From an optimization exercise on the open Yosys and OpenROAD flow, aimed at small area; shortcuts taken in it are not production practice. In this exercise RTL edits were held to simulation tests only and were not proved equivalent to the original. Not every run is shown, and edits may drop behaviour that the tests do not exercise.

===== design/flow/config.mk =====
export PLATFORM = sky130hd
export DESIGN_NAME = processing_unit
export DESIGN_NICKNAME = processing_unit
export VERILOG_FILES = /design/flow/design.v
export SDC_FILE = /design/flow/constraint.sdc
export NUM_CORES = 4
export LEC_CHECK = 0
export CAP_MARGIN = 20
export CORE_MARGIN = 2
export CORE_UTILIZATION = 40
export SLEW_MARGIN = 20

===== design/flow/constraint.sdc =====
create_clock -name core_clock -period 6.0 [get_ports {clock}]
set_input_delay 1.2000 -clock core_clock [delete_from_list [all_inputs] [get_ports {clock}]]
set_output_delay 1.2000 -clock core_clock [all_outputs]
set_load 0.01 [all_outputs]

===== design/flow/design.v =====
module LFSR (
    input clock,
    input enable,
    input init,
    input [6-1:0] init_val,
    output [6-1:0] out_val
);
    reg [6:1] LFSR_reg;
    wire              XNOR_reg;
    always @(posedge clock)
    begin
    if (init == 1'b1)
        LFSR_reg <= init_val;
    else if (enable == 1'b1)
        LFSR_reg <= {LFSR_reg[6-1:1], XNOR_reg};
    end
    assign XNOR_reg = LFSR_reg[6] ^~ LFSR_reg[5];
    assign out_val = LFSR_reg[6:1];
endmodule
module SNG (
    input clock,
    input reset,
    input enable,
    input [(6 - 1) : 0] in_val,
    output out_val
);
    wire [(6 - 1) : 0] random_number;
    LFSR UUT (
        .clock(clock),
        .enable(enable),
        .init(reset),
        .init_val(6'd10),
        .out_val(random_number)
    );
    assign out_val = (in_val >= random_number) ? 1 : 0;
endmodule
module ESL_multiplier(
    input a_x, a_y, b_x, b_y,
    output o_x, o_y
);
    assign o_x = a_x ~^ b_x;
    assign o_y = a_y ~^ b_y;
endmodule
module ESL_adder(
    input half_sc,
    input half_cnt,
    input a_x, a_y, b_x, b_y,
    output o_x, o_y
);
    assign o_x = (half_cnt == 1) ? a_x ~^ b_y : a_y ~^ b_x;
    assign o_y = a_y ~^ b_y ~^ half_sc;
endmodule
module one_counter(
    input clock,
    input reset,
    input enable,
    output reg count
);
    always@(posedge clock) begin
        if(reset) begin
            count <= 0;
        end else if(enable) begin
            count <= 1 - count;
        end
    end
endmodule
module processing_element(
    input clock,
    input reset,
    input enable,
    input input_val_x,
    input input_val_y,
    input init_val_x,
    input init_val_y,
    input [(6 - 1) : 0] weight_val,
    output reg output_val_x,
    output reg output_val_y
);
    wire weight_x;
    wire mult_x, mult_y;
    wire half_cnt;
    wire half_sc;
    wire output_val_x_tmp;
    wire output_val_y_tmp;
    SNG SNG_weight_inst(
        .clock(clock),
        .reset(reset),
        .enable(enable),
        .in_val(weight_val),
        .out_val(weight_x)
    );
    ESL_multiplier multiplier_inst(
        .a_x(weight_x),
        .a_y(1'b1),
        .b_x(input_val_x),
        .b_y(input_val_y),
        .o_x(mult_x),
        .o_y(mult_y)
    );
    SNG SNG_half_inst(
        .clock(clock),
        .reset(reset),
        .enable(enable),
        .in_val({1'b1, {(6 - 1){1'b0}}}),
        .out_val(half_sc)
    );
    one_counter one_counter_inst(
        .clock(clock),
        .reset(reset),
        .enable(enable),
        .count(half_cnt)
    );
    ESL_adder adder_inst(
        .half_sc(half_sc),
        .half_cnt(half_cnt),
        .a_x(mult_x),
        .a_y(mult_y),
        .b_x(init_val_x),
        .b_y(init_val_y),
        .o_x(output_val_x_tmp),
        .o_y(output_val_y_tmp)
    );
    always@(posedge clock) begin
        if(reset) begin
            output_val_x <= 0;
            output_val_y <= 0;
        end else if(enable) begin
            output_val_x <= output_val_x_tmp;
            output_val_y <= output_val_y_tmp;
        end
    end
endmodule
module P2B(
    input clock,
    input reset,
    input enable,
    input in_val,
    output reg [(6 - 1) : 0] out_val
);
    reg [(6 - 1) : 0] n_out_val;
    reg [(6 - 1) : 0] modulus_m;
    wire storage_ld;
    always@(posedge clock) begin
        if(reset || storage_ld) begin
            n_out_val <= 0;
        end else if(enable && in_val) begin
            n_out_val <= n_out_val + 1;
        end
    end
    always@(posedge clock) begin
        if(reset) begin
            modulus_m <= 0;
        end else if(enable) begin
            if(storage_ld) begin
                modulus_m <= 0;
            end else begin
                modulus_m <= modulus_m + 1;
            end
        end
    end
    assign storage_ld = (modulus_m == 6'd10 - 1) ? 1 : 0;
    always@(posedge clock) begin
        if(reset) begin
            out_val <= 0;
        end else if (enable && storage_ld) begin
            out_val <= n_out_val;
        end
    end
endmodule
module ESL_bioilar_divider(
    input clock,
    input reset,
    input enable,
    input a_x, a_y,
    output reg [(6 - 1) : 0] out_bin
);
    wire up_or_down;
    wire up_down_count_enable;
    reg est_max;
    reg est_min;
    wire SC_estimation;
    reg [(6 - 1) : 0] estimation_tmp;
    wire [(6 - 1) : 0] a_y_bin;
    assign est_max = (estimation_tmp == {6{1'b1}}) ? 1 : 0;
    assign est_min = (estimation_tmp == 0) ? 1 : 0;
    assign up_or_down = (~est_max) & (a_x | est_min);
    assign up_down_count_enable = a_x ^ (a_y ~^ SC_estimation);
    assign out_bin = (a_y_bin >= {1'b1, {(6-1){1'b0}}}) ? estimation_tmp : ~estimation_tmp;
    P2B P2B_inst(
        .clock(clock),
        .reset(reset),
        .enable(enable),
        .in_val(a_y),
        .out_val(a_y_bin)
    );
    always@(posedge clock) begin
        if(reset) begin
            estimation_tmp <= 0;
        end else if (enable && up_down_count_enable) begin
            if(up_or_down) begin
                estimation_tmp <= estimation_tmp + 1;
            end else begin
                estimation_tmp <= estimation_tmp - 1;
            end
        end
    end
    SNG SNG_inst(
        .clock(clock),
        .reset(reset),
        .enable(enable),
        .in_val(estimation_tmp),
        .out_val(SC_estimation)
    );
endmodule
module index_counter(
    input clock,
    input reset,
    input enable,
    output reg [($clog2(4) - 1) : 0] width_index,
    output reg [($clog2(4) - 1) : 0] height_index
);
    always@(posedge clock) begin
        if(reset) begin
            width_index <= 0;
            height_index <= 0;
        end else if (enable) begin
            if(width_index == 4 - 1) begin
                width_index <= 0;
                height_index <= height_index + 1;
            end else begin
                width_index <= width_index + 1;
            end
        end
    end
endmodule
module sc_counter(
    input clock,
    input reset,
    input enable,
    output reg [($clog2(64) - 1) : 0] sc_count,
    output wire sc_count_done
);
    always@(posedge clock) begin
        if(reset) begin
            sc_count <= 0;
        end else if(enable) begin
            sc_count <= sc_count + 1;
        end
    end
    assign sc_count_done = (sc_count == 64-1) ? 1 : 0;
endmodule
module partial_result_buffer(
    input clock,
    input reset,
    input enable,
    input [(2 - 1) : 0] store_vals_x,
    input [(2 - 1) : 0] store_vals_y,
    input [($clog2(4) - 1) : 0] width_index,
    input [($clog2(64) - 1) : 0] sc_count,
    output reg [(2 - 1) : 0] fetch_vals_x,
    output reg [(2 - 1) : 0] fetch_vals_y
);
    reg [(64 - 1) : 0] stored_partial_sums_x [(2 - 2) : 0][(4 - 1) : 0];
    reg [(64 - 1) : 0] stored_partial_sums_y [(2 - 2) : 0][(4 - 1) : 0];
    always@(posedge clock) begin
        if(reset) begin
            for(int i = 0; i < 2 - 1; i++) begin
                for(int j = 0; j < 4; j++) begin
                    stored_partial_sums_x[i][j] <= 0;
                    stored_partial_sums_y[i][j] <= 0;
                end
            end
        end else if(enable && (width_index >= (2 - 1))) begin
            for(int i = 0; i < 2 - 1; i++) begin
                stored_partial_sums_x[i][width_index - (2 - 1)][sc_count] <= store_vals_x[i];
                stored_partial_sums_y[i][width_index - (2 - 1)][sc_count] <= store_vals_y[i];
            end
        end
    end
    always@(*) begin
        for (int i = 1; i < 2; i = i + 1) begin
            fetch_vals_x[i] = stored_partial_sums_x[i - 1][width_index][sc_count];
            fetch_vals_y[i] = stored_partial_sums_y[i - 1][width_index][sc_count];
        end
        fetch_vals_x[0] = 0;
        fetch_vals_y[0] = 1;
    end
endmodule
module controller(
    input clock,
    input reset,
    input start,
    input input_ready,
    input sc_count_done,
    input [($clog2(4) - 1) : 0] width_index,
    input [($clog2(4) - 1) : 0] height_index,
    output reg PE_reset,
    output reg PE_enable,
    output reg PE_init,
    output reg index_reset,
    output reg index_enable,
    output reg partial_sum_reset,
    output reg partial_sum_enable,
    output reg output_valid,
    output reg input_req,
    output reg sc_count_enable,
    output reg sc_count_reset,
    output reg SNG_enable,
    output reg ESL_bipolar_divider_enable,
    output reg done
);
    parameter   WAIT_FOR_START = 3'd0,
                RESET_SIGNALS = 3'd1,
                WAIT_FOR_INPUT = 3'd2,
                INIT_SIGNALS = 3'd3,
                WAIT_FOR_ZERO = 3'd4,
                OUTPUT_IS_READY = 3'd5,
                INDEX_INCREMENT = 3'd6,
                DONE_FLAG = 3'd7;
    reg [2:0] state, next_state;
    always@(state) begin
        input_req = 0;
        PE_reset = 0;
        PE_enable = 0;
        PE_init = 0;
        index_reset = 0;
        index_enable = 0;
        partial_sum_reset = 0;
        partial_sum_enable = 0;
        output_valid = 0;
        sc_count_enable = 0;
        sc_count_reset = 0;
        SNG_enable = 0;
        ESL_bipolar_divider_enable = 0;
        done = 0;
        case (state)
            RESET_SIGNALS: begin
                index_reset = 1;
                PE_reset = 1;
                partial_sum_reset = 1;
            end
            WAIT_FOR_INPUT: input_req = 1;
            INIT_SIGNALS: begin
                PE_init = 1;
                sc_count_reset = 1;
            end
            WAIT_FOR_ZERO: begin
                PE_enable = 1;
                SNG_enable = 1;
                sc_count_enable = 1;
                partial_sum_enable = 1;
                ESL_bipolar_divider_enable = 1;
            end
            OUTPUT_IS_READY: begin
                output_valid = 1;
            end
            INDEX_INCREMENT: begin
                index_enable = 1;
            end
            DONE_FLAG: done = 1;
            default: begin
                input_req = 0;
                PE_reset = 0;
                PE_enable = 0;
                PE_init = 0;
                index_reset = 0;
                index_enable = 0;
                partial_sum_reset = 0;
                partial_sum_enable = 0;
                output_valid = 0;
                sc_count_enable = 0;
                sc_count_reset = 0;
                SNG_enable = 0;
                ESL_bipolar_divider_enable = 0;
                done = 0;
            end
        endcase
    end
    always@(*) begin
        next_state = WAIT_FOR_START;
        case (state)
            WAIT_FOR_START:
                if(start)
                    next_state = RESET_SIGNALS;
                else
                    next_state = WAIT_FOR_START;
            RESET_SIGNALS: next_state = WAIT_FOR_INPUT;
            WAIT_FOR_INPUT:
                if(input_ready)
                    next_state = INIT_SIGNALS;
                else
                    next_state = WAIT_FOR_INPUT;
            INIT_SIGNALS: next_state = WAIT_FOR_ZERO;
            WAIT_FOR_ZERO:
                if(sc_count_done)
                    next_state = OUTPUT_IS_READY;
                else
                    next_state = WAIT_FOR_ZERO;
            OUTPUT_IS_READY:
                next_state = INDEX_INCREMENT;
            INDEX_INCREMENT:
                if((width_index == 4 - 1) && (height_index == 4 - 1))
                    next_state = DONE_FLAG;
                else
                    next_state = WAIT_FOR_INPUT;
            DONE_FLAG: next_state = WAIT_FOR_START;
            default: next_state = WAIT_FOR_START;
        endcase
    end
    always@(posedge clock) begin
        if(reset) begin
            state <= WAIT_FOR_START;
        end else begin
            state <= next_state;
        end
    end
endmodule
module processing_unit(
    input clock,
    input reset,
    input start,
    output input_req,
    input [(6 - 1) : 0] input_val,
    input input_ready,
    input [(2 * 2 * 6 - 1) : 0] weight_vals,
    output [(6 - 1) : 0] output_val,
    output output_valid,
    output done
);
    genvar i, j;
    wire input_x;
    reg init_vals_x [(2 - 1) : 0][(2 - 1) : 0];
    reg init_vals_y [(2 - 1) : 0][(2 - 1) : 0];
    reg enables [(2 - 1) : 0][(2 - 1) : 0];
    reg [($clog2(4) - 1) : 0] width_index;
    reg [($clog2(4) - 1) : 0] height_index;
    wire PE_reset, PE_enable, PE_init;
    wire index_reset, index_enable;
    wire partial_sum_reset, partial_sum_enable;
    wire SNG_enable;
    wire output_valid_tmp;
    wire sc_count_enable, sc_count_reset;
    wire [($clog2(64) - 1) : 0] sc_count;
    wire sc_count_done;
    wire ESL_bipolar_divider_enable;
    wire [(2 - 1) : 0][(2 - 1) : 0] output_val_x, output_val_y;
    reg [(2 - 1) : 0] store_vals_x;
    reg [(2 - 1) : 0] store_vals_y;
    wire [(2 - 1) : 0] fetch_vals_x;
    wire [(2 - 1) : 0] fetch_vals_y;
    controller controller_inst(
        .clock(clock),
        .reset(reset),
        .start(start),
        .input_ready(input_ready),
        .sc_count_done(sc_count_done),
        .width_index(width_index),
        .height_index(height_index),
        .PE_reset(PE_reset),
        .PE_enable(PE_enable),
        .PE_init(PE_init),
        .index_reset(index_reset),
        .index_enable(index_enable),
        .partial_sum_reset(partial_sum_reset),
        .partial_sum_enable(partial_sum_enable),
        .output_valid(output_valid_tmp),
        .input_req(input_req),
        .sc_count_enable(sc_count_enable),
        .sc_count_reset(sc_count_reset),
        .SNG_enable(SNG_enable),
        .ESL_bipolar_divider_enable(ESL_bipolar_divider_enable),
        .done(done)
    );
    SNG SNG_inst(
        .clock(clock),
        .reset(reset),
        .enable(SNG_enable),
        .in_val(input_val),
        .out_val(input_x)
    );
    for (i = 0; i < 2; i = i + 1) begin : PE_row
        for (j = 0; j < 2; j = j + 1) begin : PE_column
            processing_element PEs(
                .clock(clock),
                .reset(PE_reset|reset),
                .enable(enables[i][j] && PE_enable),
                .input_val_x(input_x),
                .input_val_y(1'b1),
                .init_val_x(init_vals_x[i][j]),
                .init_val_y(init_vals_y[i][j]),
                .weight_val(weight_vals[((i * 2 + j) * 6) +: 6]),
                .output_val_x(output_val_x[i][j]),
                .output_val_y(output_val_y[i][j])
            );
        end
    end
    always@(*) begin
        for (int i = 0; i < 2; i = i + 1) begin
            for (int j = 1; j < 2; j = j + 1) begin
                init_vals_x[i][j] = output_val_x[i][j-1];
                init_vals_y[i][j] = output_val_y[i][j-1];
            end
            for (int j = 0; j < 2; j = j + 1) begin
                enables[i][j] = ((i <= height_index) && (j <= width_index) && (width_index + 2 - 1 - j < 4) && (height_index + 2 - 1 - i < 4)) ? 1 : 0;
            end
            store_vals_x[i] = output_val_x[i][(2 - 1)];
            store_vals_y[i] = output_val_y[i][(2 - 1)];
            init_vals_x[i][0] = fetch_vals_x[i];
            init_vals_y[i][0] = fetch_vals_y[i];
        end
    end
    assign output_valid = ((output_valid_tmp == 1) && (width_index >= (2 - 1)) && (height_index >= (2 - 1))) ? 1 : 0;
    ESL_bioilar_divider ESL_bioilar_divider_inst(
        .clock(clock),
        .reset(reset),
        .enable(ESL_bipolar_divider_enable),
        .a_x(output_val_x[(2 - 1)][(2 - 1)]),
        .a_y(output_val_y[(2 - 1)][(2 - 1)]),
        .out_bin(output_val)
    );
    index_counter index_counter_inst(
        .clock(clock),
        .reset(index_reset|reset),
        .enable(index_enable),
        .width_index(width_index),
        .height_index(height_index)
    );
    partial_result_buffer partial_result_buffer_inst(
        .clock(clock),
        .reset(partial_sum_reset|reset),
        .enable(partial_sum_enable),
        .store_vals_x(store_vals_x),
        .store_vals_y(store_vals_y),
        .width_index(width_index),
        .sc_count(sc_count),
        .fetch_vals_x(fetch_vals_x),
        .fetch_vals_y(fetch_vals_y)
    );
    sc_counter sc_counter_inst(
        .clock(clock),
        .reset(sc_count_reset|reset),
        .enable(sc_count_enable),
        .sc_count(sc_count),
        .sc_count_done(sc_count_done)
    );
endmodule

===== design/flow/run.sh =====
#!/bin/bash
# synth_recipe.tcl (not shown) runs the flow's synth.tcl, then flattens the netlist and writes it again
# the make line also repeats each setting of config.mk as NAME=value (left out here)
make -C /OpenROAD-flow-scripts/flow DESIGN_CONFIG=/design/flow/config.mk WORK_HOME=/design/flow/orfs CLKGATE_MAP_FILE= SYNTH_SCRIPT=/design/flow/synth_recipe.tcl finish

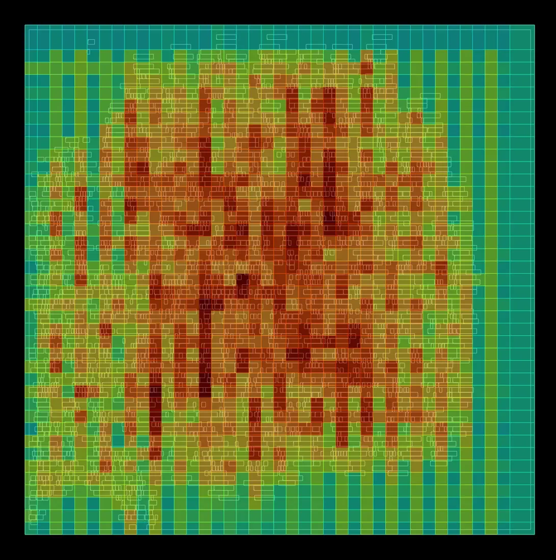
*Routing congestion map, run 1*
met1 Resource Use GR: 31.44%
final routed wire length divided by cell count: 24.61 um
met3 Track Usage GR: 5.006%
Total Routing Usage GR: 24.08%
final design utilization: 44.56%

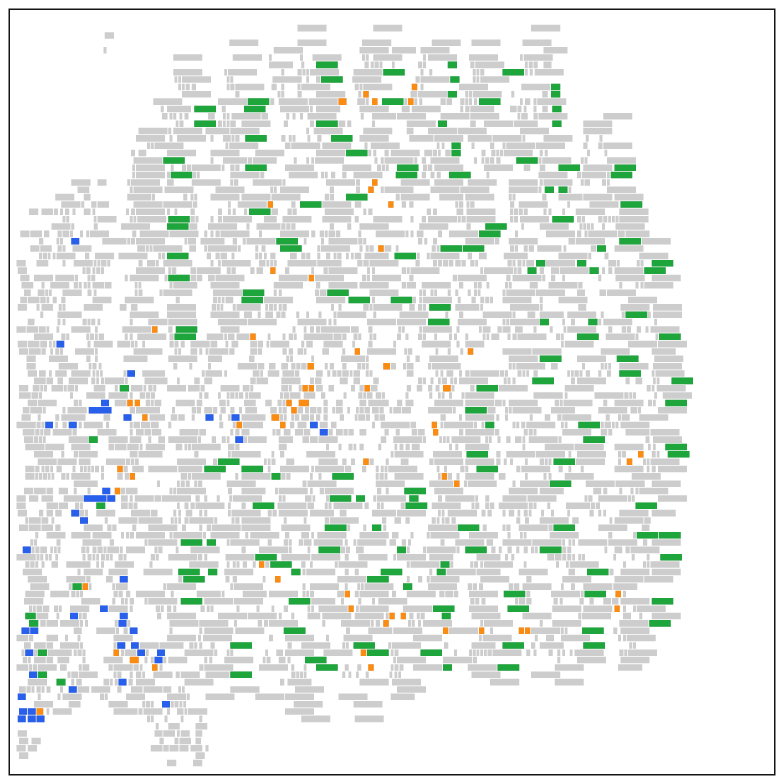
*Gate families picked out, run 1*
[orange] and/or cells | cells: 61 | most used: or2_2
[blue] xor and xnor cells | cells: 43 | most used: xnor2_1 | where: south-west
[green] mux cells | cells: 159 | most used: mux4_2
Final Instance Count excl. Fillers: 3893
most common cell after layout, fill and taps aside: sky130_fd_sc_hd__nor2_1
fraction of area in multi-input gates: 35.81%

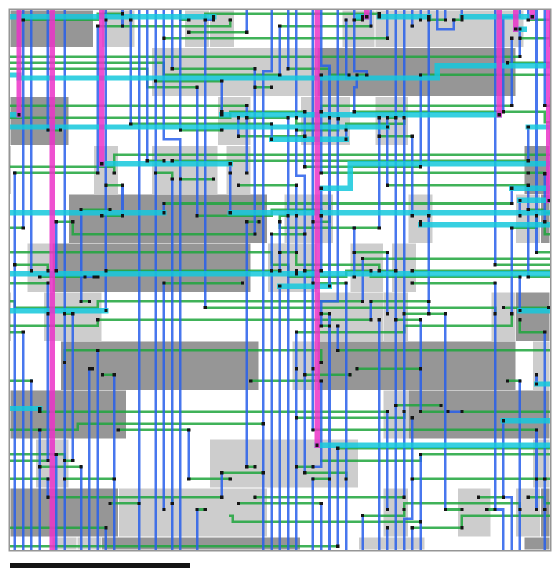
*Zoomed window, run 1*
Bar = 10 um. Region (126, 70) to (156, 100) um. Cells in gray, sequential cells in the stronger gray; small squares are vias.
[blue] M2
[cyan] M3
[magenta] M4
[green] M1
netlist names of flops here include: partial_result_buffer_inst.stored_partial_sums_x (4), partial_result_buffer_inst.stored_partial_sums_y (4)
sequential cells in the window: 8
most frequent: nor2_1 (13), edfxtp_1 (8), a21oi_1 (5)
cells with their middle in the window: 40

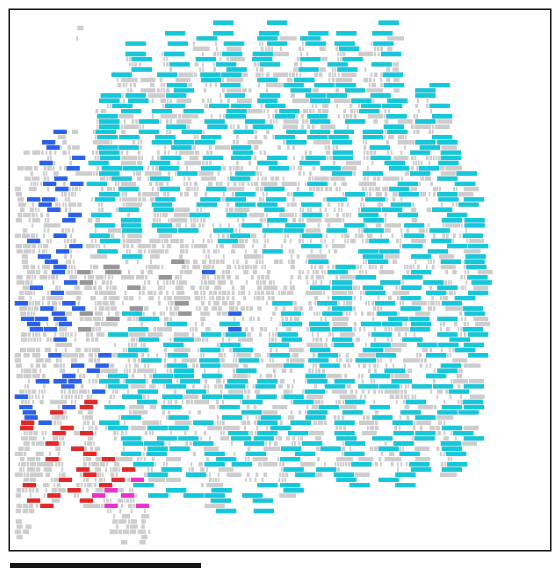
*Hierarchy map of the flops, run 1*
Bar = 100 um. Other sequential cells in the stronger gray, the rest of the logic in the fainter gray.
[blue] PE_row | sequential cells: 60
[cyan] partial_result_buffer_inst | sequential cells: 512
[magenta] SNG_inst | sequential cells: 6 | where: south-west
[red] ESL_bioilar_divider_inst | sequential cells: 25 | where: south-west
not colored: 13
DIE AREA: 79970 um^2

==> results.yml, run 1 <==
synthesis:
  post_synth_most_frequent_cells: "sky130_fd_sc_hd__nor2_1 (602), sky130_fd_sc_hd__edfxtp_1 (512), sky130_fd_sc_hd__nand2_1 (290), sky130_fd_sc_hd__o21ai_0 (235), sky130_fd_sc_hd__a21oi_1 (147)"
  yosysWarnings: 19
  synthDominantCellAreaShare_pct: 49.45
  synth_most_common_cell: "sky130_fd_sc_hd__nor2_1"
  synth-compound-area-share_pct: 10.02
  synth_net_count: 2951
sta:
  setup_ws_ns: 1.173
  number_of_endpoints_with_negative_hold_slack_in_the_final_report: 0
  worst_pin_slew_ns: 0.9693
worst_setup_path:
  crit_cells: 9
  cp_slowest_cell: "sky130_fd_sc_hd__dfxtp_4"
  crit_path_cell_trace: "inv_1, ha_1, nor3b_1, nand3_1, nor2_1, or3_4, nand3b_4, or2_4, o21ai_0"
floorplanning:
  die_height_um: 282.8
  ios: 43
  well_tap_count: 1040
finish:
  drive_gt1_share_pct: 11.74
  area_delta_synth_final_pct: 10.67
  multi_input_cells: 1952
  combined_area_of_the_multi_input_logic_cells_um2: 12320
  layout.cell_area.non_filler_um2: 34410
  signal_buffer_area_fraction_pct: 2.873
  layout_clock_buffer_count: 96
place:
  place_area_um2: 32300
global_routing:
  grt.met2_usage_pct: 38.62
  grt_max_degree: 122
  grt.overflow.total: 0
  grt_antenna_before_repair: 2
routing:
  drt-met1-wl_mm: 36.21
clock_network:
  h-tree-depth: 3
  clk-insertion-delay-late_ns: 0.61
  numClockSinks: 616
  root_buffer: "sky130_fd_sc_hd__clkbuf_16"
outcome:
  outcome: "finished clean"
### Sequential cells colored by netlist name, run 1

Other sequential cells in the stronger gray, the rest of the logic in the fainter gray.
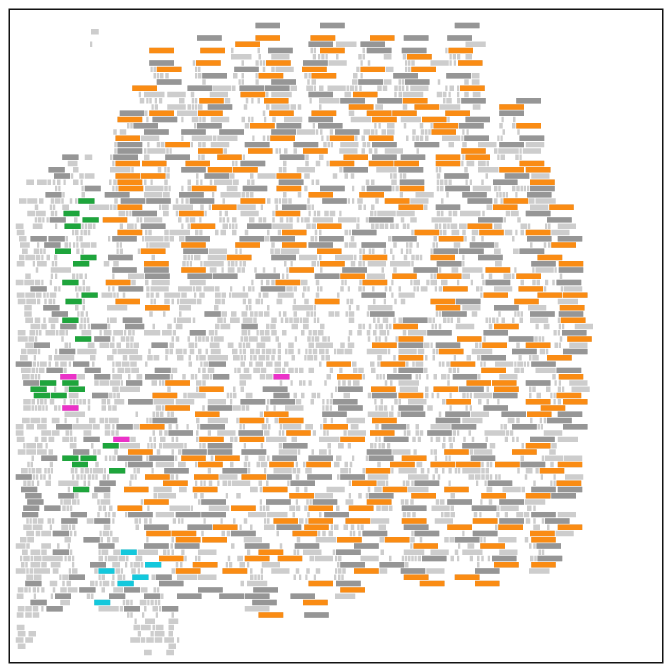

--- run 2 (changed files replaced; the others as in run 1) ---
==> design/flow/design.v <==
module processing_unit(
    input clock,
    input reset,
    input start,
    output input_req,
    input [(6 - 1) : 0] input_val,
    input input_ready,
    input [(2 * 2 * 6 - 1) : 0] weight_vals,
    output [(6 - 1) : 0] output_val,
    output output_valid,
    output done
);
    localparam  WAIT_FOR_START = 3'd0,
                RESET_SIGNALS = 3'd1,
                WAIT_FOR_INPUT = 3'd2,
                INIT_SIGNALS = 3'd3,
                WAIT_FOR_ZERO = 3'd4,
                OUTPUT_IS_READY = 3'd5,
                INDEX_INCREMENT = 3'd6,
                DONE_FLAG = 3'd7;
    reg [2:0] state, next_state;
    reg [5:0] sc_count;
    reg [1:0] width_index, height_index;
    wire s_frame = (state == RESET_SIGNALS);
    wire run     = (state == WAIT_FOR_ZERO);
    wire s_inc   = (state == INDEX_INCREMENT);
    wire last    = (sc_count == 6'd63);
    assign input_req = (state == WAIT_FOR_INPUT);
    assign done = (state == DONE_FLAG);
    assign output_valid = (state == OUTPUT_IS_READY) && (width_index != 2'd0) && (height_index != 2'd0);
    always @(*) begin
        case (state)
            WAIT_FOR_START:  next_state = start ? RESET_SIGNALS : WAIT_FOR_START;
            RESET_SIGNALS:   next_state = WAIT_FOR_INPUT;
            WAIT_FOR_INPUT:  next_state = input_ready ? INIT_SIGNALS : WAIT_FOR_INPUT;
            INIT_SIGNALS:    next_state = WAIT_FOR_ZERO;
            WAIT_FOR_ZERO:   next_state = last ? OUTPUT_IS_READY : WAIT_FOR_ZERO;
            OUTPUT_IS_READY: next_state = INDEX_INCREMENT;
            INDEX_INCREMENT: next_state = ((width_index == 2'd3) && (height_index == 2'd3)) ? DONE_FLAG : WAIT_FOR_INPUT;
            default:         next_state = WAIT_FOR_START;
        endcase
    end
    always @(posedge clock) begin
        if (reset)
            state <= WAIT_FOR_START;
        else
            state <= next_state;
    end
    always @(posedge clock) begin
        if (reset)
            sc_count <= 0;
        else
            sc_count <= sc_count ^ {run & (&sc_count[4:0]), run & (&sc_count[3:0]), run & (&sc_count[2:0]),
                                    run & (&sc_count[1:0]), run & sc_count[0], run};
    end
    always @(posedge clock) begin
        if (s_frame)
            {height_index, width_index} <= 4'd0;
        else begin
            width_index[0] <= width_index[0] ^ s_inc;
            width_index[1] <= width_index[1] ^ (s_inc & width_index[0]);
            height_index[0] <= height_index[0] ^ (s_inc & (&width_index));
            height_index[1] <= height_index[1] ^ (s_inc & (&width_index) & height_index[0]);
        end
    end
    function automatic ge6(input [5:0] a, input [5:0] b);
        integer k;
        begin
            ge6 = 1'b1;
            for (k = 0; k < 6; k = k + 1)
                ge6 = (a[k] ^ b[k]) ? a[k] : ge6;
        end
    endfunction
    wire half_cnt = sc_count[0];
    reg [6:1] g;
    always @(posedge clock) begin
        if (reset)
            g <= 6'd10;
        else if (run)
            g <= {g[5:1], g[6] ~^ g[5]};
    end
    reg [7:1] q;
    wire q_en = run && !((width_index == 2'd3) && last);
    always @(posedge clock) begin
        if (s_frame)
            q[6:1] <= 6'd25;
        else if (q_en)
            q[6:1] <= {q[5:1], q[6] ~^ q[5]};
        if (q_en)
            q[7] <= q[6];
    end
    wire [5:0] l3 = q[6:1];
    wire [5:0] l4 = q[7:2];
    wire h3 = (6'd32 >= l3);
    wire h4 = (6'd32 >= l4);
    wire in_x = ge6(input_val, g);
    wire mx10 = ge6(weight_vals[12 +: 6], l3) ~^ in_x;
    wire mx11 = ge6(weight_vals[18 +: 6], l4) ~^ in_x;
    wire ry00 = (width_index == 2'd2) ? height_index[1] : h3;
    reg ry01, x10, y10, x11, y11;
    always @(posedge clock) begin
        if (s_frame) begin
            {ry01, x10, y10, x11, y11} <= 5'd0;
        end else if (run && (height_index != 2'd0)) begin
            if (width_index != 2'd3) begin
                ry01 <= ry00 ~^ h3;
                x10 <= mx10 ~^ ry01;
                y10 <= ry01 ~^ h3;
            end
            if (width_index != 2'd0) begin
                x11 <= half_cnt ? (mx11 ~^ y10) : x10;
                y11 <= y10 ~^ h4;
            end
        end
    end
    reg [5:0] ne;
    wire sc_est = ge6(~g, ne);
    wire est_max = (ne == 6'd0);
    wire est_min = (ne == 6'd63);
    wire up = (~est_max) & (x11 | est_min);
    wire cnt_en = x11 ^ (y11 ~^ sc_est);
    reg [6:0] ne_t;
    integer k;
    always @(*) begin
        ne_t[0] = run & cnt_en;
        for (k = 0; k < 6; k = k + 1)
            ne_t[k + 1] = ne_t[k] & (ne[k] ^ up);
    end
    always @(posedge clock) begin
        if (reset)
            ne <= 6'd63;
        else
            ne <= ne ^ ne_t[5:0];
    end
    assign output_val = ne;
endmodule
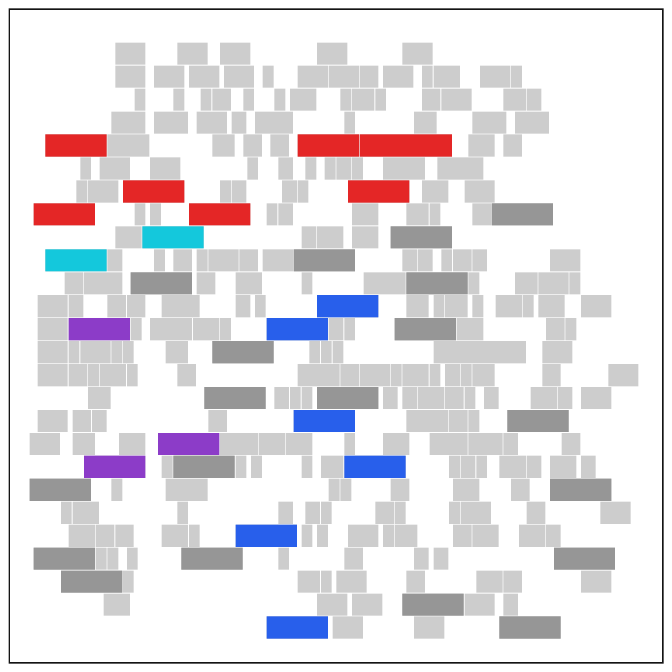
*Sequential cells colored by netlist name, run 2*
Other sequential cells in the stronger gray, the rest of the logic in the fainter gray.
[purple] state | sequential cells: 3
[cyan] height_index | sequential cells: 2
[blue] g | sequential cells: 6
[red] q | sequential cells: 7
fraction of standard cell area that is sequential: 28.93%
final design utilization: 50.49%
area used by sequential logic in the layout: 750.7 um^2

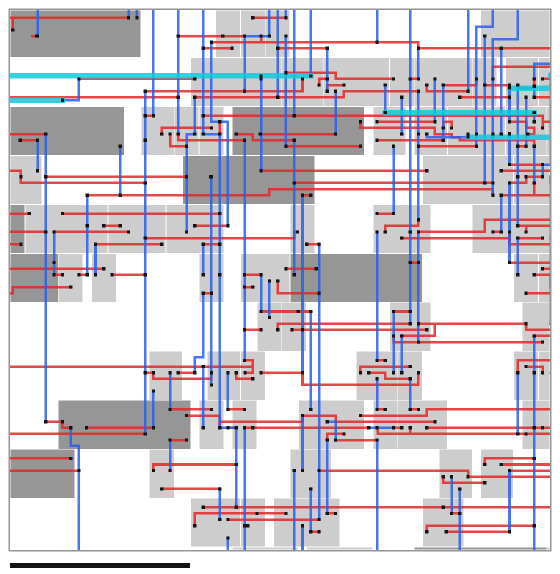
*Zoomed window, run 2*
Bar = 10 um. Region (24, 8) to (54, 38) um. Cells in gray, sequential cells in the stronger gray; small squares are vias.
[red] M1
[cyan] M3
[blue] M2
cells with their middle in the window: 60
sequential cells in the window: 6
most frequent: nand2_1 (15), dfxtp_1 (6), a21oi_1 (5)
netlist names of flops here include: g (3)

==> run 2 against run 1 <==
Effect of this change: worst hold slack improved by 0.064 ns; worst setup slack improved by 1.7 ns; count of clock-buffer cells in the layout fell by 89; critical path depth fell by 1; still clean; cell count fell by 91%; non-clock buffer count fell by 76; register-to-register slack improved by 2.4 ns; highest routed layer is now met4; via count fell by 92%; cell area fell by 92%.
==> results.yml, run 2 <==
floorplanning:
  die_height_um: 77.27
  ios: 43
  well_tap_count: 70
  fp.dieArea_um2: 5970
  placeableCoreArea_um2: 5140
  rows: 26
global_routing:
  grt_antenna_before_repair: 0
  grt.overflow.total: 0
  grt_use_met1_pct: 22.63
  grt_max_degree: 22
  grt.met2_usage_pct: 22.09
  grt.met3_usage_pct: 2.941
  grtUsageTotal_pct: 15.33
sta:
  setup_ws_ns: 2.915
  slew_violations: 0
  setup_viol: 0
  final_min_period_over_clock_period_pct: 51.42
  number_of_endpoints_with_negative_hold_slack_in_the_final_report: 0
  worst_pin_slew_ns: 0.7964
routing:
  drt_iter0_drc: 107
  drt_pre_antenna_iters: 4
  totalWireLength_mm: 4.371
  wl_per_cell_um: 12.14
  drt-met1-wl_mm: 2.355
  post-route-drc-count: 0
flow_run:
  maximum_capacitance_violations: 0
finish:
  multi_input_cells: 197
  registers.top_by_ff_count: "q"
  fraction_of_area_in_multi_input_gates_pct: 49.04
  max_ffs_per_register: 7
  combined_area_of_the_multi_input_logic_cells_um2: 1272
  layout.cell_area.non_filler_um2: 2595
  signal_buffer_area_fraction_pct: 11.57
  fin_cells: 360
  most_common_cell_after_layout_fill_and_taps_aside: "sky130_fd_sc_hd__dfxtp_1"
  area_delta_synth_final_pct: 20.86
  drive_gt1_share_pct: 5.517
  layout_clock_buffer_count: 7
synthesis:
  synth_net_count: 304
  yosysWarnings: 1
  synth_cell_type_count: 54
  synth_area_per_cell_um2: 8.072
  main_area_contributors_after_synthesis: "sky130_fd_sc_hd__dfxtp_1 (34%), sky130_fd_sc_hd__nand2_1 (5.1%), sky130_fd_sc_hd__nor2_1 (5.1%)"
  synth_most_common_cell: "sky130_fd_sc_hd__dfxtp_1"
  synth_top_area_cell: "sky130_fd_sc_hd__dfxtp_1"
  synth-compound-area-share_pct: 19.06
  post_synth_fa_ha_maj_area_fraction_pct: 6.177
  netlist_area_um2: 2147
  post_synth_most_frequent_cells: "sky130_fd_sc_hd__dfxtp_1 (36), sky130_fd_sc_hd__nand2_1 (29), sky130_fd_sc_hd__nor2_1 (29), sky130_fd_sc_hd__inv_1 (18), sky130_fd_sc_hd__a21oi_1 (12)"
  synthDominantCellAreaShare_pct: 33.57
worst_setup_path:
  worst_r2r_path_depth: 5
  crit_path_cell_trace: "clkdlybuf4s50_1, nand2b_1, maj3_1, maj3_1, o2bb2ai_1, nor2b_1, a41o_1, o21a_1"
  critical_path.endpoint: "x11"
  crit_cells: 8
  timing.rr.start: "state[2]"
  cp_top_family: "adder cells"
  timing.rr.end: "q[7]"
  worst_setup_path_startpoint: "input_val[0]"
  cp_slowest_cell: "sky130_fd_sc_hd__clkdlybuf4s50_1"
clock_network:
  numClockSinks: 37
  root_buffer: "sky130_fd_sc_hd__clkbuf_8"
  h-tree-depth: 2
  cts_setup_buffers: 0
  total_clock_buffers_created_by_cts: 5
  clk-insertion-delay-late_ns: 0.28
place:
  setup_slack_after_placement_ns: 2.597
  place_area_um2: 2479
  dpl.hpwl_mm: 3.213
outcome:
  outcome: "finished clean"
==> run 2 -> run 3 <==
--- a/design/flow/config.mk
+++ b/design/flow/config.mk
@@ -7,5 +7,5 @@
 export LEC_CHECK = 0
 export CAP_MARGIN = 20
 export CORE_MARGIN = 2
-export CORE_UTILIZATION = 40
+export CORE_UTILIZATION = 70
 export SLEW_MARGIN = 20
==> run 3 against run 2 <==
Effect of this change: still clean on timing, DRC and antenna; count of clock-buffer cells in the layout did not move; global-route usage is 12 points higher; die area down 41%; sequential cell count did not move; largest cell class unchanged.
==> results.yml, run 3 <==
outcome:
  outcome: "finished clean"
finish:
  signal_buffer_area_fraction_pct: 11.93
  registers.top_by_ff_count: "q"
  drive_gt1_share_pct: 5.517
  fin_util_pct: 84.54
  num-fill-cells: 183
  most_common_cell_after_layout_fill_and_taps_aside: "sky130_fd_sc_hd__dfxtp_1"
  combined_area_of_the_multi_input_logic_cells_um2: 1272
  fin_cells: 323
  layout.cell_area.non_filler_um2: 2517
  area_used_by_sequential_logic_in_the_layout_um2: 750.7
  max_ffs_per_register: 7
  layout.non_clock_buffers: 30
  layout_clock_buffer_count: 7
  multi_input_cells: 197
  fraction_of_area_in_multi_input_gates_pct: 50.55
clock_network:
  total_clock_buffers_created_by_cts: 5
  root_buffer: "sky130_fd_sc_hd__clkbuf_4"
  numClockSinks: 37
  cts_setup_buffers: 0
  clk-insertion-delay-late_ns: 0.35
  h-tree-depth: 2
synthesis:
  yosysWarnings: 1
  synth_net_count: 304
  netlist_area_um2: 2147
  post_synth_most_frequent_cells: "sky130_fd_sc_hd__dfxtp_1 (36), sky130_fd_sc_hd__nand2_1 (29), sky130_fd_sc_hd__nor2_1 (29), sky130_fd_sc_hd__inv_1 (18), sky130_fd_sc_hd__a21oi_1 (12)"
  synth_cell_type_count: 54
  synth_top_area_cell: "sky130_fd_sc_hd__dfxtp_1"
  main_area_contributors_after_synthesis: "sky130_fd_sc_hd__dfxtp_1 (34%), sky130_fd_sc_hd__nand2_1 (5.1%), sky130_fd_sc_hd__nor2_1 (5.1%)"
  post_synth_fa_ha_maj_area_fraction_pct: 6.177
  synth_most_common_cell: "sky130_fd_sc_hd__dfxtp_1"
  synthDominantCellAreaShare_pct: 33.57
  synth_area_per_cell_um2: 8.072
  yosys.area_share.xor_xnor_pct: 6.527
  synth-compound-area-share_pct: 19.06
routing:
  drt-met1-wl_mm: 1.904
  drt_iter0_drc: 82
  post-route-drc-count: 0
  ant_nets: 0
  highest-signal-layer: "met4"
  drt_pre_antenna_iters: 4
sta:
  setup_ws_ns: 2.965
  final_min_period_over_clock_period_pct: 50.58
  slew_violations: 0
  worst_pin_slew_ns: 0.7057
  setup_viol: 0
  number_of_endpoints_with_negative_hold_slack_in_the_final_report: 0
place:
  place_area_um2: 2432
  dpl.hpwl_mm: 3.117
  setup_slack_after_placement_ns: 2.614
floorplanning:
  fp.dieArea_um2: 3526
  rows: 20
  die_height_um: 59.38
  ios: 43
  placeableCoreArea_um2: 2978
  well_tap_count: 33
worst_setup_path:
  crit_cells: 8
  worst_setup_path_startpoint: "input_val[0]"
  worst_r2r_path_depth: 5
  cp_top_family: "adder cells"
  cp_slowest_cell: "sky130_fd_sc_hd__clkdlybuf4s50_1"
  critical_path.endpoint: "x11"
  timing.rr.start: "state[2]"
  crit_path_cell_trace: "clkdlybuf4s50_1, nand2b_1, maj3_1, maj3_1, o2bb2ai_1, nor2b_1, a41o_1, o21a_1"
global_routing:
  grt.met3_usage_pct: 6.769
  grt_max_degree: 22
  grt.met2_usage_pct: 47.57
  grt.overflow.total: 0
  grt_antenna_before_repair: 0
  grt_use_met1_pct: 30.45
flow_run:
  maximum_capacitance_violations: 0
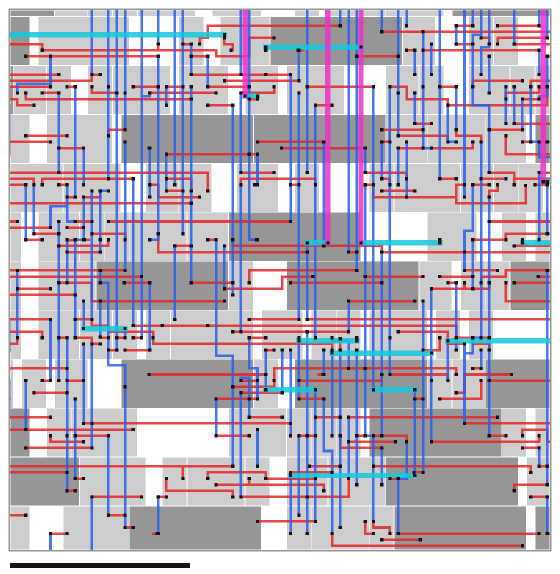
*Zoomed window, run 3*
Bar = 10 um. Region (15, 3) to (45, 33) um. Cells in gray, sequential cells in the stronger gray; small squares are vias.
[blue] M2
[magenta] M4
[cyan] M3
[red] M1
netlist names of flops here include: sc_count (6)
sequential cells in the window: 13
cells with their middle in the window: 92
most frequent: nand2_1 (19), nor2_1 (15), dfxtp_1 (13)

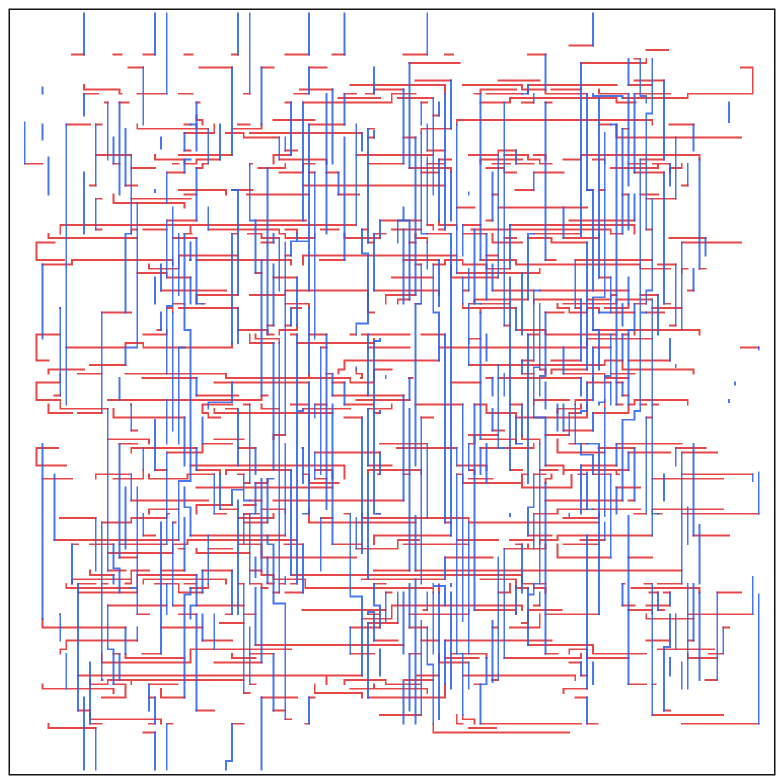
*Routed metal, one color a layer, run 3*
Only two layers are drawn.
[red] M1 | wire length: 1900 um
[blue] M2 | wire length: 2130 um
Total Routing Usage GR: 27.43%
routed vias: 1926
final routed wire length divided by cell count: 13.37 um
final routed wirelength across all metal layers: 4.320 mm

==> run 3 -> run 4 <==
==> design/flow/flow/run.sh (new file) <==
#!/bin/bash
# Standard layout, with plain buf_1 cells as the port buffers.
set -euo pipefail
export BUFFER_PORTS_ARGS="-buffer_cell sky130_fd_sc_hd__buf_1"
bash standard.sh > standard.log 2>&1
==> design/flow/standard.sh (new file) <==
#!/bin/bash
# synth_recipe.tcl (not shown) runs the flow's synth.tcl, then flattens the netlist and writes it again
# the make line also repeats each setting of config.mk as NAME=value (left out here)
make -C /OpenROAD-flow-scripts/flow DESIGN_CONFIG=/design/flow/config.mk WORK_HOME=/design/flow/orfs CLKGATE_MAP_FILE= SYNTH_SCRIPT=/design/flow/synth_recipe.tcl "${@:-finish}"
--- a/design/flow/config.mk
+++ b/design/flow/config.mk
@@ -7,5 +7,5 @@
 export LEC_CHECK = 0
 export CAP_MARGIN = 20
 export CORE_MARGIN = 2
-export CORE_UTILIZATION = 70
+export CORE_UTILIZATION = 40
 export SLEW_MARGIN = 20
removed: design/flow/run.sh
==> run 4 against run 3 <==
Effect of this change: sequential share of layout area rose by 1.4 points; global-route usage decreased by 12 points; critical endpoint unchanged; cell area down 4.4%; sequential cell count stayed put; via count is 3.1% lower; die area grew 69%; still clean.
==> results.yml, run 4 <==
worst_setup_path:
  cp_slowest_cell: "sky130_fd_sc_hd__maj3_1"
  timing.setup.critical_path_class: "primary input to flop"
  crit_cells: 8
  worst_setup_path_startpoint: "input_val[0]"
  cp_top_family: "adder cells"
  timing.rr.start: "state[2]"
  endpoint_kind: "flop"
routing:
  highest-signal-layer: "met4"
  drt-met1-wl_mm: 2.295
  post-route-drc-count: 0
  ant_nets: 0
  wl_per_cell_um: 12.21
  drt_pre_antenna_iters: 4
  totalWireLength_mm: 4.396
  routed_vias: 1866
synthesis:
  synthDominantCellAreaShare_pct: 33.57
  post_synth_and_or_nand_nor_area_fraction_pct: 24.24
  synth_cell_type_count: 54
  post_synth_fa_ha_maj_area_fraction_pct: 6.177
  yosys.area_share.xor_xnor_pct: 6.527
  synth_net_count: 304
  synth_most_common_cell: "sky130_fd_sc_hd__dfxtp_1"
  yosysWarnings: 1
  netlist_area_um2: 2147
  synth_top_area_cell: "sky130_fd_sc_hd__dfxtp_1"
  synth-compound-area-share_pct: 19.06
  main_area_contributors_after_synthesis: "sky130_fd_sc_hd__dfxtp_1 (34%), sky130_fd_sc_hd__nand2_1 (5.1%), sky130_fd_sc_hd__nor2_1 (5.1%)"
  synth_area_per_cell_um2: 8.072
  post_synth_most_frequent_cells: "sky130_fd_sc_hd__dfxtp_1 (36), sky130_fd_sc_hd__nand2_1 (29), sky130_fd_sc_hd__nor2_1 (29), sky130_fd_sc_hd__inv_1 (18), sky130_fd_sc_hd__a21oi_1 (12)"
sta:
  final_min_period_over_clock_period_pct: 45.71
  slew_violations: 0
  setup_tns_ns: 0
  highest_attainable_clock_frequency_ghz: 0.3646
  setup_ws_ns: 3.257
  worst_pin_slew_ns: 0.7783
  setup_viol: 0
place:
  setup_slack_after_placement_ns: 2.942
  place_area_um2: 2291
  dpl.hpwl_mm: 3.093
finish:
  layout.non_clock_inverters: 18
  layout.cell_area.non_filler_um2: 2406
  most_common_cell_after_layout_fill_and_taps_aside: "sky130_fd_sc_hd__dfxtp_1"
  max_ffs_per_register: 7
  final_net_count: 327
  area_used_by_sequential_logic_in_the_layout_um2: 750.7
  registers.top_by_ff_count: "q"
  fin_cells: 360
  drive_gt1_share_pct: 5.862
  fraction_of_area_in_multi_input_gates_pct: 52.89
  signal_buffer_area_fraction_pct: 4.680
  num-fill-cells: 553
  layout.non_clock_buffers: 30
  combined_area_of_the_multi_input_logic_cells_um2: 1272
global_routing:
  grt.met3_usage_pct: 4.000
  grt_antenna_before_repair: 0
  grtUsageTotal_pct: 15.92
  grt_max_degree: 22
  grt.met2_usage_pct: 24.78
  grt.overflow.total: 0
  grt_use_met1_pct: 21.18
floorplanning:
  rows: 26
  die_height_um: 77.27
  well_tap_count: 70
  fp.dieArea_um2: 5970
  placeableCoreArea_um2: 5140
clock_network:
  cts_setup_buffers: 0
  clk-insertion-delay-late_ns: 0.29
  numClockSinks: 37
  h-tree-depth: 2
  root_buffer: "sky130_fd_sc_hd__clkbuf_8"
  total_clock_buffers_created_by_cts: 5
flow_run:
  maximum_capacitance_violations: 0
outcome:
  outcome: "finished clean"
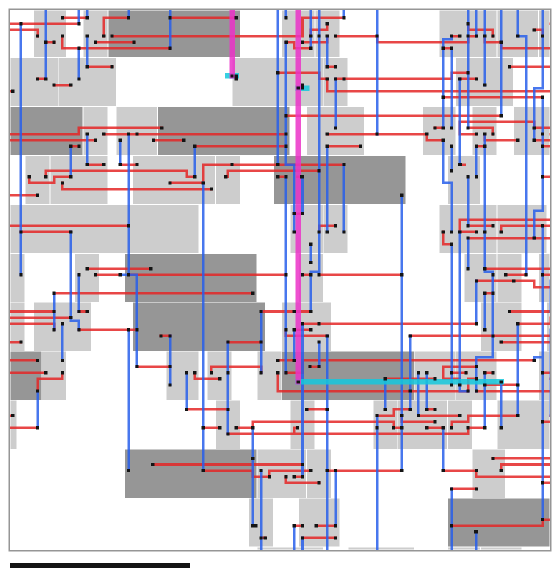
*Zoomed window, run 4*
Bar = 10 um. Region (24, 8) to (54, 38) um. Cells in gray, sequential cells in the stronger gray; small squares are vias.
[blue] M2
[magenta] M4
[cyan] M3
[red] M1
most frequent: nand2_1 (13), dfxtp_1 (9), a21oi_1 (5)
cells with their middle in the window: 61
netlist names of flops here include: g (4), sc_count (3)
sequential cells in the window: 9

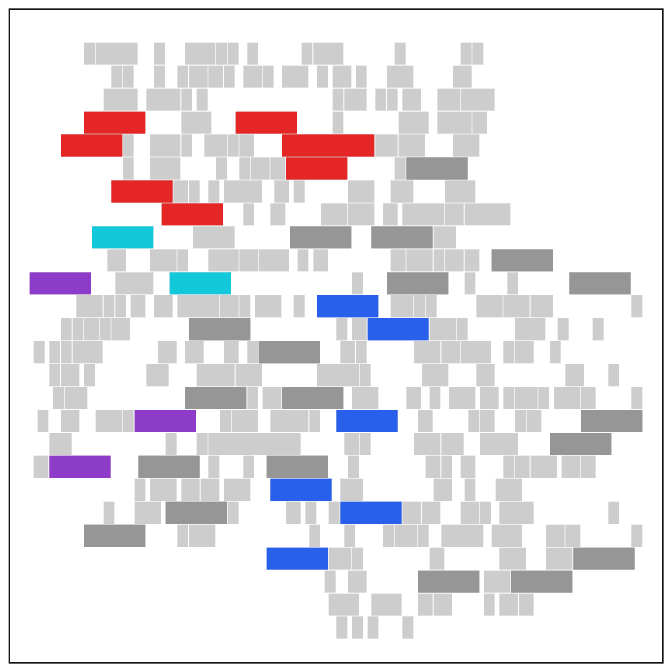
*Sequential cells colored by netlist name, run 4*
Other sequential cells in the stronger gray, the rest of the logic in the fainter gray.
final design utilization: 46.81%
fraction of standard cell area that is sequential: 31.20%

==> run 4 -> run 5 <==
--- a/design/flow/config.mk
+++ b/design/flow/config.mk
@@ -8,4 +8,7 @@
 export CAP_MARGIN = 20
 export CORE_MARGIN = 2
 export CORE_UTILIZATION = 40
+export CTS_BUF_LIST = sky130_fd_sc_hd__clkbuf_8
+export CTS_CLUSTER_DIAMETER = 200
+export CTS_CLUSTER_SIZE = 40
 export SLEW_MARGIN = 20
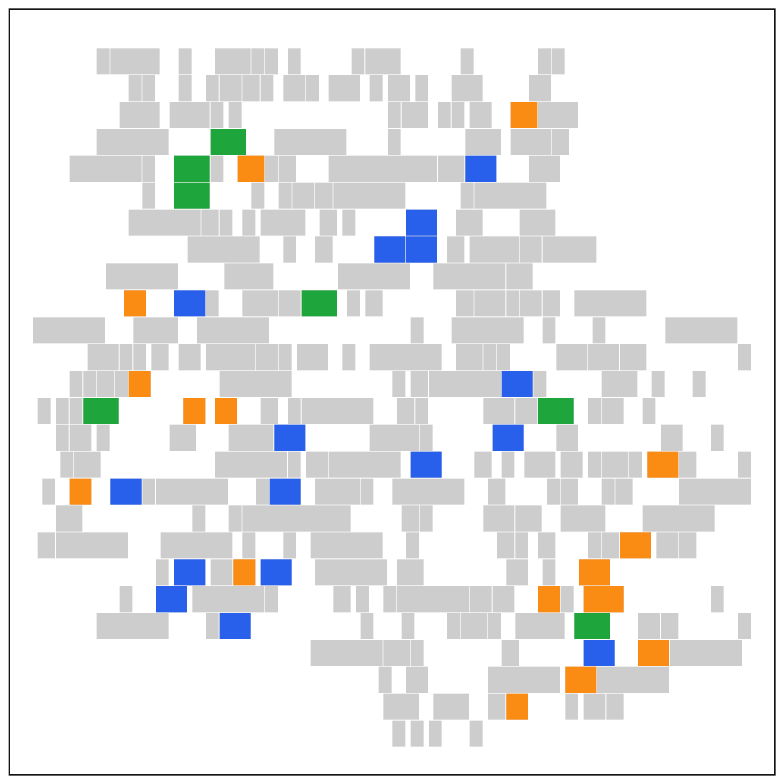
*Gate families picked out, run 5*
[orange] and/or cells | cells: 16 | most used: and4_1
[green] mux cells | cells: 7 | most used: mux2i_1
[blue] xor and xnor cells | cells: 16 | most used: xnor2_1
most common cell after layout, fill and taps aside: sky130_fd_sc_hd__dfxtp_1
Final Instance Count excl. Fillers: 360

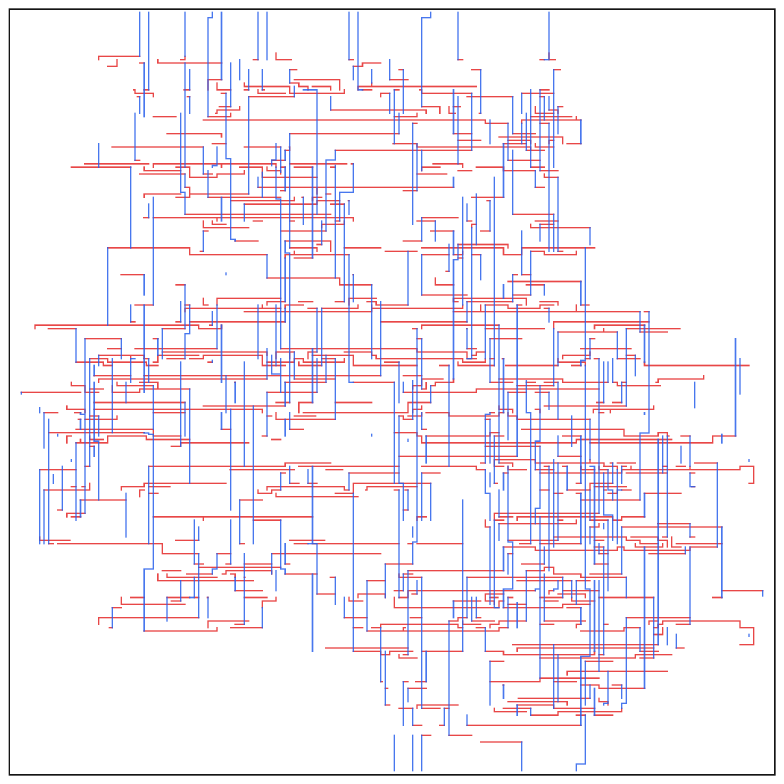
*Routed metal, one color a layer, run 5*
Only two layers are drawn.
[blue] M2 | wire length: 1880 um
[red] M1 | wire length: 2300 um
routed vias: 1866
final routed wirelength across all metal layers: 4.396 mm
Total Routing Usage GR: 15.92%
final routed wire length divided by cell count: 12.21 um

==> run 5 against run 4 <==
Effect of this change: still clean on timing, DRC and antenna; cell area did not move; utilization did not move; cell count did not move; sequential cell count did not move; critical path depth did not move; worst hold slack did not move; area after synthesis did not move; count of clock-buffer cells in the layout did not move; sequential share of layout area did not move; wire length did not move; synthesized cell count did not move.
==> results.yml, run 5 <==
synthesis:
  yosys.area_share.xor_xnor_pct: 6.527
  synth-compound-area-share_pct: 19.06
  synth_area_per_cell_um2: 8.072
  synth_top_area_cell: "sky130_fd_sc_hd__dfxtp_1"
  netlist_area_um2: 2147
  synth_net_count: 304
  post_synth_most_frequent_cells: "sky130_fd_sc_hd__dfxtp_1 (36), sky130_fd_sc_hd__nand2_1 (29), sky130_fd_sc_hd__nor2_1 (29), sky130_fd_sc_hd__inv_1 (18), sky130_fd_sc_hd__a21oi_1 (12)"
  main_area_contributors_after_synthesis: "sky130_fd_sc_hd__dfxtp_1 (34%), sky130_fd_sc_hd__nand2_1 (5.1%), sky130_fd_sc_hd__nor2_1 (5.1%)"
  post_synth_fa_ha_maj_area_fraction_pct: 6.177
  synthDominantCellAreaShare_pct: 33.57
  synth_most_common_cell: "sky130_fd_sc_hd__dfxtp_1"
  yosysWarnings: 1
  synth_cell_type_count: 54
finish:
  num-fill-cells: 553
  seqAreaFraction_pct: 31.20
  area_used_by_sequential_logic_in_the_layout_um2: 750.7
  registers.top_by_ff_count: "q"
  layout.cell_area.non_filler_um2: 2406
  max_ffs_per_register: 7
  signal_buffer_area_fraction_pct: 4.680
  fraction_of_area_in_multi_input_gates_pct: 52.89
  layout.non_clock_inverters: 18
  fin_util_pct: 46.81
global_routing:
  grt_use_met1_pct: 21.18
  grt.met3_usage_pct: 4.000
  grt.met2_usage_pct: 24.78
  grt_max_degree: 22
routing:
  post-route-drc-count: 0
  highest-signal-layer: "met4"
  ant_nets: 0
worst_setup_path:
  timing.rr.start: "state[2]"
  endpoint_kind: "flop"
  worst_setup_path_startpoint: "input_val[0]"
  timing.setup.critical_path_class: "primary input to flop"
flow_run:
  maximum_capacitance_violations: 0
floorplanning:
  rows: 26
  fp.dieArea_um2: 5970
outcome:
  outcome: "finished clean"
sta:
  slew_violations: 0
  highest_attainable_clock_frequency_ghz: 0.3646
  worst_pin_slew_ns: 0.7783
  setup_tns_ns: 0
  setup_viol: 0
clock_network:
  clk-insertion-delay-late_ns: 0.29
  root_buffer: "sky130_fd_sc_hd__clkbuf_8"
  cts_setup_buffers: 0
  h-tree-depth: 2
  numClockSinks: 37
place:
  setup_slack_after_placement_ns: 2.942
  dpl.hpwl_mm: 3.093
==> run 5 -> run 6 <==
--- a/design/flow/config.mk
+++ b/design/flow/config.mk
@@ -8,7 +8,7 @@
 export CAP_MARGIN = 20
 export CORE_MARGIN = 2
 export CORE_UTILIZATION = 40
-export CTS_BUF_LIST = sky130_fd_sc_hd__clkbuf_8
+export CTS_BUF_LIST = sky130_fd_sc_hd__clkbuf_4
 export CTS_CLUSTER_DIAMETER = 200
 export CTS_CLUSTER_SIZE = 40
 export SLEW_MARGIN = 20
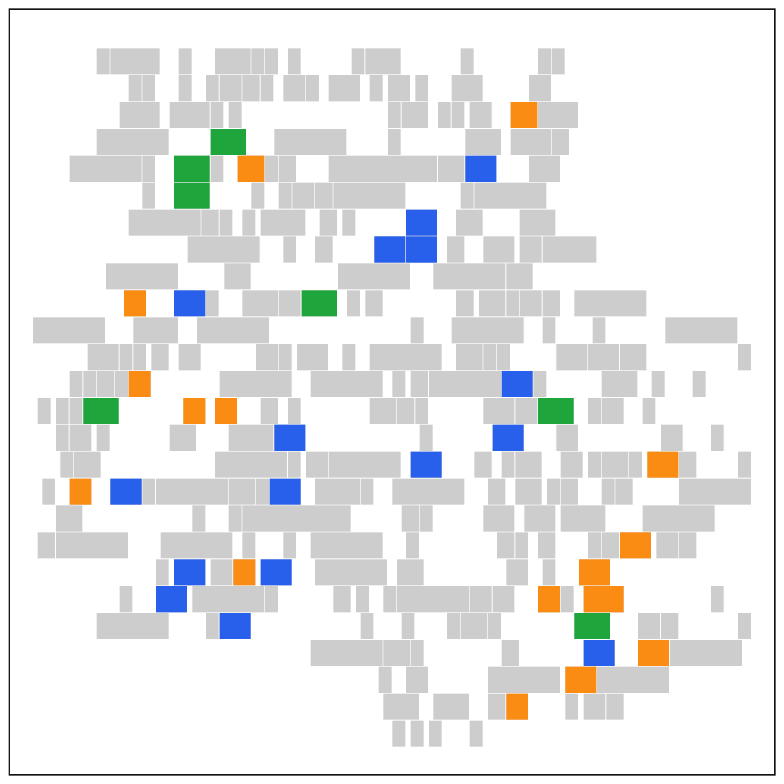
*Gate families picked out, run 6*
[orange] and/or cells | cells: 16 | most used: and4_1
[blue] xor and xnor cells | cells: 16 | most used: xnor2_1
[green] mux cells | cells: 7 | most used: mux2i_1
fraction of area in multi-input gates: 53.58%

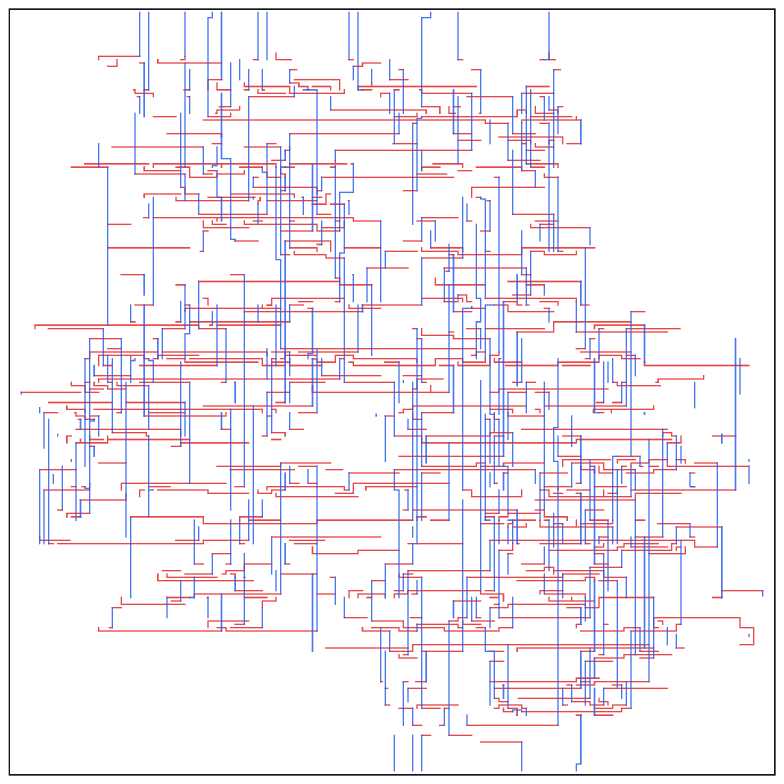
*Routed metal, one color a layer, run 6*
Only two layers are drawn.
routed vias: 1865
Total Routing Usage GR: 15.53%
final routed wirelength across all metal layers: 4.326 mm
final routed wire length divided by cell count: 12.02 um

==> run 6 against run 5 <==
Effect of this change: still clean on timing, DRC and antenna; count of clock-buffer cells in the layout unchanged; area after synthesis unchanged; critical path depth unchanged; synthesized cell count unchanged; cell area down 1.3%; non-clock buffer count unchanged; utilization down 0.61 points; wire length down 1.6%; sequential cell count unchanged.
==> results.yml, run 6 <==
worst_setup_path:
  worst_setup_path_startpoint: "input_val[0]"
  setup.worst_path.start_class: "primary input"
  endpoint_kind: "flop"
  timing.setup.critical_path_class: "primary input to flop"
  timing.critical_path.fanout_max: 3
clock_network:
  root_buffer: "sky130_fd_sc_hd__clkbuf_4"
  numClockSinks: 37
  h-tree-depth: 2
  clk-insertion-delay-late_ns: 0.34
  cts_setup_buffers: 0
sta:
  setup_viol: 0
  slew_violations: 0
  highest_attainable_clock_frequency_ghz: 0.3735
  setup_tns_ns: 0
  layout_min_cycle_time_ns: 2.677
  worst_pin_slew_ns: 0.7613
synthesis:
  synthDominantCellAreaShare_pct: 33.57
  yosysWarnings: 1
  post_synth_most_frequent_cells: "sky130_fd_sc_hd__dfxtp_1 (36), sky130_fd_sc_hd__nand2_1 (29), sky130_fd_sc_hd__nor2_1 (29), sky130_fd_sc_hd__inv_1 (18), sky130_fd_sc_hd__a21oi_1 (12)"
  synth_cell_type_count: 54
  number_of_enable_flip_flop_cells_after_synthesis: 1
  synth-compound-area-share_pct: 19.06
  main_area_contributors_after_synthesis: "sky130_fd_sc_hd__dfxtp_1 (34%), sky130_fd_sc_hd__nand2_1 (5.1%), sky130_fd_sc_hd__nor2_1 (5.1%)"
  synth_most_common_cell: "sky130_fd_sc_hd__dfxtp_1"
  netlist_area_um2: 2147
  yosys.area_share.xor_xnor_pct: 6.527
  synthesis.instances: 266
  synth_net_count: 304
  synth_top_area_cell: "sky130_fd_sc_hd__dfxtp_1"
  synth_area_per_cell_um2: 8.072
finish:
  most_common_cell_after_layout_fill_and_taps_aside: "sky130_fd_sc_hd__dfxtp_1"
  signal_buffer_area_fraction_pct: 4.742
  area_used_by_sequential_logic_in_the_layout_um2: 750.7
  seqAreaFraction_pct: 31.61
  registers.top_by_ff_count: "q"
  layout.non_clock_inverters: 18
  fin_util_pct: 46.20
  layout.cell_area.non_filler_um2: 2375
  fin_cells: 360
  num-fill-cells: 552
global_routing:
  grt_use_met1_pct: 21.32
  grt.met3_usage_pct: 4.353
  grt.met2_usage_pct: 24.00
  grt_max_degree: 22
outcome:
  outcome: "finished clean"
floorplanning:
  rows: 26
  fp.dieArea_um2: 5970
routing:
  post-route-drc-count: 0
  highest-signal-layer: "met4"
  routed_wl_met3_um: 156
  ant_nets: 0
place:
  dpl.hpwl_mm: 3.093
  setup_slack_after_placement_ns: 2.942
hold_path:
  hold_path_start: "g[2]"
flow_run:
  maximum_capacitance_violations: 0
### Routing congestion map, run 6

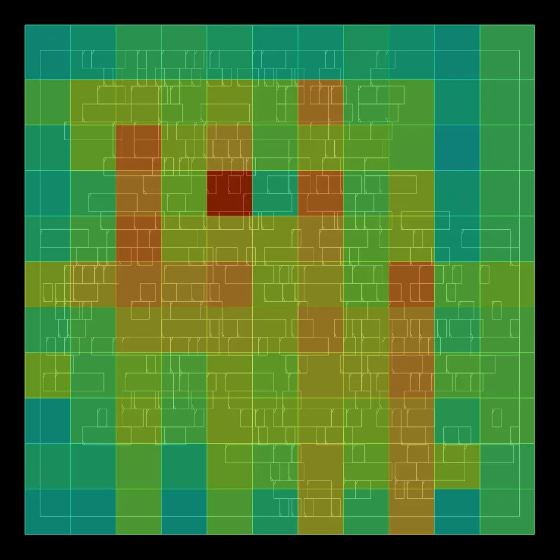

==> run 6 -> run 7 <==
--- a/design/flow/config.mk
+++ b/design/flow/config.mk
@@ -8,7 +8,7 @@
 export CAP_MARGIN = 20
 export CORE_MARGIN = 2
 export CORE_UTILIZATION = 40
-export CTS_BUF_LIST = sky130_fd_sc_hd__clkbuf_4
+export CTS_BUF_LIST = sky130_fd_sc_hd__clkbuf_16
 export CTS_CLUSTER_DIAMETER = 200
 export CTS_CLUSTER_SIZE = 40
 export SLEW_MARGIN = 20
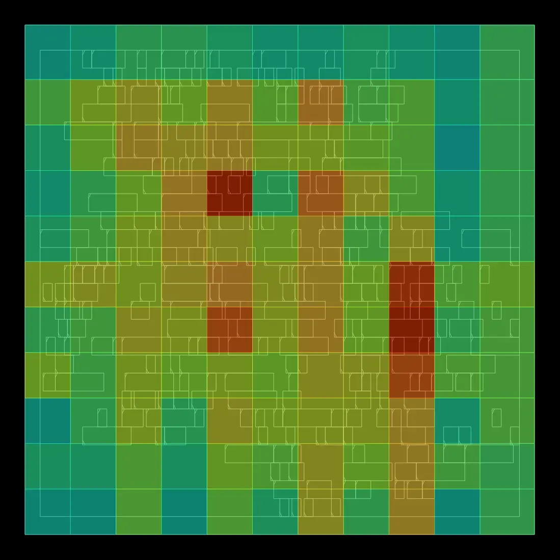
*Routing congestion map, run 7*
met2 Usage GRT: 24.52%
routing layer with the top usage in global route: met2
met3 Track Usage GR: 4.588%
met1 Resource Use GR: 21.11%

==> run 7 against run 6 <==
Effect of this change: still clean; critical path depth stayed put; area after synthesis stayed put; synthesized cell count stayed put; register-to-register slack hardly changed; critical endpoint unchanged; highest routed layer unchanged.
==> results.yml, run 7 <==
routing:
  routed_vias: 1878
  post-route-drc-count: 0
  ant_nets: 0
  highest-signal-layer: "met4"
  drt-met1-wl_mm: 2.250
  routed_wl_met3_um: 153
worst_setup_path:
  timing.critical_path.fanout_max: 3
  timing.rr.start: "state[2]"
  worst_setup_path_startpoint: "input_val[0]"
  endpoint_kind: "flop"
  setup.worst_path.start_class: "primary input"
  cp_top_family: "adder cells"
clock_network:
  cts_setup_buffers: 0
  h-tree-depth: 2
  root_buffer: "sky130_fd_sc_hd__clkbuf_16"
  numClockSinks: 37
  clk-insertion-delay-late_ns: 0.28
global_routing:
  grt_max_degree: 22
  grtUsageTotal_pct: 15.95
floorplanning:
  die_height_um: 77.27
  rows: 26
  fp.dieArea_um2: 5970
hold_path:
  hold_path_start: "g[2]"
finish:
  signal_buffer_area_fraction_pct: 4.573
  largest_class: "multi-input combinational cells"
  most_common_cell_after_layout_fill_and_taps_aside: "sky130_fd_sc_hd__dfxtp_1"
  layout.cell_area.non_filler_um2: 2462
  fin_cells: 360
  combined_area_of_the_multi_input_logic_cells_um2: 1272
  layout.non_clock_inverters: 18
  area_used_by_sequential_logic_in_the_layout_um2: 750.7
  registers.top_by_ff_count: "q"
  fin_util_pct: 47.91
synthesis:
  post_synth_most_frequent_cells: "sky130_fd_sc_hd__dfxtp_1 (36), sky130_fd_sc_hd__nand2_1 (29), sky130_fd_sc_hd__nor2_1 (29), sky130_fd_sc_hd__inv_1 (18), sky130_fd_sc_hd__a21oi_1 (12)"
  synth-compound-area-share_pct: 19.06
  yosysWarnings: 1
  synthDominantCellAreaShare_pct: 33.57
  main_area_contributors_after_synthesis: "sky130_fd_sc_hd__dfxtp_1 (34%), sky130_fd_sc_hd__nand2_1 (5.1%), sky130_fd_sc_hd__nor2_1 (5.1%)"
  synth_cell_type_count: 54
  netlist_area_um2: 2147
  synthesis.instances: 266
  synth_area_per_cell_um2: 8.072
  number_of_enable_flip_flop_cells_after_synthesis: 1
  synth_net_count: 304
  yosys.area_share.xor_xnor_pct: 6.527
  synth_most_common_cell: "sky130_fd_sc_hd__dfxtp_1"
flow_run:
  maximum_capacitance_violations: 0
sta:
  setup_tns_ns: 0
  worst_pin_slew_ns: 0.7547
  setup_viol: 0
  highest_attainable_clock_frequency_ghz: 0.3615
  slew_violations: 0
place:
  dpl.hpwl_mm: 3.093
  setup_slack_after_placement_ns: 2.942
outcome:
  outcome: "finished clean"
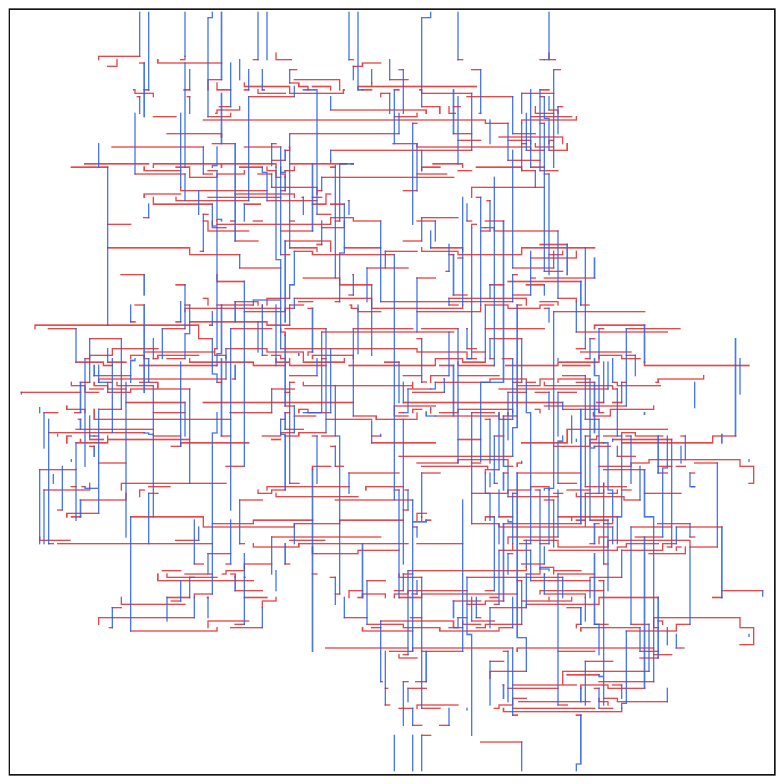
*Routed metal, one color a layer, run 7*
Only two layers are drawn.
final routed wire length divided by cell count: 12.36 um
final routed wirelength across all metal layers: 4.449 mm

==> run 7 -> run 8 <==
==> design/flow/flow/run.sh (replaced) <==
#!/bin/bash
set -euo pipefail
export BUFFER_PORTS_ARGS="-buffer_cell sky130_fd_sc_hd__buf_1"
export CTS_ARGS="-sink_clustering_enable -repair_clock_nets -dont_use_dummy_load"
bash standard.sh > standard.log 2>&1
--- a/design/flow/config.mk
+++ b/design/flow/config.mk
@@ -8,7 +8,4 @@
 export CAP_MARGIN = 20
 export CORE_MARGIN = 2
 export CORE_UTILIZATION = 40
-export CTS_BUF_LIST = sky130_fd_sc_hd__clkbuf_16
-export CTS_CLUSTER_DIAMETER = 200
-export CTS_CLUSTER_SIZE = 40
 export SLEW_MARGIN = 20
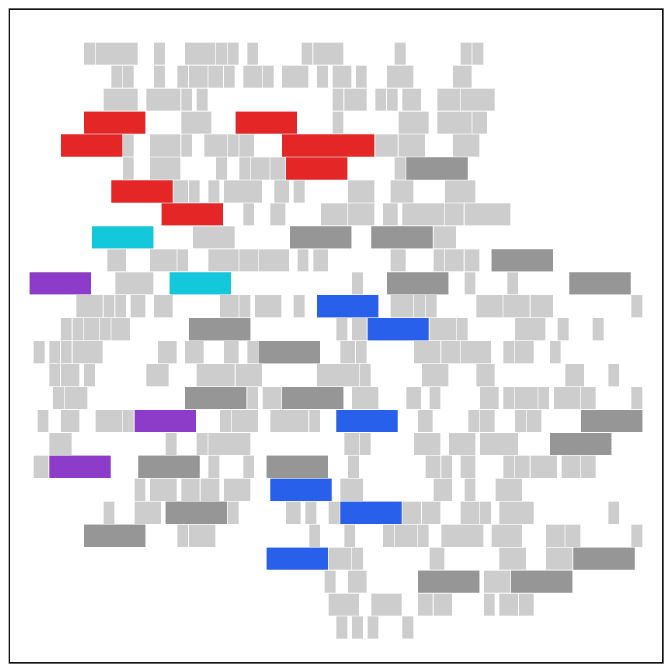
*Sequential cells colored by netlist name, run 8*
Other sequential cells in the stronger gray, the rest of the logic in the fainter gray.
[cyan] height_index | sequential cells: 2
[red] q | sequential cells: 7
[blue] g | sequential cells: 6
[purple] state | sequential cells: 3
not colored: 19
fraction of standard cell area that is sequential: 31.81%
final design utilization: 45.91%

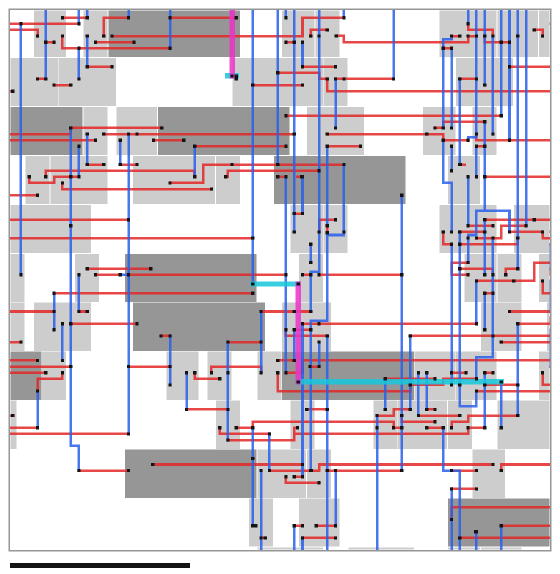
*Zoomed window, run 8*
Bar = 10 um. Region (24, 8) to (54, 38) um. Cells in gray, sequential cells in the stronger gray; small squares are vias.
[magenta] M4
[cyan] M3
[red] M1
[blue] M2
cells with their middle in the window: 60
netlist names of flops here include: g (4), sc_count (3)
sequential cells in the window: 9
most frequent: nand2_1 (13), dfxtp_1 (9), a21oi_1 (5)

==> run 8 against run 7 <==
Effect of this change: still clean; utilization shrank 2.0 points; clock skew grew 0.015 ns; via count shrank 1.7%.
==> results.yml, run 8 <==
finish:
  layout.cell_area.non_filler_um2: 2360
  largest_class: "multi-input combinational cells"
  num-fill-cells: 558
  area_used_by_sequential_logic_in_the_layout_um2: 750.7
  layout.non_clock_inverters: 18
  most_common_cell_after_layout_fill_and_taps_aside: "sky130_fd_sc_hd__dfxtp_1"
  registers.top_by_ff_count: "q"
  fin_cells: 357
  combined_area_of_the_multi_input_logic_cells_um2: 1272
  area_delta_synth_final_pct: 9.907
  signal_buffer_area_fraction_pct: 4.772
global_routing:
  grt.met2_usage_pct: 24.09
  grt_antenna_before_repair: 0
  grt_busiest_layer: "met2"
  grt_use_met1_pct: 21.18
  via_count_of_the_first_global_routing_pass: 1687
  grt.met3_usage_pct: 4.353
  grtUsageTotal_pct: 15.73
  grt_max_degree: 22
routing:
  ant_nets: 0
  routed_wl_met3_um: 133
  drt_pre_antenna_iters: 4
  post-route-drc-count: 0
  totalWireLength_mm: 4.361
  highest-signal-layer: "met4"
  drt_iter0_drc: 78
  wl_per_cell_um: 12.22
  routed_vias: 1846
  drt-met1-wl_mm: 2.287
synthesis:
  synthDominantCellAreaShare_pct: 33.57
  synth_cell_type_count: 54
  synth-compound-area-share_pct: 19.06
  post_synth_most_frequent_cells: "sky130_fd_sc_hd__dfxtp_1 (36), sky130_fd_sc_hd__nand2_1 (29), sky130_fd_sc_hd__nor2_1 (29), sky130_fd_sc_hd__inv_1 (18), sky130_fd_sc_hd__a21oi_1 (12)"
  synth_most_common_cell: "sky130_fd_sc_hd__dfxtp_1"
  synth_area_per_cell_um2: 8.072
  main_area_contributors_after_synthesis: "sky130_fd_sc_hd__dfxtp_1 (34%), sky130_fd_sc_hd__nand2_1 (5.1%), sky130_fd_sc_hd__nor2_1 (5.1%)"
  synthesis.instances: 266
  yosysWarnings: 1
  number_of_enable_flip_flop_cells_after_synthesis: 1
  netlist_area_um2: 2147
  yosys.area_share.xor_xnor_pct: 6.527
  post_synth_and_or_nand_nor_area_fraction_pct: 24.24
  synth_net_count: 304
sta:
  highest_attainable_clock_frequency_ghz: 0.3645
  slew_violations: 0
  setup_tns_ns: 0
  setup_ws_ns: 3.256
  worst_pin_slew_ns: 0.7479
  setup_viol: 0
hold_path:
  hold_path_start: "g[2]"
  worst_hold_path.num_cells: 2
place:
  port-buffer-count: 30
  setup_slack_after_placement_ns: 2.942
  dpl.hpwl_mm: 3.093
worst_setup_path:
  setup.worst_path.start_class: "primary input"
  cp_top_family: "adder cells"
  timing.rr.start: "state[2]"
  worst_setup_path_startpoint: "input_val[0]"
  timing.critical_path.fanout_max: 3
  worst_r2r_path_depth: 5
  endpoint_kind: "flop"
  max_stage_delay_ns: 0.40
clock_network:
  clk-insertion-delay-late_ns: 0.29
  root_buffer: "sky130_fd_sc_hd__clkbuf_8"
  numClockSinks: 37
  cts_setup_buffers: 0
  clkTransAtPathRegs_ns: 0.06
  h-tree-depth: 2
  cts_repair_resize_count: 0
floorplanning:
  die_height_um: 77.27
  rows: 26
  fp.dieArea_um2: 5970
flow_run:
  maximum_capacitance_violations: 0
outcome:
  outcome: "finished clean"
==> run 8 -> run 9 <==
==> design/flow/flow/run.sh (replaced) <==
#!/bin/bash
set -euo pipefail
export BUFFER_PORTS_ARGS="-buffer_cell sky130_fd_sc_hd__buf_1"
export CTS_ARGS="-repair_clock_nets -dont_use_dummy_load -buf_list sky130_fd_sc_hd__clkbuf_16"
bash standard.sh > standard.log 2>&1
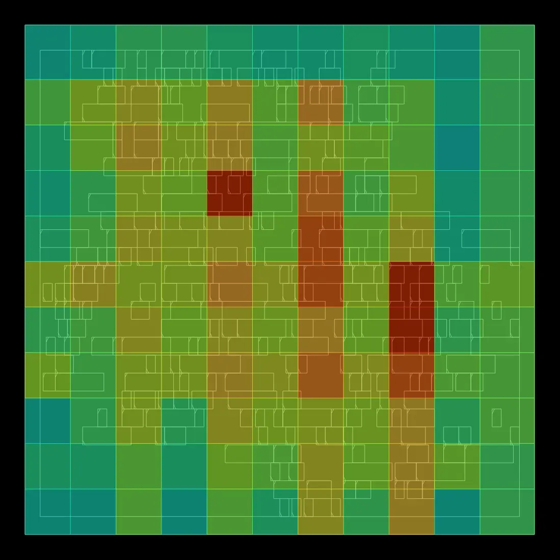
*Routing congestion map, run 9*
met2 Usage GRT: 24.09%
Total Routing Usage GR: 15.83%
final design utilization: 47.01%

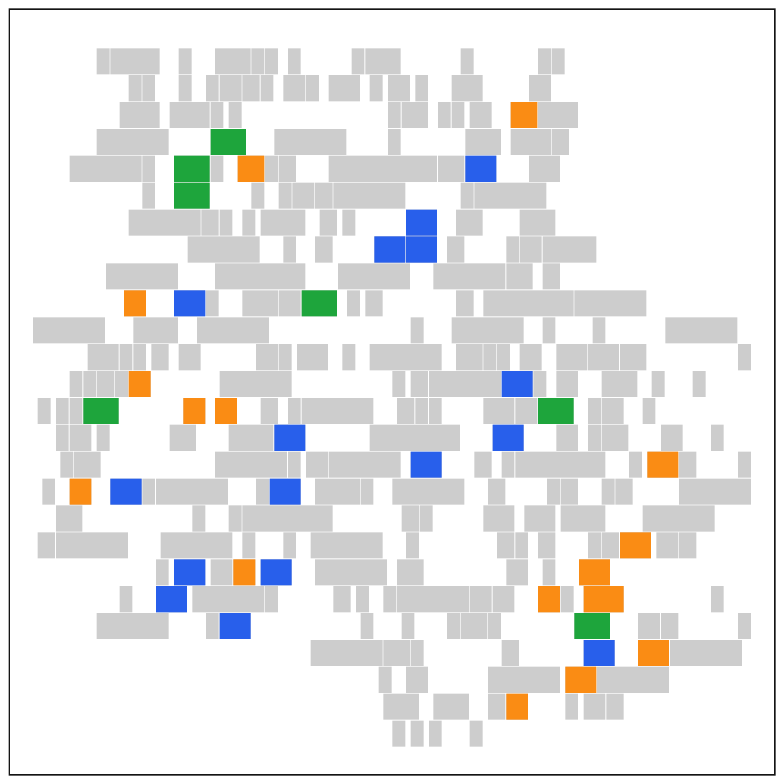
*Gate families picked out, run 9*
[blue] xor and xnor cells | cells: 16 | most used: xnor2_1
[orange] and/or cells | cells: 16 | most used: and4_1
[green] mux cells | cells: 7 | most used: mux2i_1
Final Instance Count excl. Fillers: 357
fraction of area in multi-input gates: 52.67%

==> run 9 against run 8 <==
Effect of this change: count of clock-buffer cells in the layout unchanged; global-route usage is 0.099 points higher; sequential share of layout area decreased by 0.74 points.
==> results.yml, run 9 <==
global_routing:
  grt_use_met1_pct: 21.11
  grt.met3_usage_pct: 4.588
  grt_antenna_before_repair: 0
  via_count_of_the_first_global_routing_pass: 1707
  grt_max_degree: 22
  grt_busiest_layer: "met2"
synthesis:
  yosysWarnings: 1
  synth_net_count: 304
  main_area_contributors_after_synthesis: "sky130_fd_sc_hd__dfxtp_1 (34%), sky130_fd_sc_hd__nand2_1 (5.1%), sky130_fd_sc_hd__nor2_1 (5.1%)"
  synth_most_common_cell: "sky130_fd_sc_hd__dfxtp_1"
  number_of_enable_flip_flop_cells_after_synthesis: 1
  post_synth_and_or_nand_nor_area_fraction_pct: 24.24
  synth-compound-area-share_pct: 19.06
  synthDominantCellAreaShare_pct: 33.57
  post_synth_most_frequent_cells: "sky130_fd_sc_hd__dfxtp_1 (36), sky130_fd_sc_hd__nand2_1 (29), sky130_fd_sc_hd__nor2_1 (29), sky130_fd_sc_hd__inv_1 (18), sky130_fd_sc_hd__a21oi_1 (12)"
  yosys.area_share.xor_xnor_pct: 6.527
  synth_area_per_cell_um2: 8.072
  synth_top_area_cell: "sky130_fd_sc_hd__dfxtp_1"
  synth_cell_type_count: 54
  synth-seq-area-share_pct: 34.97
  netlist_area_um2: 2147
  synthesis.instances: 266
worst_setup_path:
  endpoint_kind: "flop"
  worst_r2r_path_depth: 5
  timing.critical_path.fanout_max: 3
  cp_top_family: "adder cells"
  worst_setup_path_startpoint: "input_val[0]"
  max_stage_delay_ns: 0.41
  crit_path_cell_trace: "buf_1, nand2b_1, maj3_1, maj3_1, o2bb2ai_1, nor2b_1, a41o_1, o21a_1"
  setup.worst_path.start_class: "primary input"
  timing.rr.start: "state[2]"
routing:
  post-route-drc-count: 0
  totalWireLength_mm: 4.410
  wl_per_cell_um: 12.35
  drt_iter0_drc: 83
  routed_vias: 1864
  drt-met1-wl_mm: 2.257
  ant_nets: 0
  routed_wl_met3_um: 163
  highest-signal-layer: "met4"
sta:
  worst_pin_slew_ns: 0.7426
  setup_tns_ns: 0
  skew_ns: 0.01483
  setup_viol: 0
  setup_ws_ns: 3.216
  slew_violations: 0
  highest_attainable_clock_frequency_ghz: 0.3592
  final_min_period_over_clock_period_pct: 46.40
clock_network:
  clk-insertion-delay-late_ns: 0.28
  numClockSinks: 37
  root_buffer: "sky130_fd_sc_hd__clkbuf_16"
  total_clock_buffers_created_by_cts: 5
  cts_repair_resize_count: 0
  h-tree-depth: 2
  clkTransAtPathRegs_ns: 0.05
  cts-root-to-sink-buffers: 2
  cts_setup_buffers: 0
finish:
  layout.cell_area.non_filler_um2: 2416
  most_common_cell_after_layout_fill_and_taps_aside: "sky130_fd_sc_hd__dfxtp_1"
  area_used_by_sequential_logic_in_the_layout_um2: 750.7
  num-fill-cells: 548
  largest_class: "multi-input combinational cells"
  registers.top_by_ff_count: "q"
  combined_area_of_the_multi_input_logic_cells_um2: 1272
  seqAreaFraction_pct: 31.07
  signal_buffer_area_fraction_pct: 4.661
  layout.non_clock_inverters: 18
  area_delta_synth_final_pct: 12.53
place:
  dpl.hpwl_mm: 3.093
  setup_slack_after_placement_ns: 2.942
  port-buffer-count: 30
outcome:
  outcome: "finished clean"
floorplanning:
  rows: 26
  fp.dieArea_um2: 5970
flow_run:
  maximum_capacitance_violations: 0
hold_path:
  hold_path_start: "g[2]"
  worst_hold_path.num_cells: 2
==> run 9 -> run 10 <==
==> design/flow/flow/run.sh (replaced) <==
#!/bin/bash
set -euo pipefail
export BUFFER_PORTS_ARGS="-buffer_cell sky130_fd_sc_hd__buf_1"
export CTS_ARGS="-sink_clustering_enable -repair_clock_nets -dont_use_dummy_load -buf_list sky130_fd_sc_hd__clkbuf_16 -sink_clustering_size 40 -sink_clustering_max_diameter 200"
bash standard.sh > standard.log 2>&1
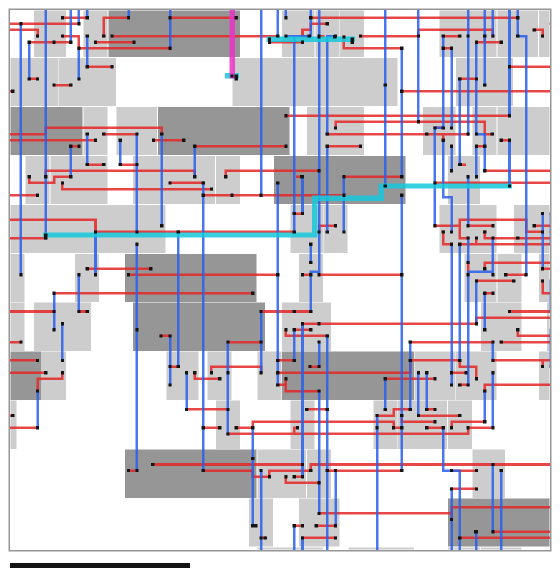
*Zoomed window, run 10*
Bar = 10 um. Region (24, 8) to (54, 38) um. Cells in gray, sequential cells in the stronger gray; small squares are vias.
[magenta] M4
[red] M1
[blue] M2
[cyan] M3
sequential cells in the window: 9
netlist names of flops here include: g (4), sc_count (3)
cells with their middle in the window: 59
most frequent: nand2_1 (13), dfxtp_1 (9), a21oi_1 (5)

==> run 10 against run 9 <==
Effect of this change: global-route usage stayed put; worst hold slack unchanged; first-iteration DRC count unchanged; utilization did not move; area after synthesis unchanged; sequential share of layout area did not move; critical path depth is the same; count of clock-buffer cells in the layout is the same; non-clock buffer count unchanged.
==> results.yml, run 10 <==
outcome:
  outcome: "finished clean"
sta:
  setup_tns_ns: 0
  slew_violations: 0
  setup_viol: 0
  setup_ws_ns: 3.216
  skew_ns: 0.01483
  final_min_period_over_clock_period_pct: 46.40
routing:
  drt_iter0_drc: 83
  routed_wl_met3_um: 163
  drt-met1-wl_mm: 2.257
  ant_nets: 0
  wl_per_cell_um: 12.35
  highest-signal-layer: "met4"
  totalWireLength_mm: 4.410
  routed_vias: 1864
  vias_per_cell: 5.221
  post-route-drc-count: 0
global_routing:
  grtUsageTotal_pct: 15.83
  grt_busiest_layer: "met2"
  grt.met2_usage_pct: 24.09
  grt_use_met1_pct: 21.11
  grt_antenna_before_repair: 0
  grt.met3_usage_pct: 4.588
  via_count_of_the_first_global_routing_pass: 1707
  grt_max_degree: 22
worst_setup_path:
  worst_r2r_path_depth: 5
  worst_setup_path_startpoint: "input_val[0]"
  crit_path_cell_trace: "buf_1, nand2b_1, maj3_1, maj3_1, o2bb2ai_1, nor2b_1, a41o_1, o21a_1"
  setup.worst_path.start_class: "primary input"
  timing.rr.start: "state[2]"
  cp_top_family: "adder cells"
  timing.critical_path.fanout_max: 3
  endpoint_kind: "flop"
  crit_path_frequent_cell: "sky130_fd_sc_hd__maj3_1"
synthesis:
  post_synth_and_or_nand_nor_area_fraction_pct: 24.24
  synth-compound-area-share_pct: 19.06
  netlist_area_um2: 2147
  synth-seq-area-share_pct: 34.97
  synth_area_per_cell_um2: 8.072
  synth_top_area_cell: "sky130_fd_sc_hd__dfxtp_1"
  synth_most_common_cell: "sky130_fd_sc_hd__dfxtp_1"
  synthesis.instances: 266
  post_synth_most_frequent_cells: "sky130_fd_sc_hd__dfxtp_1 (36), sky130_fd_sc_hd__nand2_1 (29), sky130_fd_sc_hd__nor2_1 (29), sky130_fd_sc_hd__inv_1 (18), sky130_fd_sc_hd__a21oi_1 (12)"
  yosysWarnings: 1
  synthDominantCellAreaShare_pct: 33.57
  yosys.area_share.xor_xnor_pct: 6.527
  synth_cell_type_count: 54
place:
  dpl.hpwl_mm: 3.093
  dp_cells: 352
  setup_slack_after_placement_ns: 2.942
clock_network:
  h-tree-depth: 2
  cts_repair_resize_count: 0
  cts_hold_buf: 0
  root_buffer: "sky130_fd_sc_hd__clkbuf_16"
  numClockSinks: 37
  clk-insertion-delay-late_ns: 0.28
  cts_setup_buffers: 0
  total_clock_buffers_created_by_cts: 5
  cts-root-to-sink-buffers: 2
finish:
  layout.non_clock_inverters: 18
  final_net_count: 327
  layout.cell_area.non_filler_um2: 2416
  fin_util_pct: 47.01
  combined_area_of_the_multi_input_logic_cells_um2: 1272
  area_used_by_sequential_logic_in_the_layout_um2: 750.7
  num-fill-cells: 548
  registers.top_by_ff_count: "q"
  fraction_of_area_in_multi_input_gates_pct: 52.67
  fin_cells: 357
  most_common_cell_after_layout_fill_and_taps_aside: "sky130_fd_sc_hd__dfxtp_1"
  signal_buffer_area_fraction_pct: 4.661
  area_delta_synth_final_pct: 12.53
  largest_class: "multi-input combinational cells"
flow_run:
  maximum_capacitance_violations: 0
hold_path:
  worst_hold_path.num_cells: 2
  hold_path_start: "g[2]"
floorplanning:
  fp.dieArea_um2: 5970
  rows: 26
  placeableCoreArea_um2: 5140
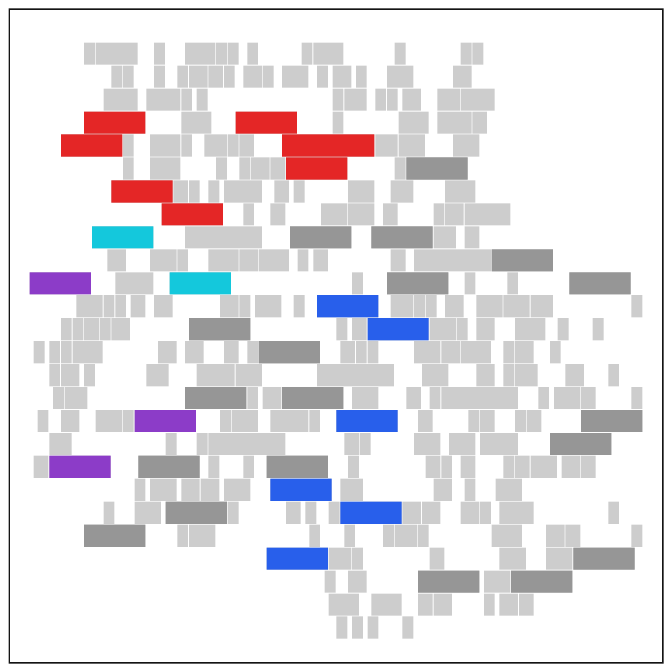
*Sequential cells colored by netlist name, run 10*
Other sequential cells in the stronger gray, the rest of the logic in the fainter gray.
[purple] state | sequential cells: 3
[blue] g | sequential cells: 6
[cyan] height_index | sequential cells: 2
[red] q | sequential cells: 7
not colored: 19
fraction of standard cell area that is sequential: 31.07%

==> run 10 -> run 11 <==
==> design/flow/flow/run.sh (replaced) <==
#!/bin/bash
set -euo pipefail
export BUFFER_PORTS_ARGS="-buffer_cell sky130_fd_sc_hd__buf_1"
export CTS_ARGS="-sink_clustering_enable -repair_clock_nets -dont_use_dummy_load -buf_list sky130_fd_sc_hd__clkbuf_8 -sink_clustering_size 40 -sink_clustering_max_diameter 200"
bash standard.sh > standard.log 2>&1
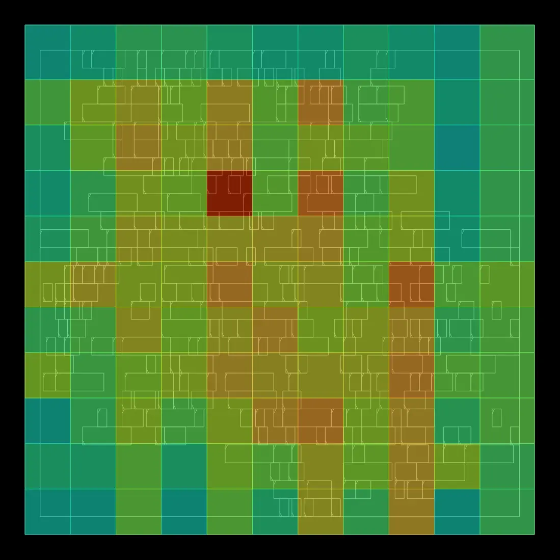
*Routing congestion map, run 11*
met3 Track Usage GR: 4.353%
final design utilization: 45.91%

==> run 11 against run 10 <==
Effect of this change: still clean; non-clock buffer count did not move; wire length fell by 1.1%; utilization fell by 1.1 points; register-to-register slack barely moved; critical path depth did not move; count of clock-buffer cells in the layout did not move; first-iteration DRC count fell by 6.0%; worst hold slack improved by 0.0017 ns; global-route usage fell by 0.099 points.
==> results.yml, run 11 <==
routing:
  wl_per_cell_um: 12.22
  post-route-drc-count: 0
  highest-signal-layer: "met4"
  drt_iter0_drc: 78
  totalWireLength_mm: 4.361
  ant_nets: 0
  wl_met2_mm: 1.905
  routed_wl_met3_um: 133
  routed_vias: 1846
finish:
  registers.top_by_ff_count: "q"
  area_used_by_sequential_logic_in_the_layout_um2: 750.7
  max_ffs_per_register: 7
  layout.non_clock_inverters: 18
  num-fill-cells: 558
  layout.cell_area.non_filler_um2: 2360
  most_common_cell_after_layout_fill_and_taps_aside: "sky130_fd_sc_hd__dfxtp_1"
  area_delta_synth_final_pct: 9.907
  fin_cells: 357
  signal_buffer_area_fraction_pct: 4.772
sta:
  skew_ns: 0.01883
  setup_ws_ns: 3.256
  setup_tns_ns: 0
  highest_attainable_clock_frequency_ghz: 0.3645
  setup_viol: 0
  slew_violations: 0
  final_min_period_over_clock_period_pct: 45.73
clock_network:
  total_clock_buffers_created_by_cts: 5
  clk-insertion-delay-late_ns: 0.29
  cts_hold_buf: 0
  cts_repair_resize_count: 0
  h-tree-depth: 2
global_routing:
  grt.met2_usage_pct: 24.09
  grt_antenna_before_repair: 0
  grt_max_degree: 22
  grtUsageTotal_pct: 15.73
  grt_use_met1_pct: 21.18
  via_count_of_the_first_global_routing_pass: 1687
  grt_first_pass_wirelength_mm: 7.590
synthesis:
  post_synth_and_or_nand_nor_area_fraction_pct: 24.24
  synth-seq-area-share_pct: 34.97
  synth-compound-area-share_pct: 19.06
  synth_area_per_cell_um2: 8.072
  synth_cell_type_count: 54
  netlist_area_um2: 2147
  yosysWarnings: 1
  synth_most_common_cell: "sky130_fd_sc_hd__dfxtp_1"
  synthDominantCellAreaShare_pct: 33.57
  yosys.area_share.xor_xnor_pct: 6.527
  synth_top_area_cell: "sky130_fd_sc_hd__dfxtp_1"
  synthesis.instances: 266
worst_setup_path:
  timing.rr.end: "q[7]"
  crit_path_cell_trace: "buf_1, nand2b_1, maj3_1, maj3_1, o2bb2ai_1, nor2b_1, a41o_1, o21a_1"
  worst_setup_path_startpoint: "input_val[0]"
  endpoint_kind: "flop"
  worst_r2r_path_depth: 5
  cp_top_family: "adder cells"
  timing.rr.start: "state[2]"
  timing.critical_path.fanout_max: 3
  setup.worst_path.start_class: "primary input"
place:
  dpl.hpwl_mm: 3.093
  setup_slack_after_placement_ns: 2.942
  dp_cells: 352
floorplanning:
  ios: 43
  fp.dieArea_um2: 5970
  placeableCoreArea_um2: 5140
  rows: 26
hold_path:
  worst_hold_path.num_cells: 2
  hold_path_start: "g[2]"
outcome:
  outcome: "finished clean"
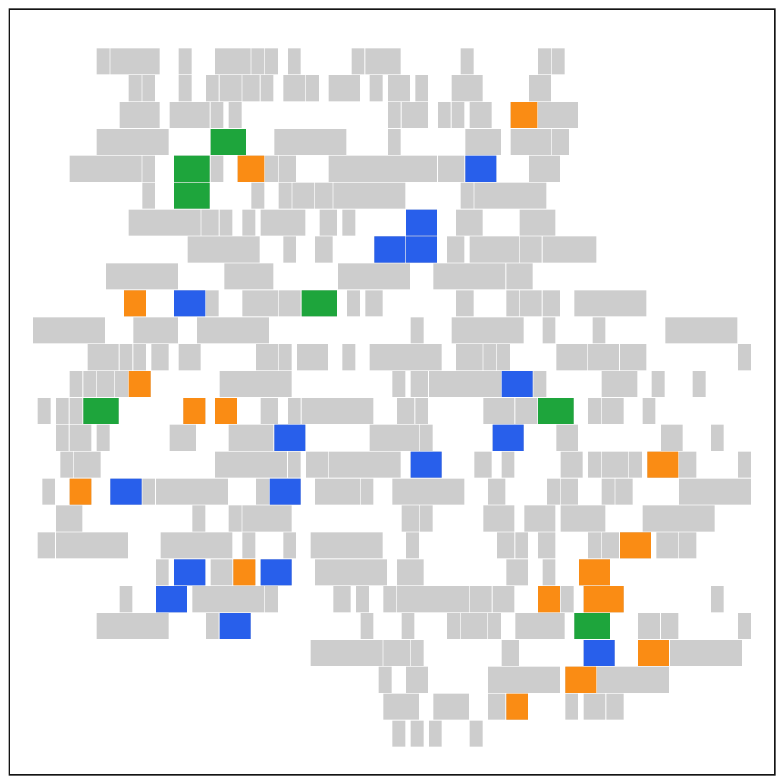
*Gate families picked out, run 11*
[orange] and/or cells | cells: 16 | most used: and4_1
[green] mux cells | cells: 7 | most used: mux2i_1
[blue] xor and xnor cells | cells: 16 | most used: xnor2_1
fraction of area in multi-input gates: 53.92%

==> run 11 -> run 12 <==
==> design/flow/flow/run.sh (replaced) <==
#!/bin/bash
set -euo pipefail
export BUFFER_PORTS_ARGS="-buffer_cell sky130_fd_sc_hd__buf_1"
export CTS_ARGS="-sink_clustering_enable -sink_clustering_levels 1 -sink_clustering_size 40 -sink_clustering_max_diameter 300 -repair_clock_nets -dont_use_dummy_load -buf_list sky130_fd_sc_hd__clkbuf_16"
bash standard.sh > standard.log 2>&1
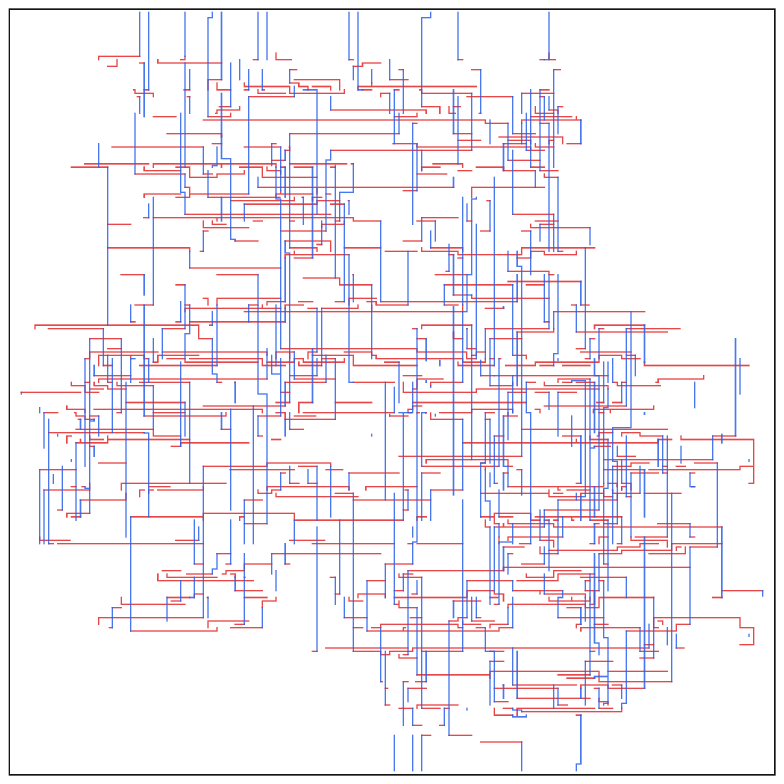
*Routed metal, one color a layer, run 12*
Only two layers are drawn.
[red] M1 | wire length: 2260 um
[blue] M2 | wire length: 1920 um
final routed wirelength across all metal layers: 4.410 mm
routed vias: 1864
final routed wire length divided by cell count: 12.35 um

==> run 12 against run 11 <==
Effect of this change: via count rose by 0.98%; critical path depth did not move; worst setup slack got worse by 0.041 ns; register-to-register slack barely moved; worst hold slack got worse by 0.0017 ns; sequential share of layout area fell by 0.74 points; global-route usage rose by 0.099 points; utilization rose by 1.1 points; die area did not move; first-iteration DRC count rose by 6.4%; critical path type unchanged.
==> results.yml, run 12 <==
outcome:
  outcome: "finished clean"
global_routing:
  grt_first_pass_wirelength_mm: 7.665
  grt.met2_usage_pct: 24.09
  grt_max_degree: 22
  via_count_of_the_first_global_routing_pass: 1707
  grt_antenna_before_repair: 0
  grtUsageTotal_pct: 15.83
  grt.met3_usage_pct: 4.588
worst_setup_path:
  timing.rr.start: "state[2]"
  cp_top_family: "adder cells"
  worst_r2r_path_depth: 5
  worst_setup_path_startpoint: "input_val[0]"
  max_stage_delay_ns: 0.41
  timing.rr.end: "q[7]"
synthesis:
  post_synth_and_or_nand_nor_area_fraction_pct: 24.24
  synth_cell_type_count: 54
  netlist_area_um2: 2147
  synth-compound-area-share_pct: 19.06
  synth_most_common_cell: "sky130_fd_sc_hd__dfxtp_1"
  post_synth_fa_ha_maj_area_fraction_pct: 6.177
  synth-seq-area-share_pct: 34.97
  synthDominantCellAreaShare_pct: 33.57
  yosysWarnings: 1
  async_flop_share_pct: 0
  synth_area_per_cell_um2: 8.072
  synthesis.instances: 266
  yosys.area_share.xor_xnor_pct: 6.527
floorplanning:
  placeableCoreArea_um2: 5140
  fp.dieArea_um2: 5970
  rows: 26
  ios: 43
sta:
  final_min_period_over_clock_period_pct: 46.40
  setup_ws_ns: 3.216
  setup_tns_ns: 0
  skew_ns: 0.01483
  slew_violations: 0
  setup_viol: 0
  highest_attainable_clock_frequency_ghz: 0.3592
routing:
  routed_wl_met3_um: 163
  post-route-drc-count: 0
  highest-signal-layer: "met4"
  ant_nets: 0
  drt_iter0_drc: 83
  wl_met2_mm: 1.924
clock_network:
  h-tree-depth: 2
  cts_hold_buf: 0
  cts_repair_resize_count: 0
  clk-insertion-delay-late_ns: 0.28
  total_clock_buffers_created_by_cts: 5
finish:
  most_common_cell_after_layout_fill_and_taps_aside: "sky130_fd_sc_hd__dfxtp_1"
  signal_buffer_area_fraction_pct: 4.661
  fraction_of_area_in_multi_input_gates_pct: 52.67
  layout.cell_area.non_filler_um2: 2416
  fin_util_pct: 47.01
  num-fill-cells: 548
  registers.top_by_ff_count: "q"
  max_ffs_per_register: 7
  layout.non_clock_inverters: 18
  fin_cells: 357
  area_used_by_sequential_logic_in_the_layout_um2: 750.7
place:
  dp_cells: 352
  dpl.hpwl_mm: 3.093
  setup_slack_after_placement_ns: 2.942
hold_path:
  hold_path_start: "g[2]"
  worst_hold_path.num_cells: 2
  hold_path_class: "flop to flop"
==> run 12 -> run 13 <==
--- a/design/flow/design.v
+++ b/design/flow/design.v
@@ -23,7 +23,6 @@
     reg [1:0] width_index, height_index;
     wire s_frame = (state == RESET_SIGNALS);
     wire run     = (state == WAIT_FOR_ZERO);
-    wire s_inc   = (state == INDEX_INCREMENT);
     wire last    = (sc_count == 6'd63);
     assign input_req = (state == WAIT_FOR_INPUT);
     assign done = (state == DONE_FLAG);
@@ -49,28 +48,15 @@
     always @(posedge clock) begin
         if (reset)
             sc_count <= 0;
-        else
-            sc_count <= sc_count ^ {run & (&sc_count[4:0]), run & (&sc_count[3:0]), run & (&sc_count[2:0]),
-                                    run & (&sc_count[1:0]), run & sc_count[0], run};
+        else if (run)
+            sc_count <= sc_count + 1'b1;
     end
     always @(posedge clock) begin
         if (s_frame)
             {height_index, width_index} <= 4'd0;
-        else begin
-            width_index[0] <= width_index[0] ^ s_inc;
-            width_index[1] <= width_index[1] ^ (s_inc & width_index[0]);
-            height_index[0] <= height_index[0] ^ (s_inc & (&width_index));
-            height_index[1] <= height_index[1] ^ (s_inc & (&width_index) & height_index[0]);
-        end
+        else if (state == INDEX_INCREMENT)
+            {height_index, width_index} <= {height_index, width_index} + 1'b1;
     end
-    function automatic ge6(input [5:0] a, input [5:0] b);
-        integer k;
-        begin
-            ge6 = 1'b1;
-            for (k = 0; k < 6; k = k + 1)
-                ge6 = (a[k] ^ b[k]) ? a[k] : ge6;
-        end
-    endfunction
     wire half_cnt = sc_count[0];
     reg [6:1] g;
     always @(posedge clock) begin
@@ -93,9 +79,9 @@
     wire [5:0] l4 = q[7:2];
     wire h3 = (6'd32 >= l3);
     wire h4 = (6'd32 >= l4);
-    wire in_x = ge6(input_val, g);
-    wire mx10 = ge6(weight_vals[12 +: 6], l3) ~^ in_x;
-    wire mx11 = ge6(weight_vals[18 +: 6], l4) ~^ in_x;
+    wire in_x = (input_val >= g);
+    wire mx10 = (weight_vals[12 +: 6] >= l3) ~^ in_x;
+    wire mx11 = (weight_vals[18 +: 6] >= l4) ~^ in_x;
     wire ry00 = (width_index == 2'd2) ? height_index[1] : h3;
     reg ry01, x10, y10, x11, y11;
     always @(posedge clock) begin
@@ -113,24 +99,17 @@
             end
         end
     end
-    reg [5:0] ne;
-    wire sc_est = ge6(~g, ne);
-    wire est_max = (ne == 6'd0);
-    wire est_min = (ne == 6'd63);
+    reg [5:0] est;
+    wire sc_est = (est >= g);
+    wire est_max = (est == 6'd63);
+    wire est_min = (est == 6'd0);
     wire up = (~est_max) & (x11 | est_min);
     wire cnt_en = x11 ^ (y11 ~^ sc_est);
-    reg [6:0] ne_t;
-    integer k;
-    always @(*) begin
-        ne_t[0] = run & cnt_en;
-        for (k = 0; k < 6; k = k + 1)
-            ne_t[k + 1] = ne_t[k] & (ne[k] ^ up);
-    end
     always @(posedge clock) begin
         if (reset)
-            ne <= 6'd63;
-        else
-            ne <= ne ^ ne_t[5:0];
+            est <= 0;
+        else if (run && cnt_en)
+            est <= up ? est + 1'b1 : est - 1'b1;
     end
-    assign output_val = ne;
+    assign output_val = ~est;
 endmodule
==> design/flow/run.sh (new file) <==
#!/bin/bash
# synth_recipe.tcl (not shown) runs the flow's synth.tcl, then flattens the netlist and writes it again
# the make line also repeats each setting of config.mk as NAME=value (left out here)
make -C /OpenROAD-flow-scripts/flow DESIGN_CONFIG=/design/flow/config.mk WORK_HOME=/design/flow/orfs CLKGATE_MAP_FILE= SYNTH_SCRIPT=/design/flow/synth_recipe.tcl finish
removed: design/flow/flow/run.sh
removed: design/flow/standard.sh
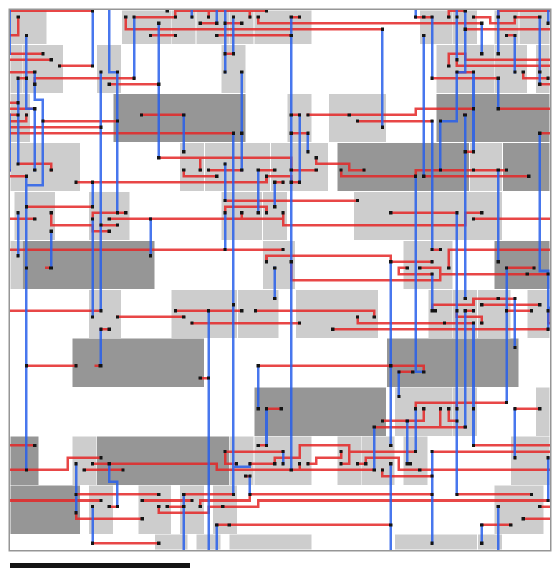
*Zoomed window, run 13*
Bar = 10 um. Region (26, 10) to (56, 40) um. Cells in gray, sequential cells in the stronger gray; small squares are vias.
[red] M1
[blue] M2
netlist names of flops here include: q (6)
most frequent: nor2_1 (12), dfxtp_1 (9)
sequential cells in the window: 9
cells with their middle in the window: 61

==> run 13 against run 12 <==
Effect of this change: still clean; first-iteration DRC count down 37%; count of clock-buffer cells in the layout is 1 higher; worst setup slack worse by 0.51 ns; global-route usage is 0.92 points lower; clock skew shrank 0.0091 ns; cell count up 9.0%; critical path type is now flop to primary output.
==> results.yml, run 13 <==
worst_setup_path:
  max_stage_delay_ns: 0.74
  timing.rr.start: "est[1]"
  cp_top_family: "flip-flops"
  timing.rr.end: "est[5]"
  worst_r2r_path_depth: 11
synthesis:
  post_synth_and_or_nand_nor_area_fraction_pct: 17.31
  synth_area_per_cell_um2: 8.521
  synth_seq_cells: 37
  synthDominantCellAreaShare_pct: 29.68
  yosys.area_share.xor_xnor_pct: 6.337
  netlist_area_um2: 2429
  synthesis.instances: 285
  synth_most_common_cell: "sky130_fd_sc_hd__dfxtp_1"
  post_synth_fa_ha_maj_area_fraction_pct: 17.83
  yosysWarnings: 1
  async_flop_share_pct: 0
  synth-compound-area-share_pct: 17.98
place:
  dp_cells: 381
  setup_slack_after_placement_ns: 2.733
floorplanning:
  rows: 28
  fp.dieArea_um2: 6711
  ios: 43
  placeableCoreArea_um2: 5886
finish:
  fin_cells: 389
  layout.non_clock_inverters: 27
  area_used_by_sequential_logic_in_the_layout_um2: 750.7
  max_ffs_per_register: 7
  fraction_of_area_in_multi_input_gates_pct: 53.46
  most_common_cell_after_layout_fill_and_taps_aside: "sky130_fd_sc_hd__dfxtp_1"
  registers.top_by_ff_count: "q"
  signal_buffer_area_fraction_pct: 10.52
  layout.cell_area.non_filler_um2: 2855
  num-fill-cells: 597
hold_path:
  hold_path_start: "q[4]"
  hold_path_class: "flop to flop"
clock_network:
  total_clock_buffers_created_by_cts: 5
  cts_repair_resize_count: 0
  clk-insertion-delay-late_ns: 0.28
  cts_hold_buf: 0
outcome:
  outcome: "finished clean"
sta:
  slew_violations: 0
  final_min_period_over_clock_period_pct: 54.85
  setup_tns_ns: 0
  skew_ns: 0.005747
  highest_attainable_clock_frequency_ghz: 0.3039
  layout_min_cycle_time_ns: 3.291
  setup_viol: 0
global_routing:
  grt.met3_usage_pct: 3.077
  grtUsageTotal_pct: 14.91
  grt.met2_usage_pct: 23.17
  via_count_of_the_first_global_routing_pass: 1767
  grt_first_pass_wirelength_mm: 7.914
  grt_antenna_before_repair: 0
routing:
  totalWireLength_mm: 4.631
  drt_iter0_drc: 52
  ant_nets: 0
  highest-signal-layer: "met4"
  post-route-drc-count: 0
  drt_pre_antenna_iters: 4
  wl_met2_mm: 1.998
  routed_vias: 1962
  routed_wl_met3_um: 181
  wl_per_cell_um: 11.90
flow_run:
  maximum_capacitance_violations: 0
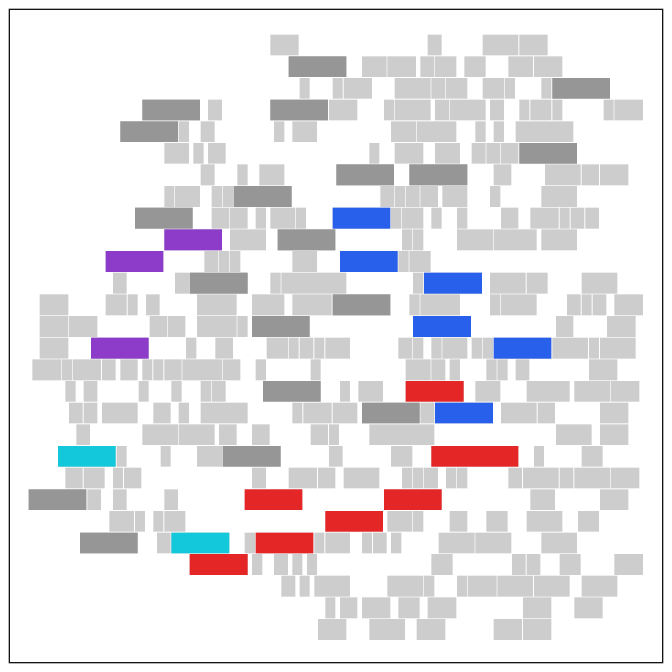
*Sequential cells colored by netlist name, run 13*
Other sequential cells in the stronger gray, the rest of the logic in the fainter gray.
[blue] g | sequential cells: 6
[cyan] height_index | sequential cells: 2
[purple] state | sequential cells: 3
[red] q | sequential cells: 7 | where: south
final design utilization: 48.51%
fraction of standard cell area that is sequential: 26.29%


==> notes/layouts.md <==
Pictures saved along the way, in no particular order.

Gate families picked out.
(a)
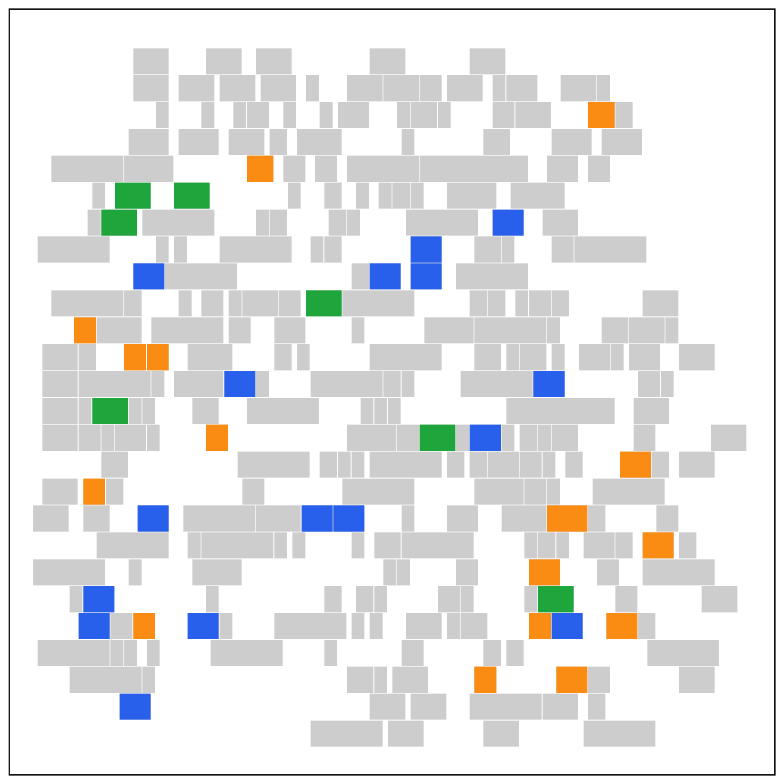
(b)
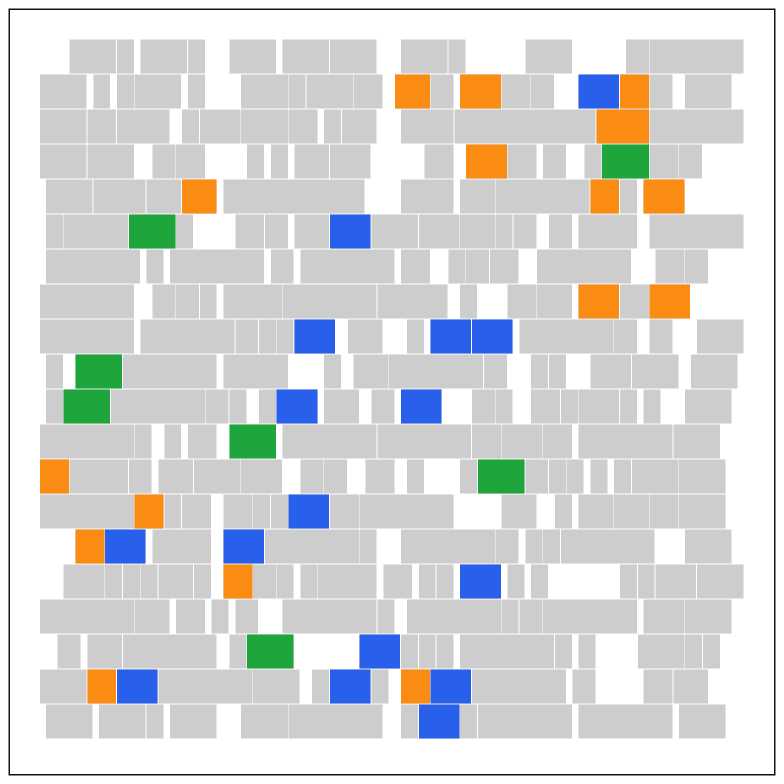
(c)
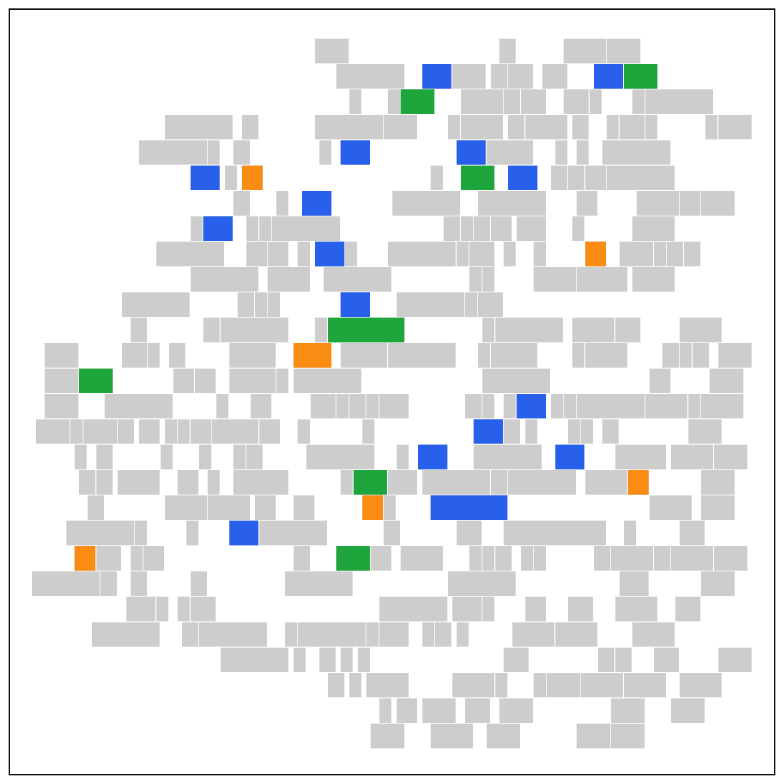
- (b) = run 3
- (a) = run 2
- (c) = run 13

Key to (c):
[blue] xor and xnor cells | cells: 16 | most used: xnor2_1
[orange] and/or cells | cells: 6 | most used: and3_1
[green] mux cells | cells: 7 | most used: mux2i_1


==> notes/layouts.md <==
Pictures saved along the way, in no particular order.

Routed metal, one color a layer.
Only two layers are drawn.
Plate I
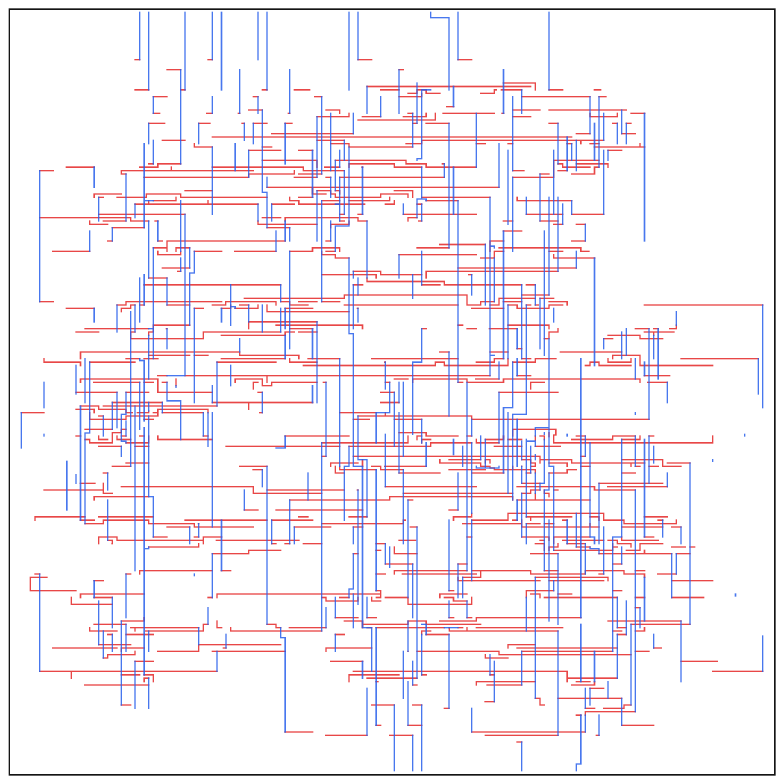
Plate II
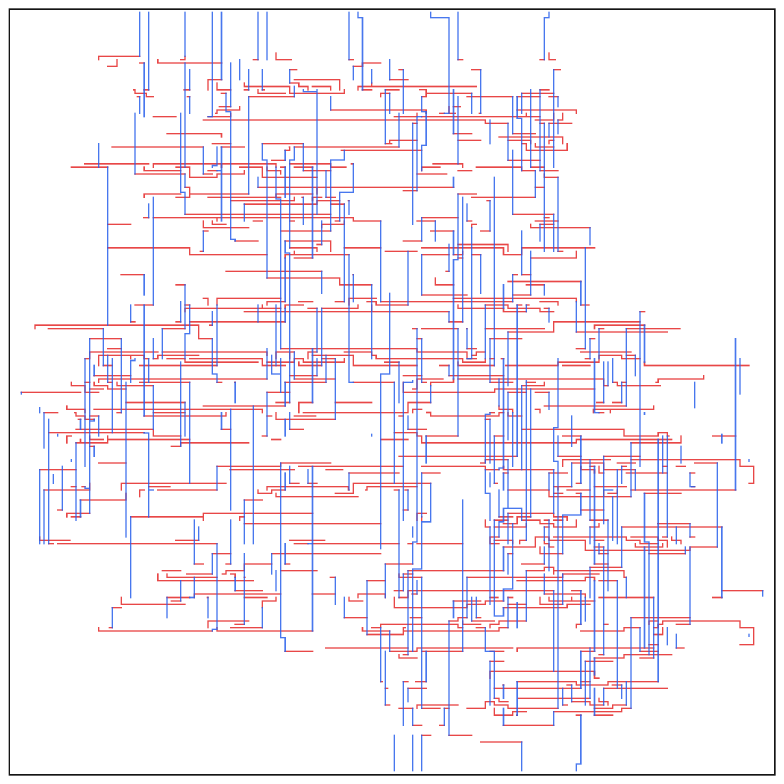
Plate III
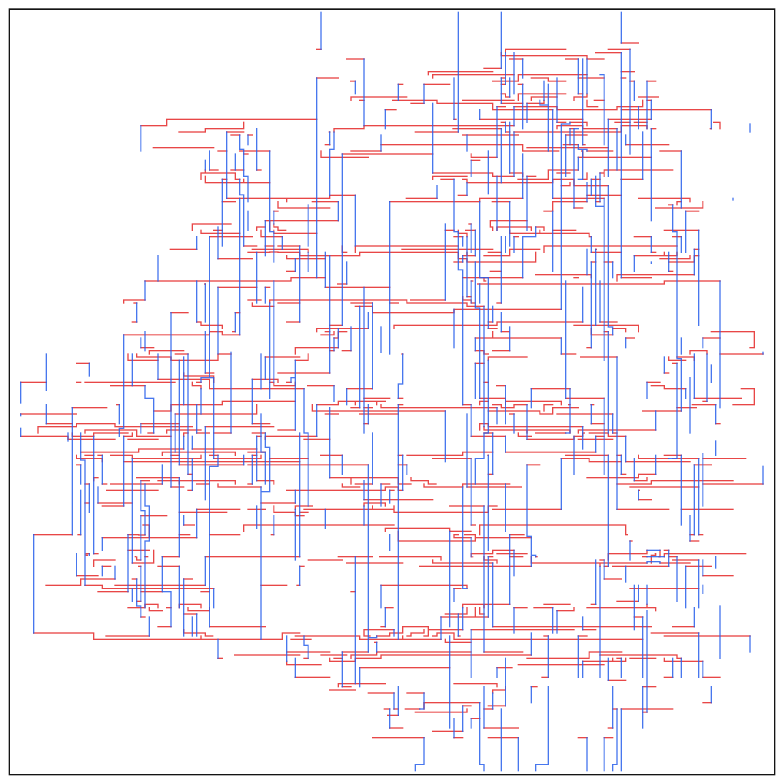
| picture | from |
|---|---|
| Plate I | run 2 |
| Plate III | run 13 |
| Plate II | run 8 |

Key to Plate II:
[blue] M2 | wire length: 1910 um
[red] M1 | wire length: 2290 um

afterwards: timing with drivers on the ports:
The flow's constraints put no driver on any port. The routed layouts listed below were extracted and timed again, unchanged, in two steps. Step 1, drivers: a clkbuf_16 drives clock and a buf_2 each remaining input, both assumed. Step 2 moves the port delays by t, midway between the first and last clock arrival at a register: inputs arrive t later, outputs are due t later. That takes back most of the time a late clock gives input paths. Slacks: no drivers / after step 1 / after step 2; pairs: no drivers / after step 1.
run | t (ns) | setup WS [ns] | worst setup path after step 2 | worst slew at a driven data input, ns
run 1 | 0.666 | 1.173 / 1.173 / 1.149 | input to register | 0.05
run 2 | 0.308 | 2.915 / 2.919 / 2.611 | input to register | 0.04
run 3 | 0.366 | 2.965 / 2.963 / 2.597 | input to register | 0.03
run 4 | 0.318 | 3.257 / 3.265 / 2.947 | input to register | 0.03
run 5 | 0.318 | 3.257 / 3.265 / 2.947 | input to register | 0.03
run 6 | 0.362 | 3.323 / 3.329 / 2.966 | input to register | 0.03
run 7 | 0.307 | 3.234 / 3.247 / 2.939 | input to register | 0.03
run 8 | 0.312 | 3.256 / 3.265 / 2.952 | input to register | 0.03
run 9 | 0.303 | 3.216 / 3.228 / 2.925 | input to register | 0.03
run 10 | 0.303 | 3.216 / 3.228 / 2.925 | input to register | 0.03
run 11 | 0.312 | 3.256 / 3.265 / 2.952 | input to register | 0.03
run 12 | 0.303 | 3.216 / 3.228 / 2.925 | input to register | 0.03
run 13 | 0.305 | 2.709 / 2.683 / 2.751 | input to register | 0.03
After both steps every run listed still meets setup and hold. The setup slack of run 3, which loses most, moves by -0.002 ns with the drivers and by -0.368 ns with both steps.
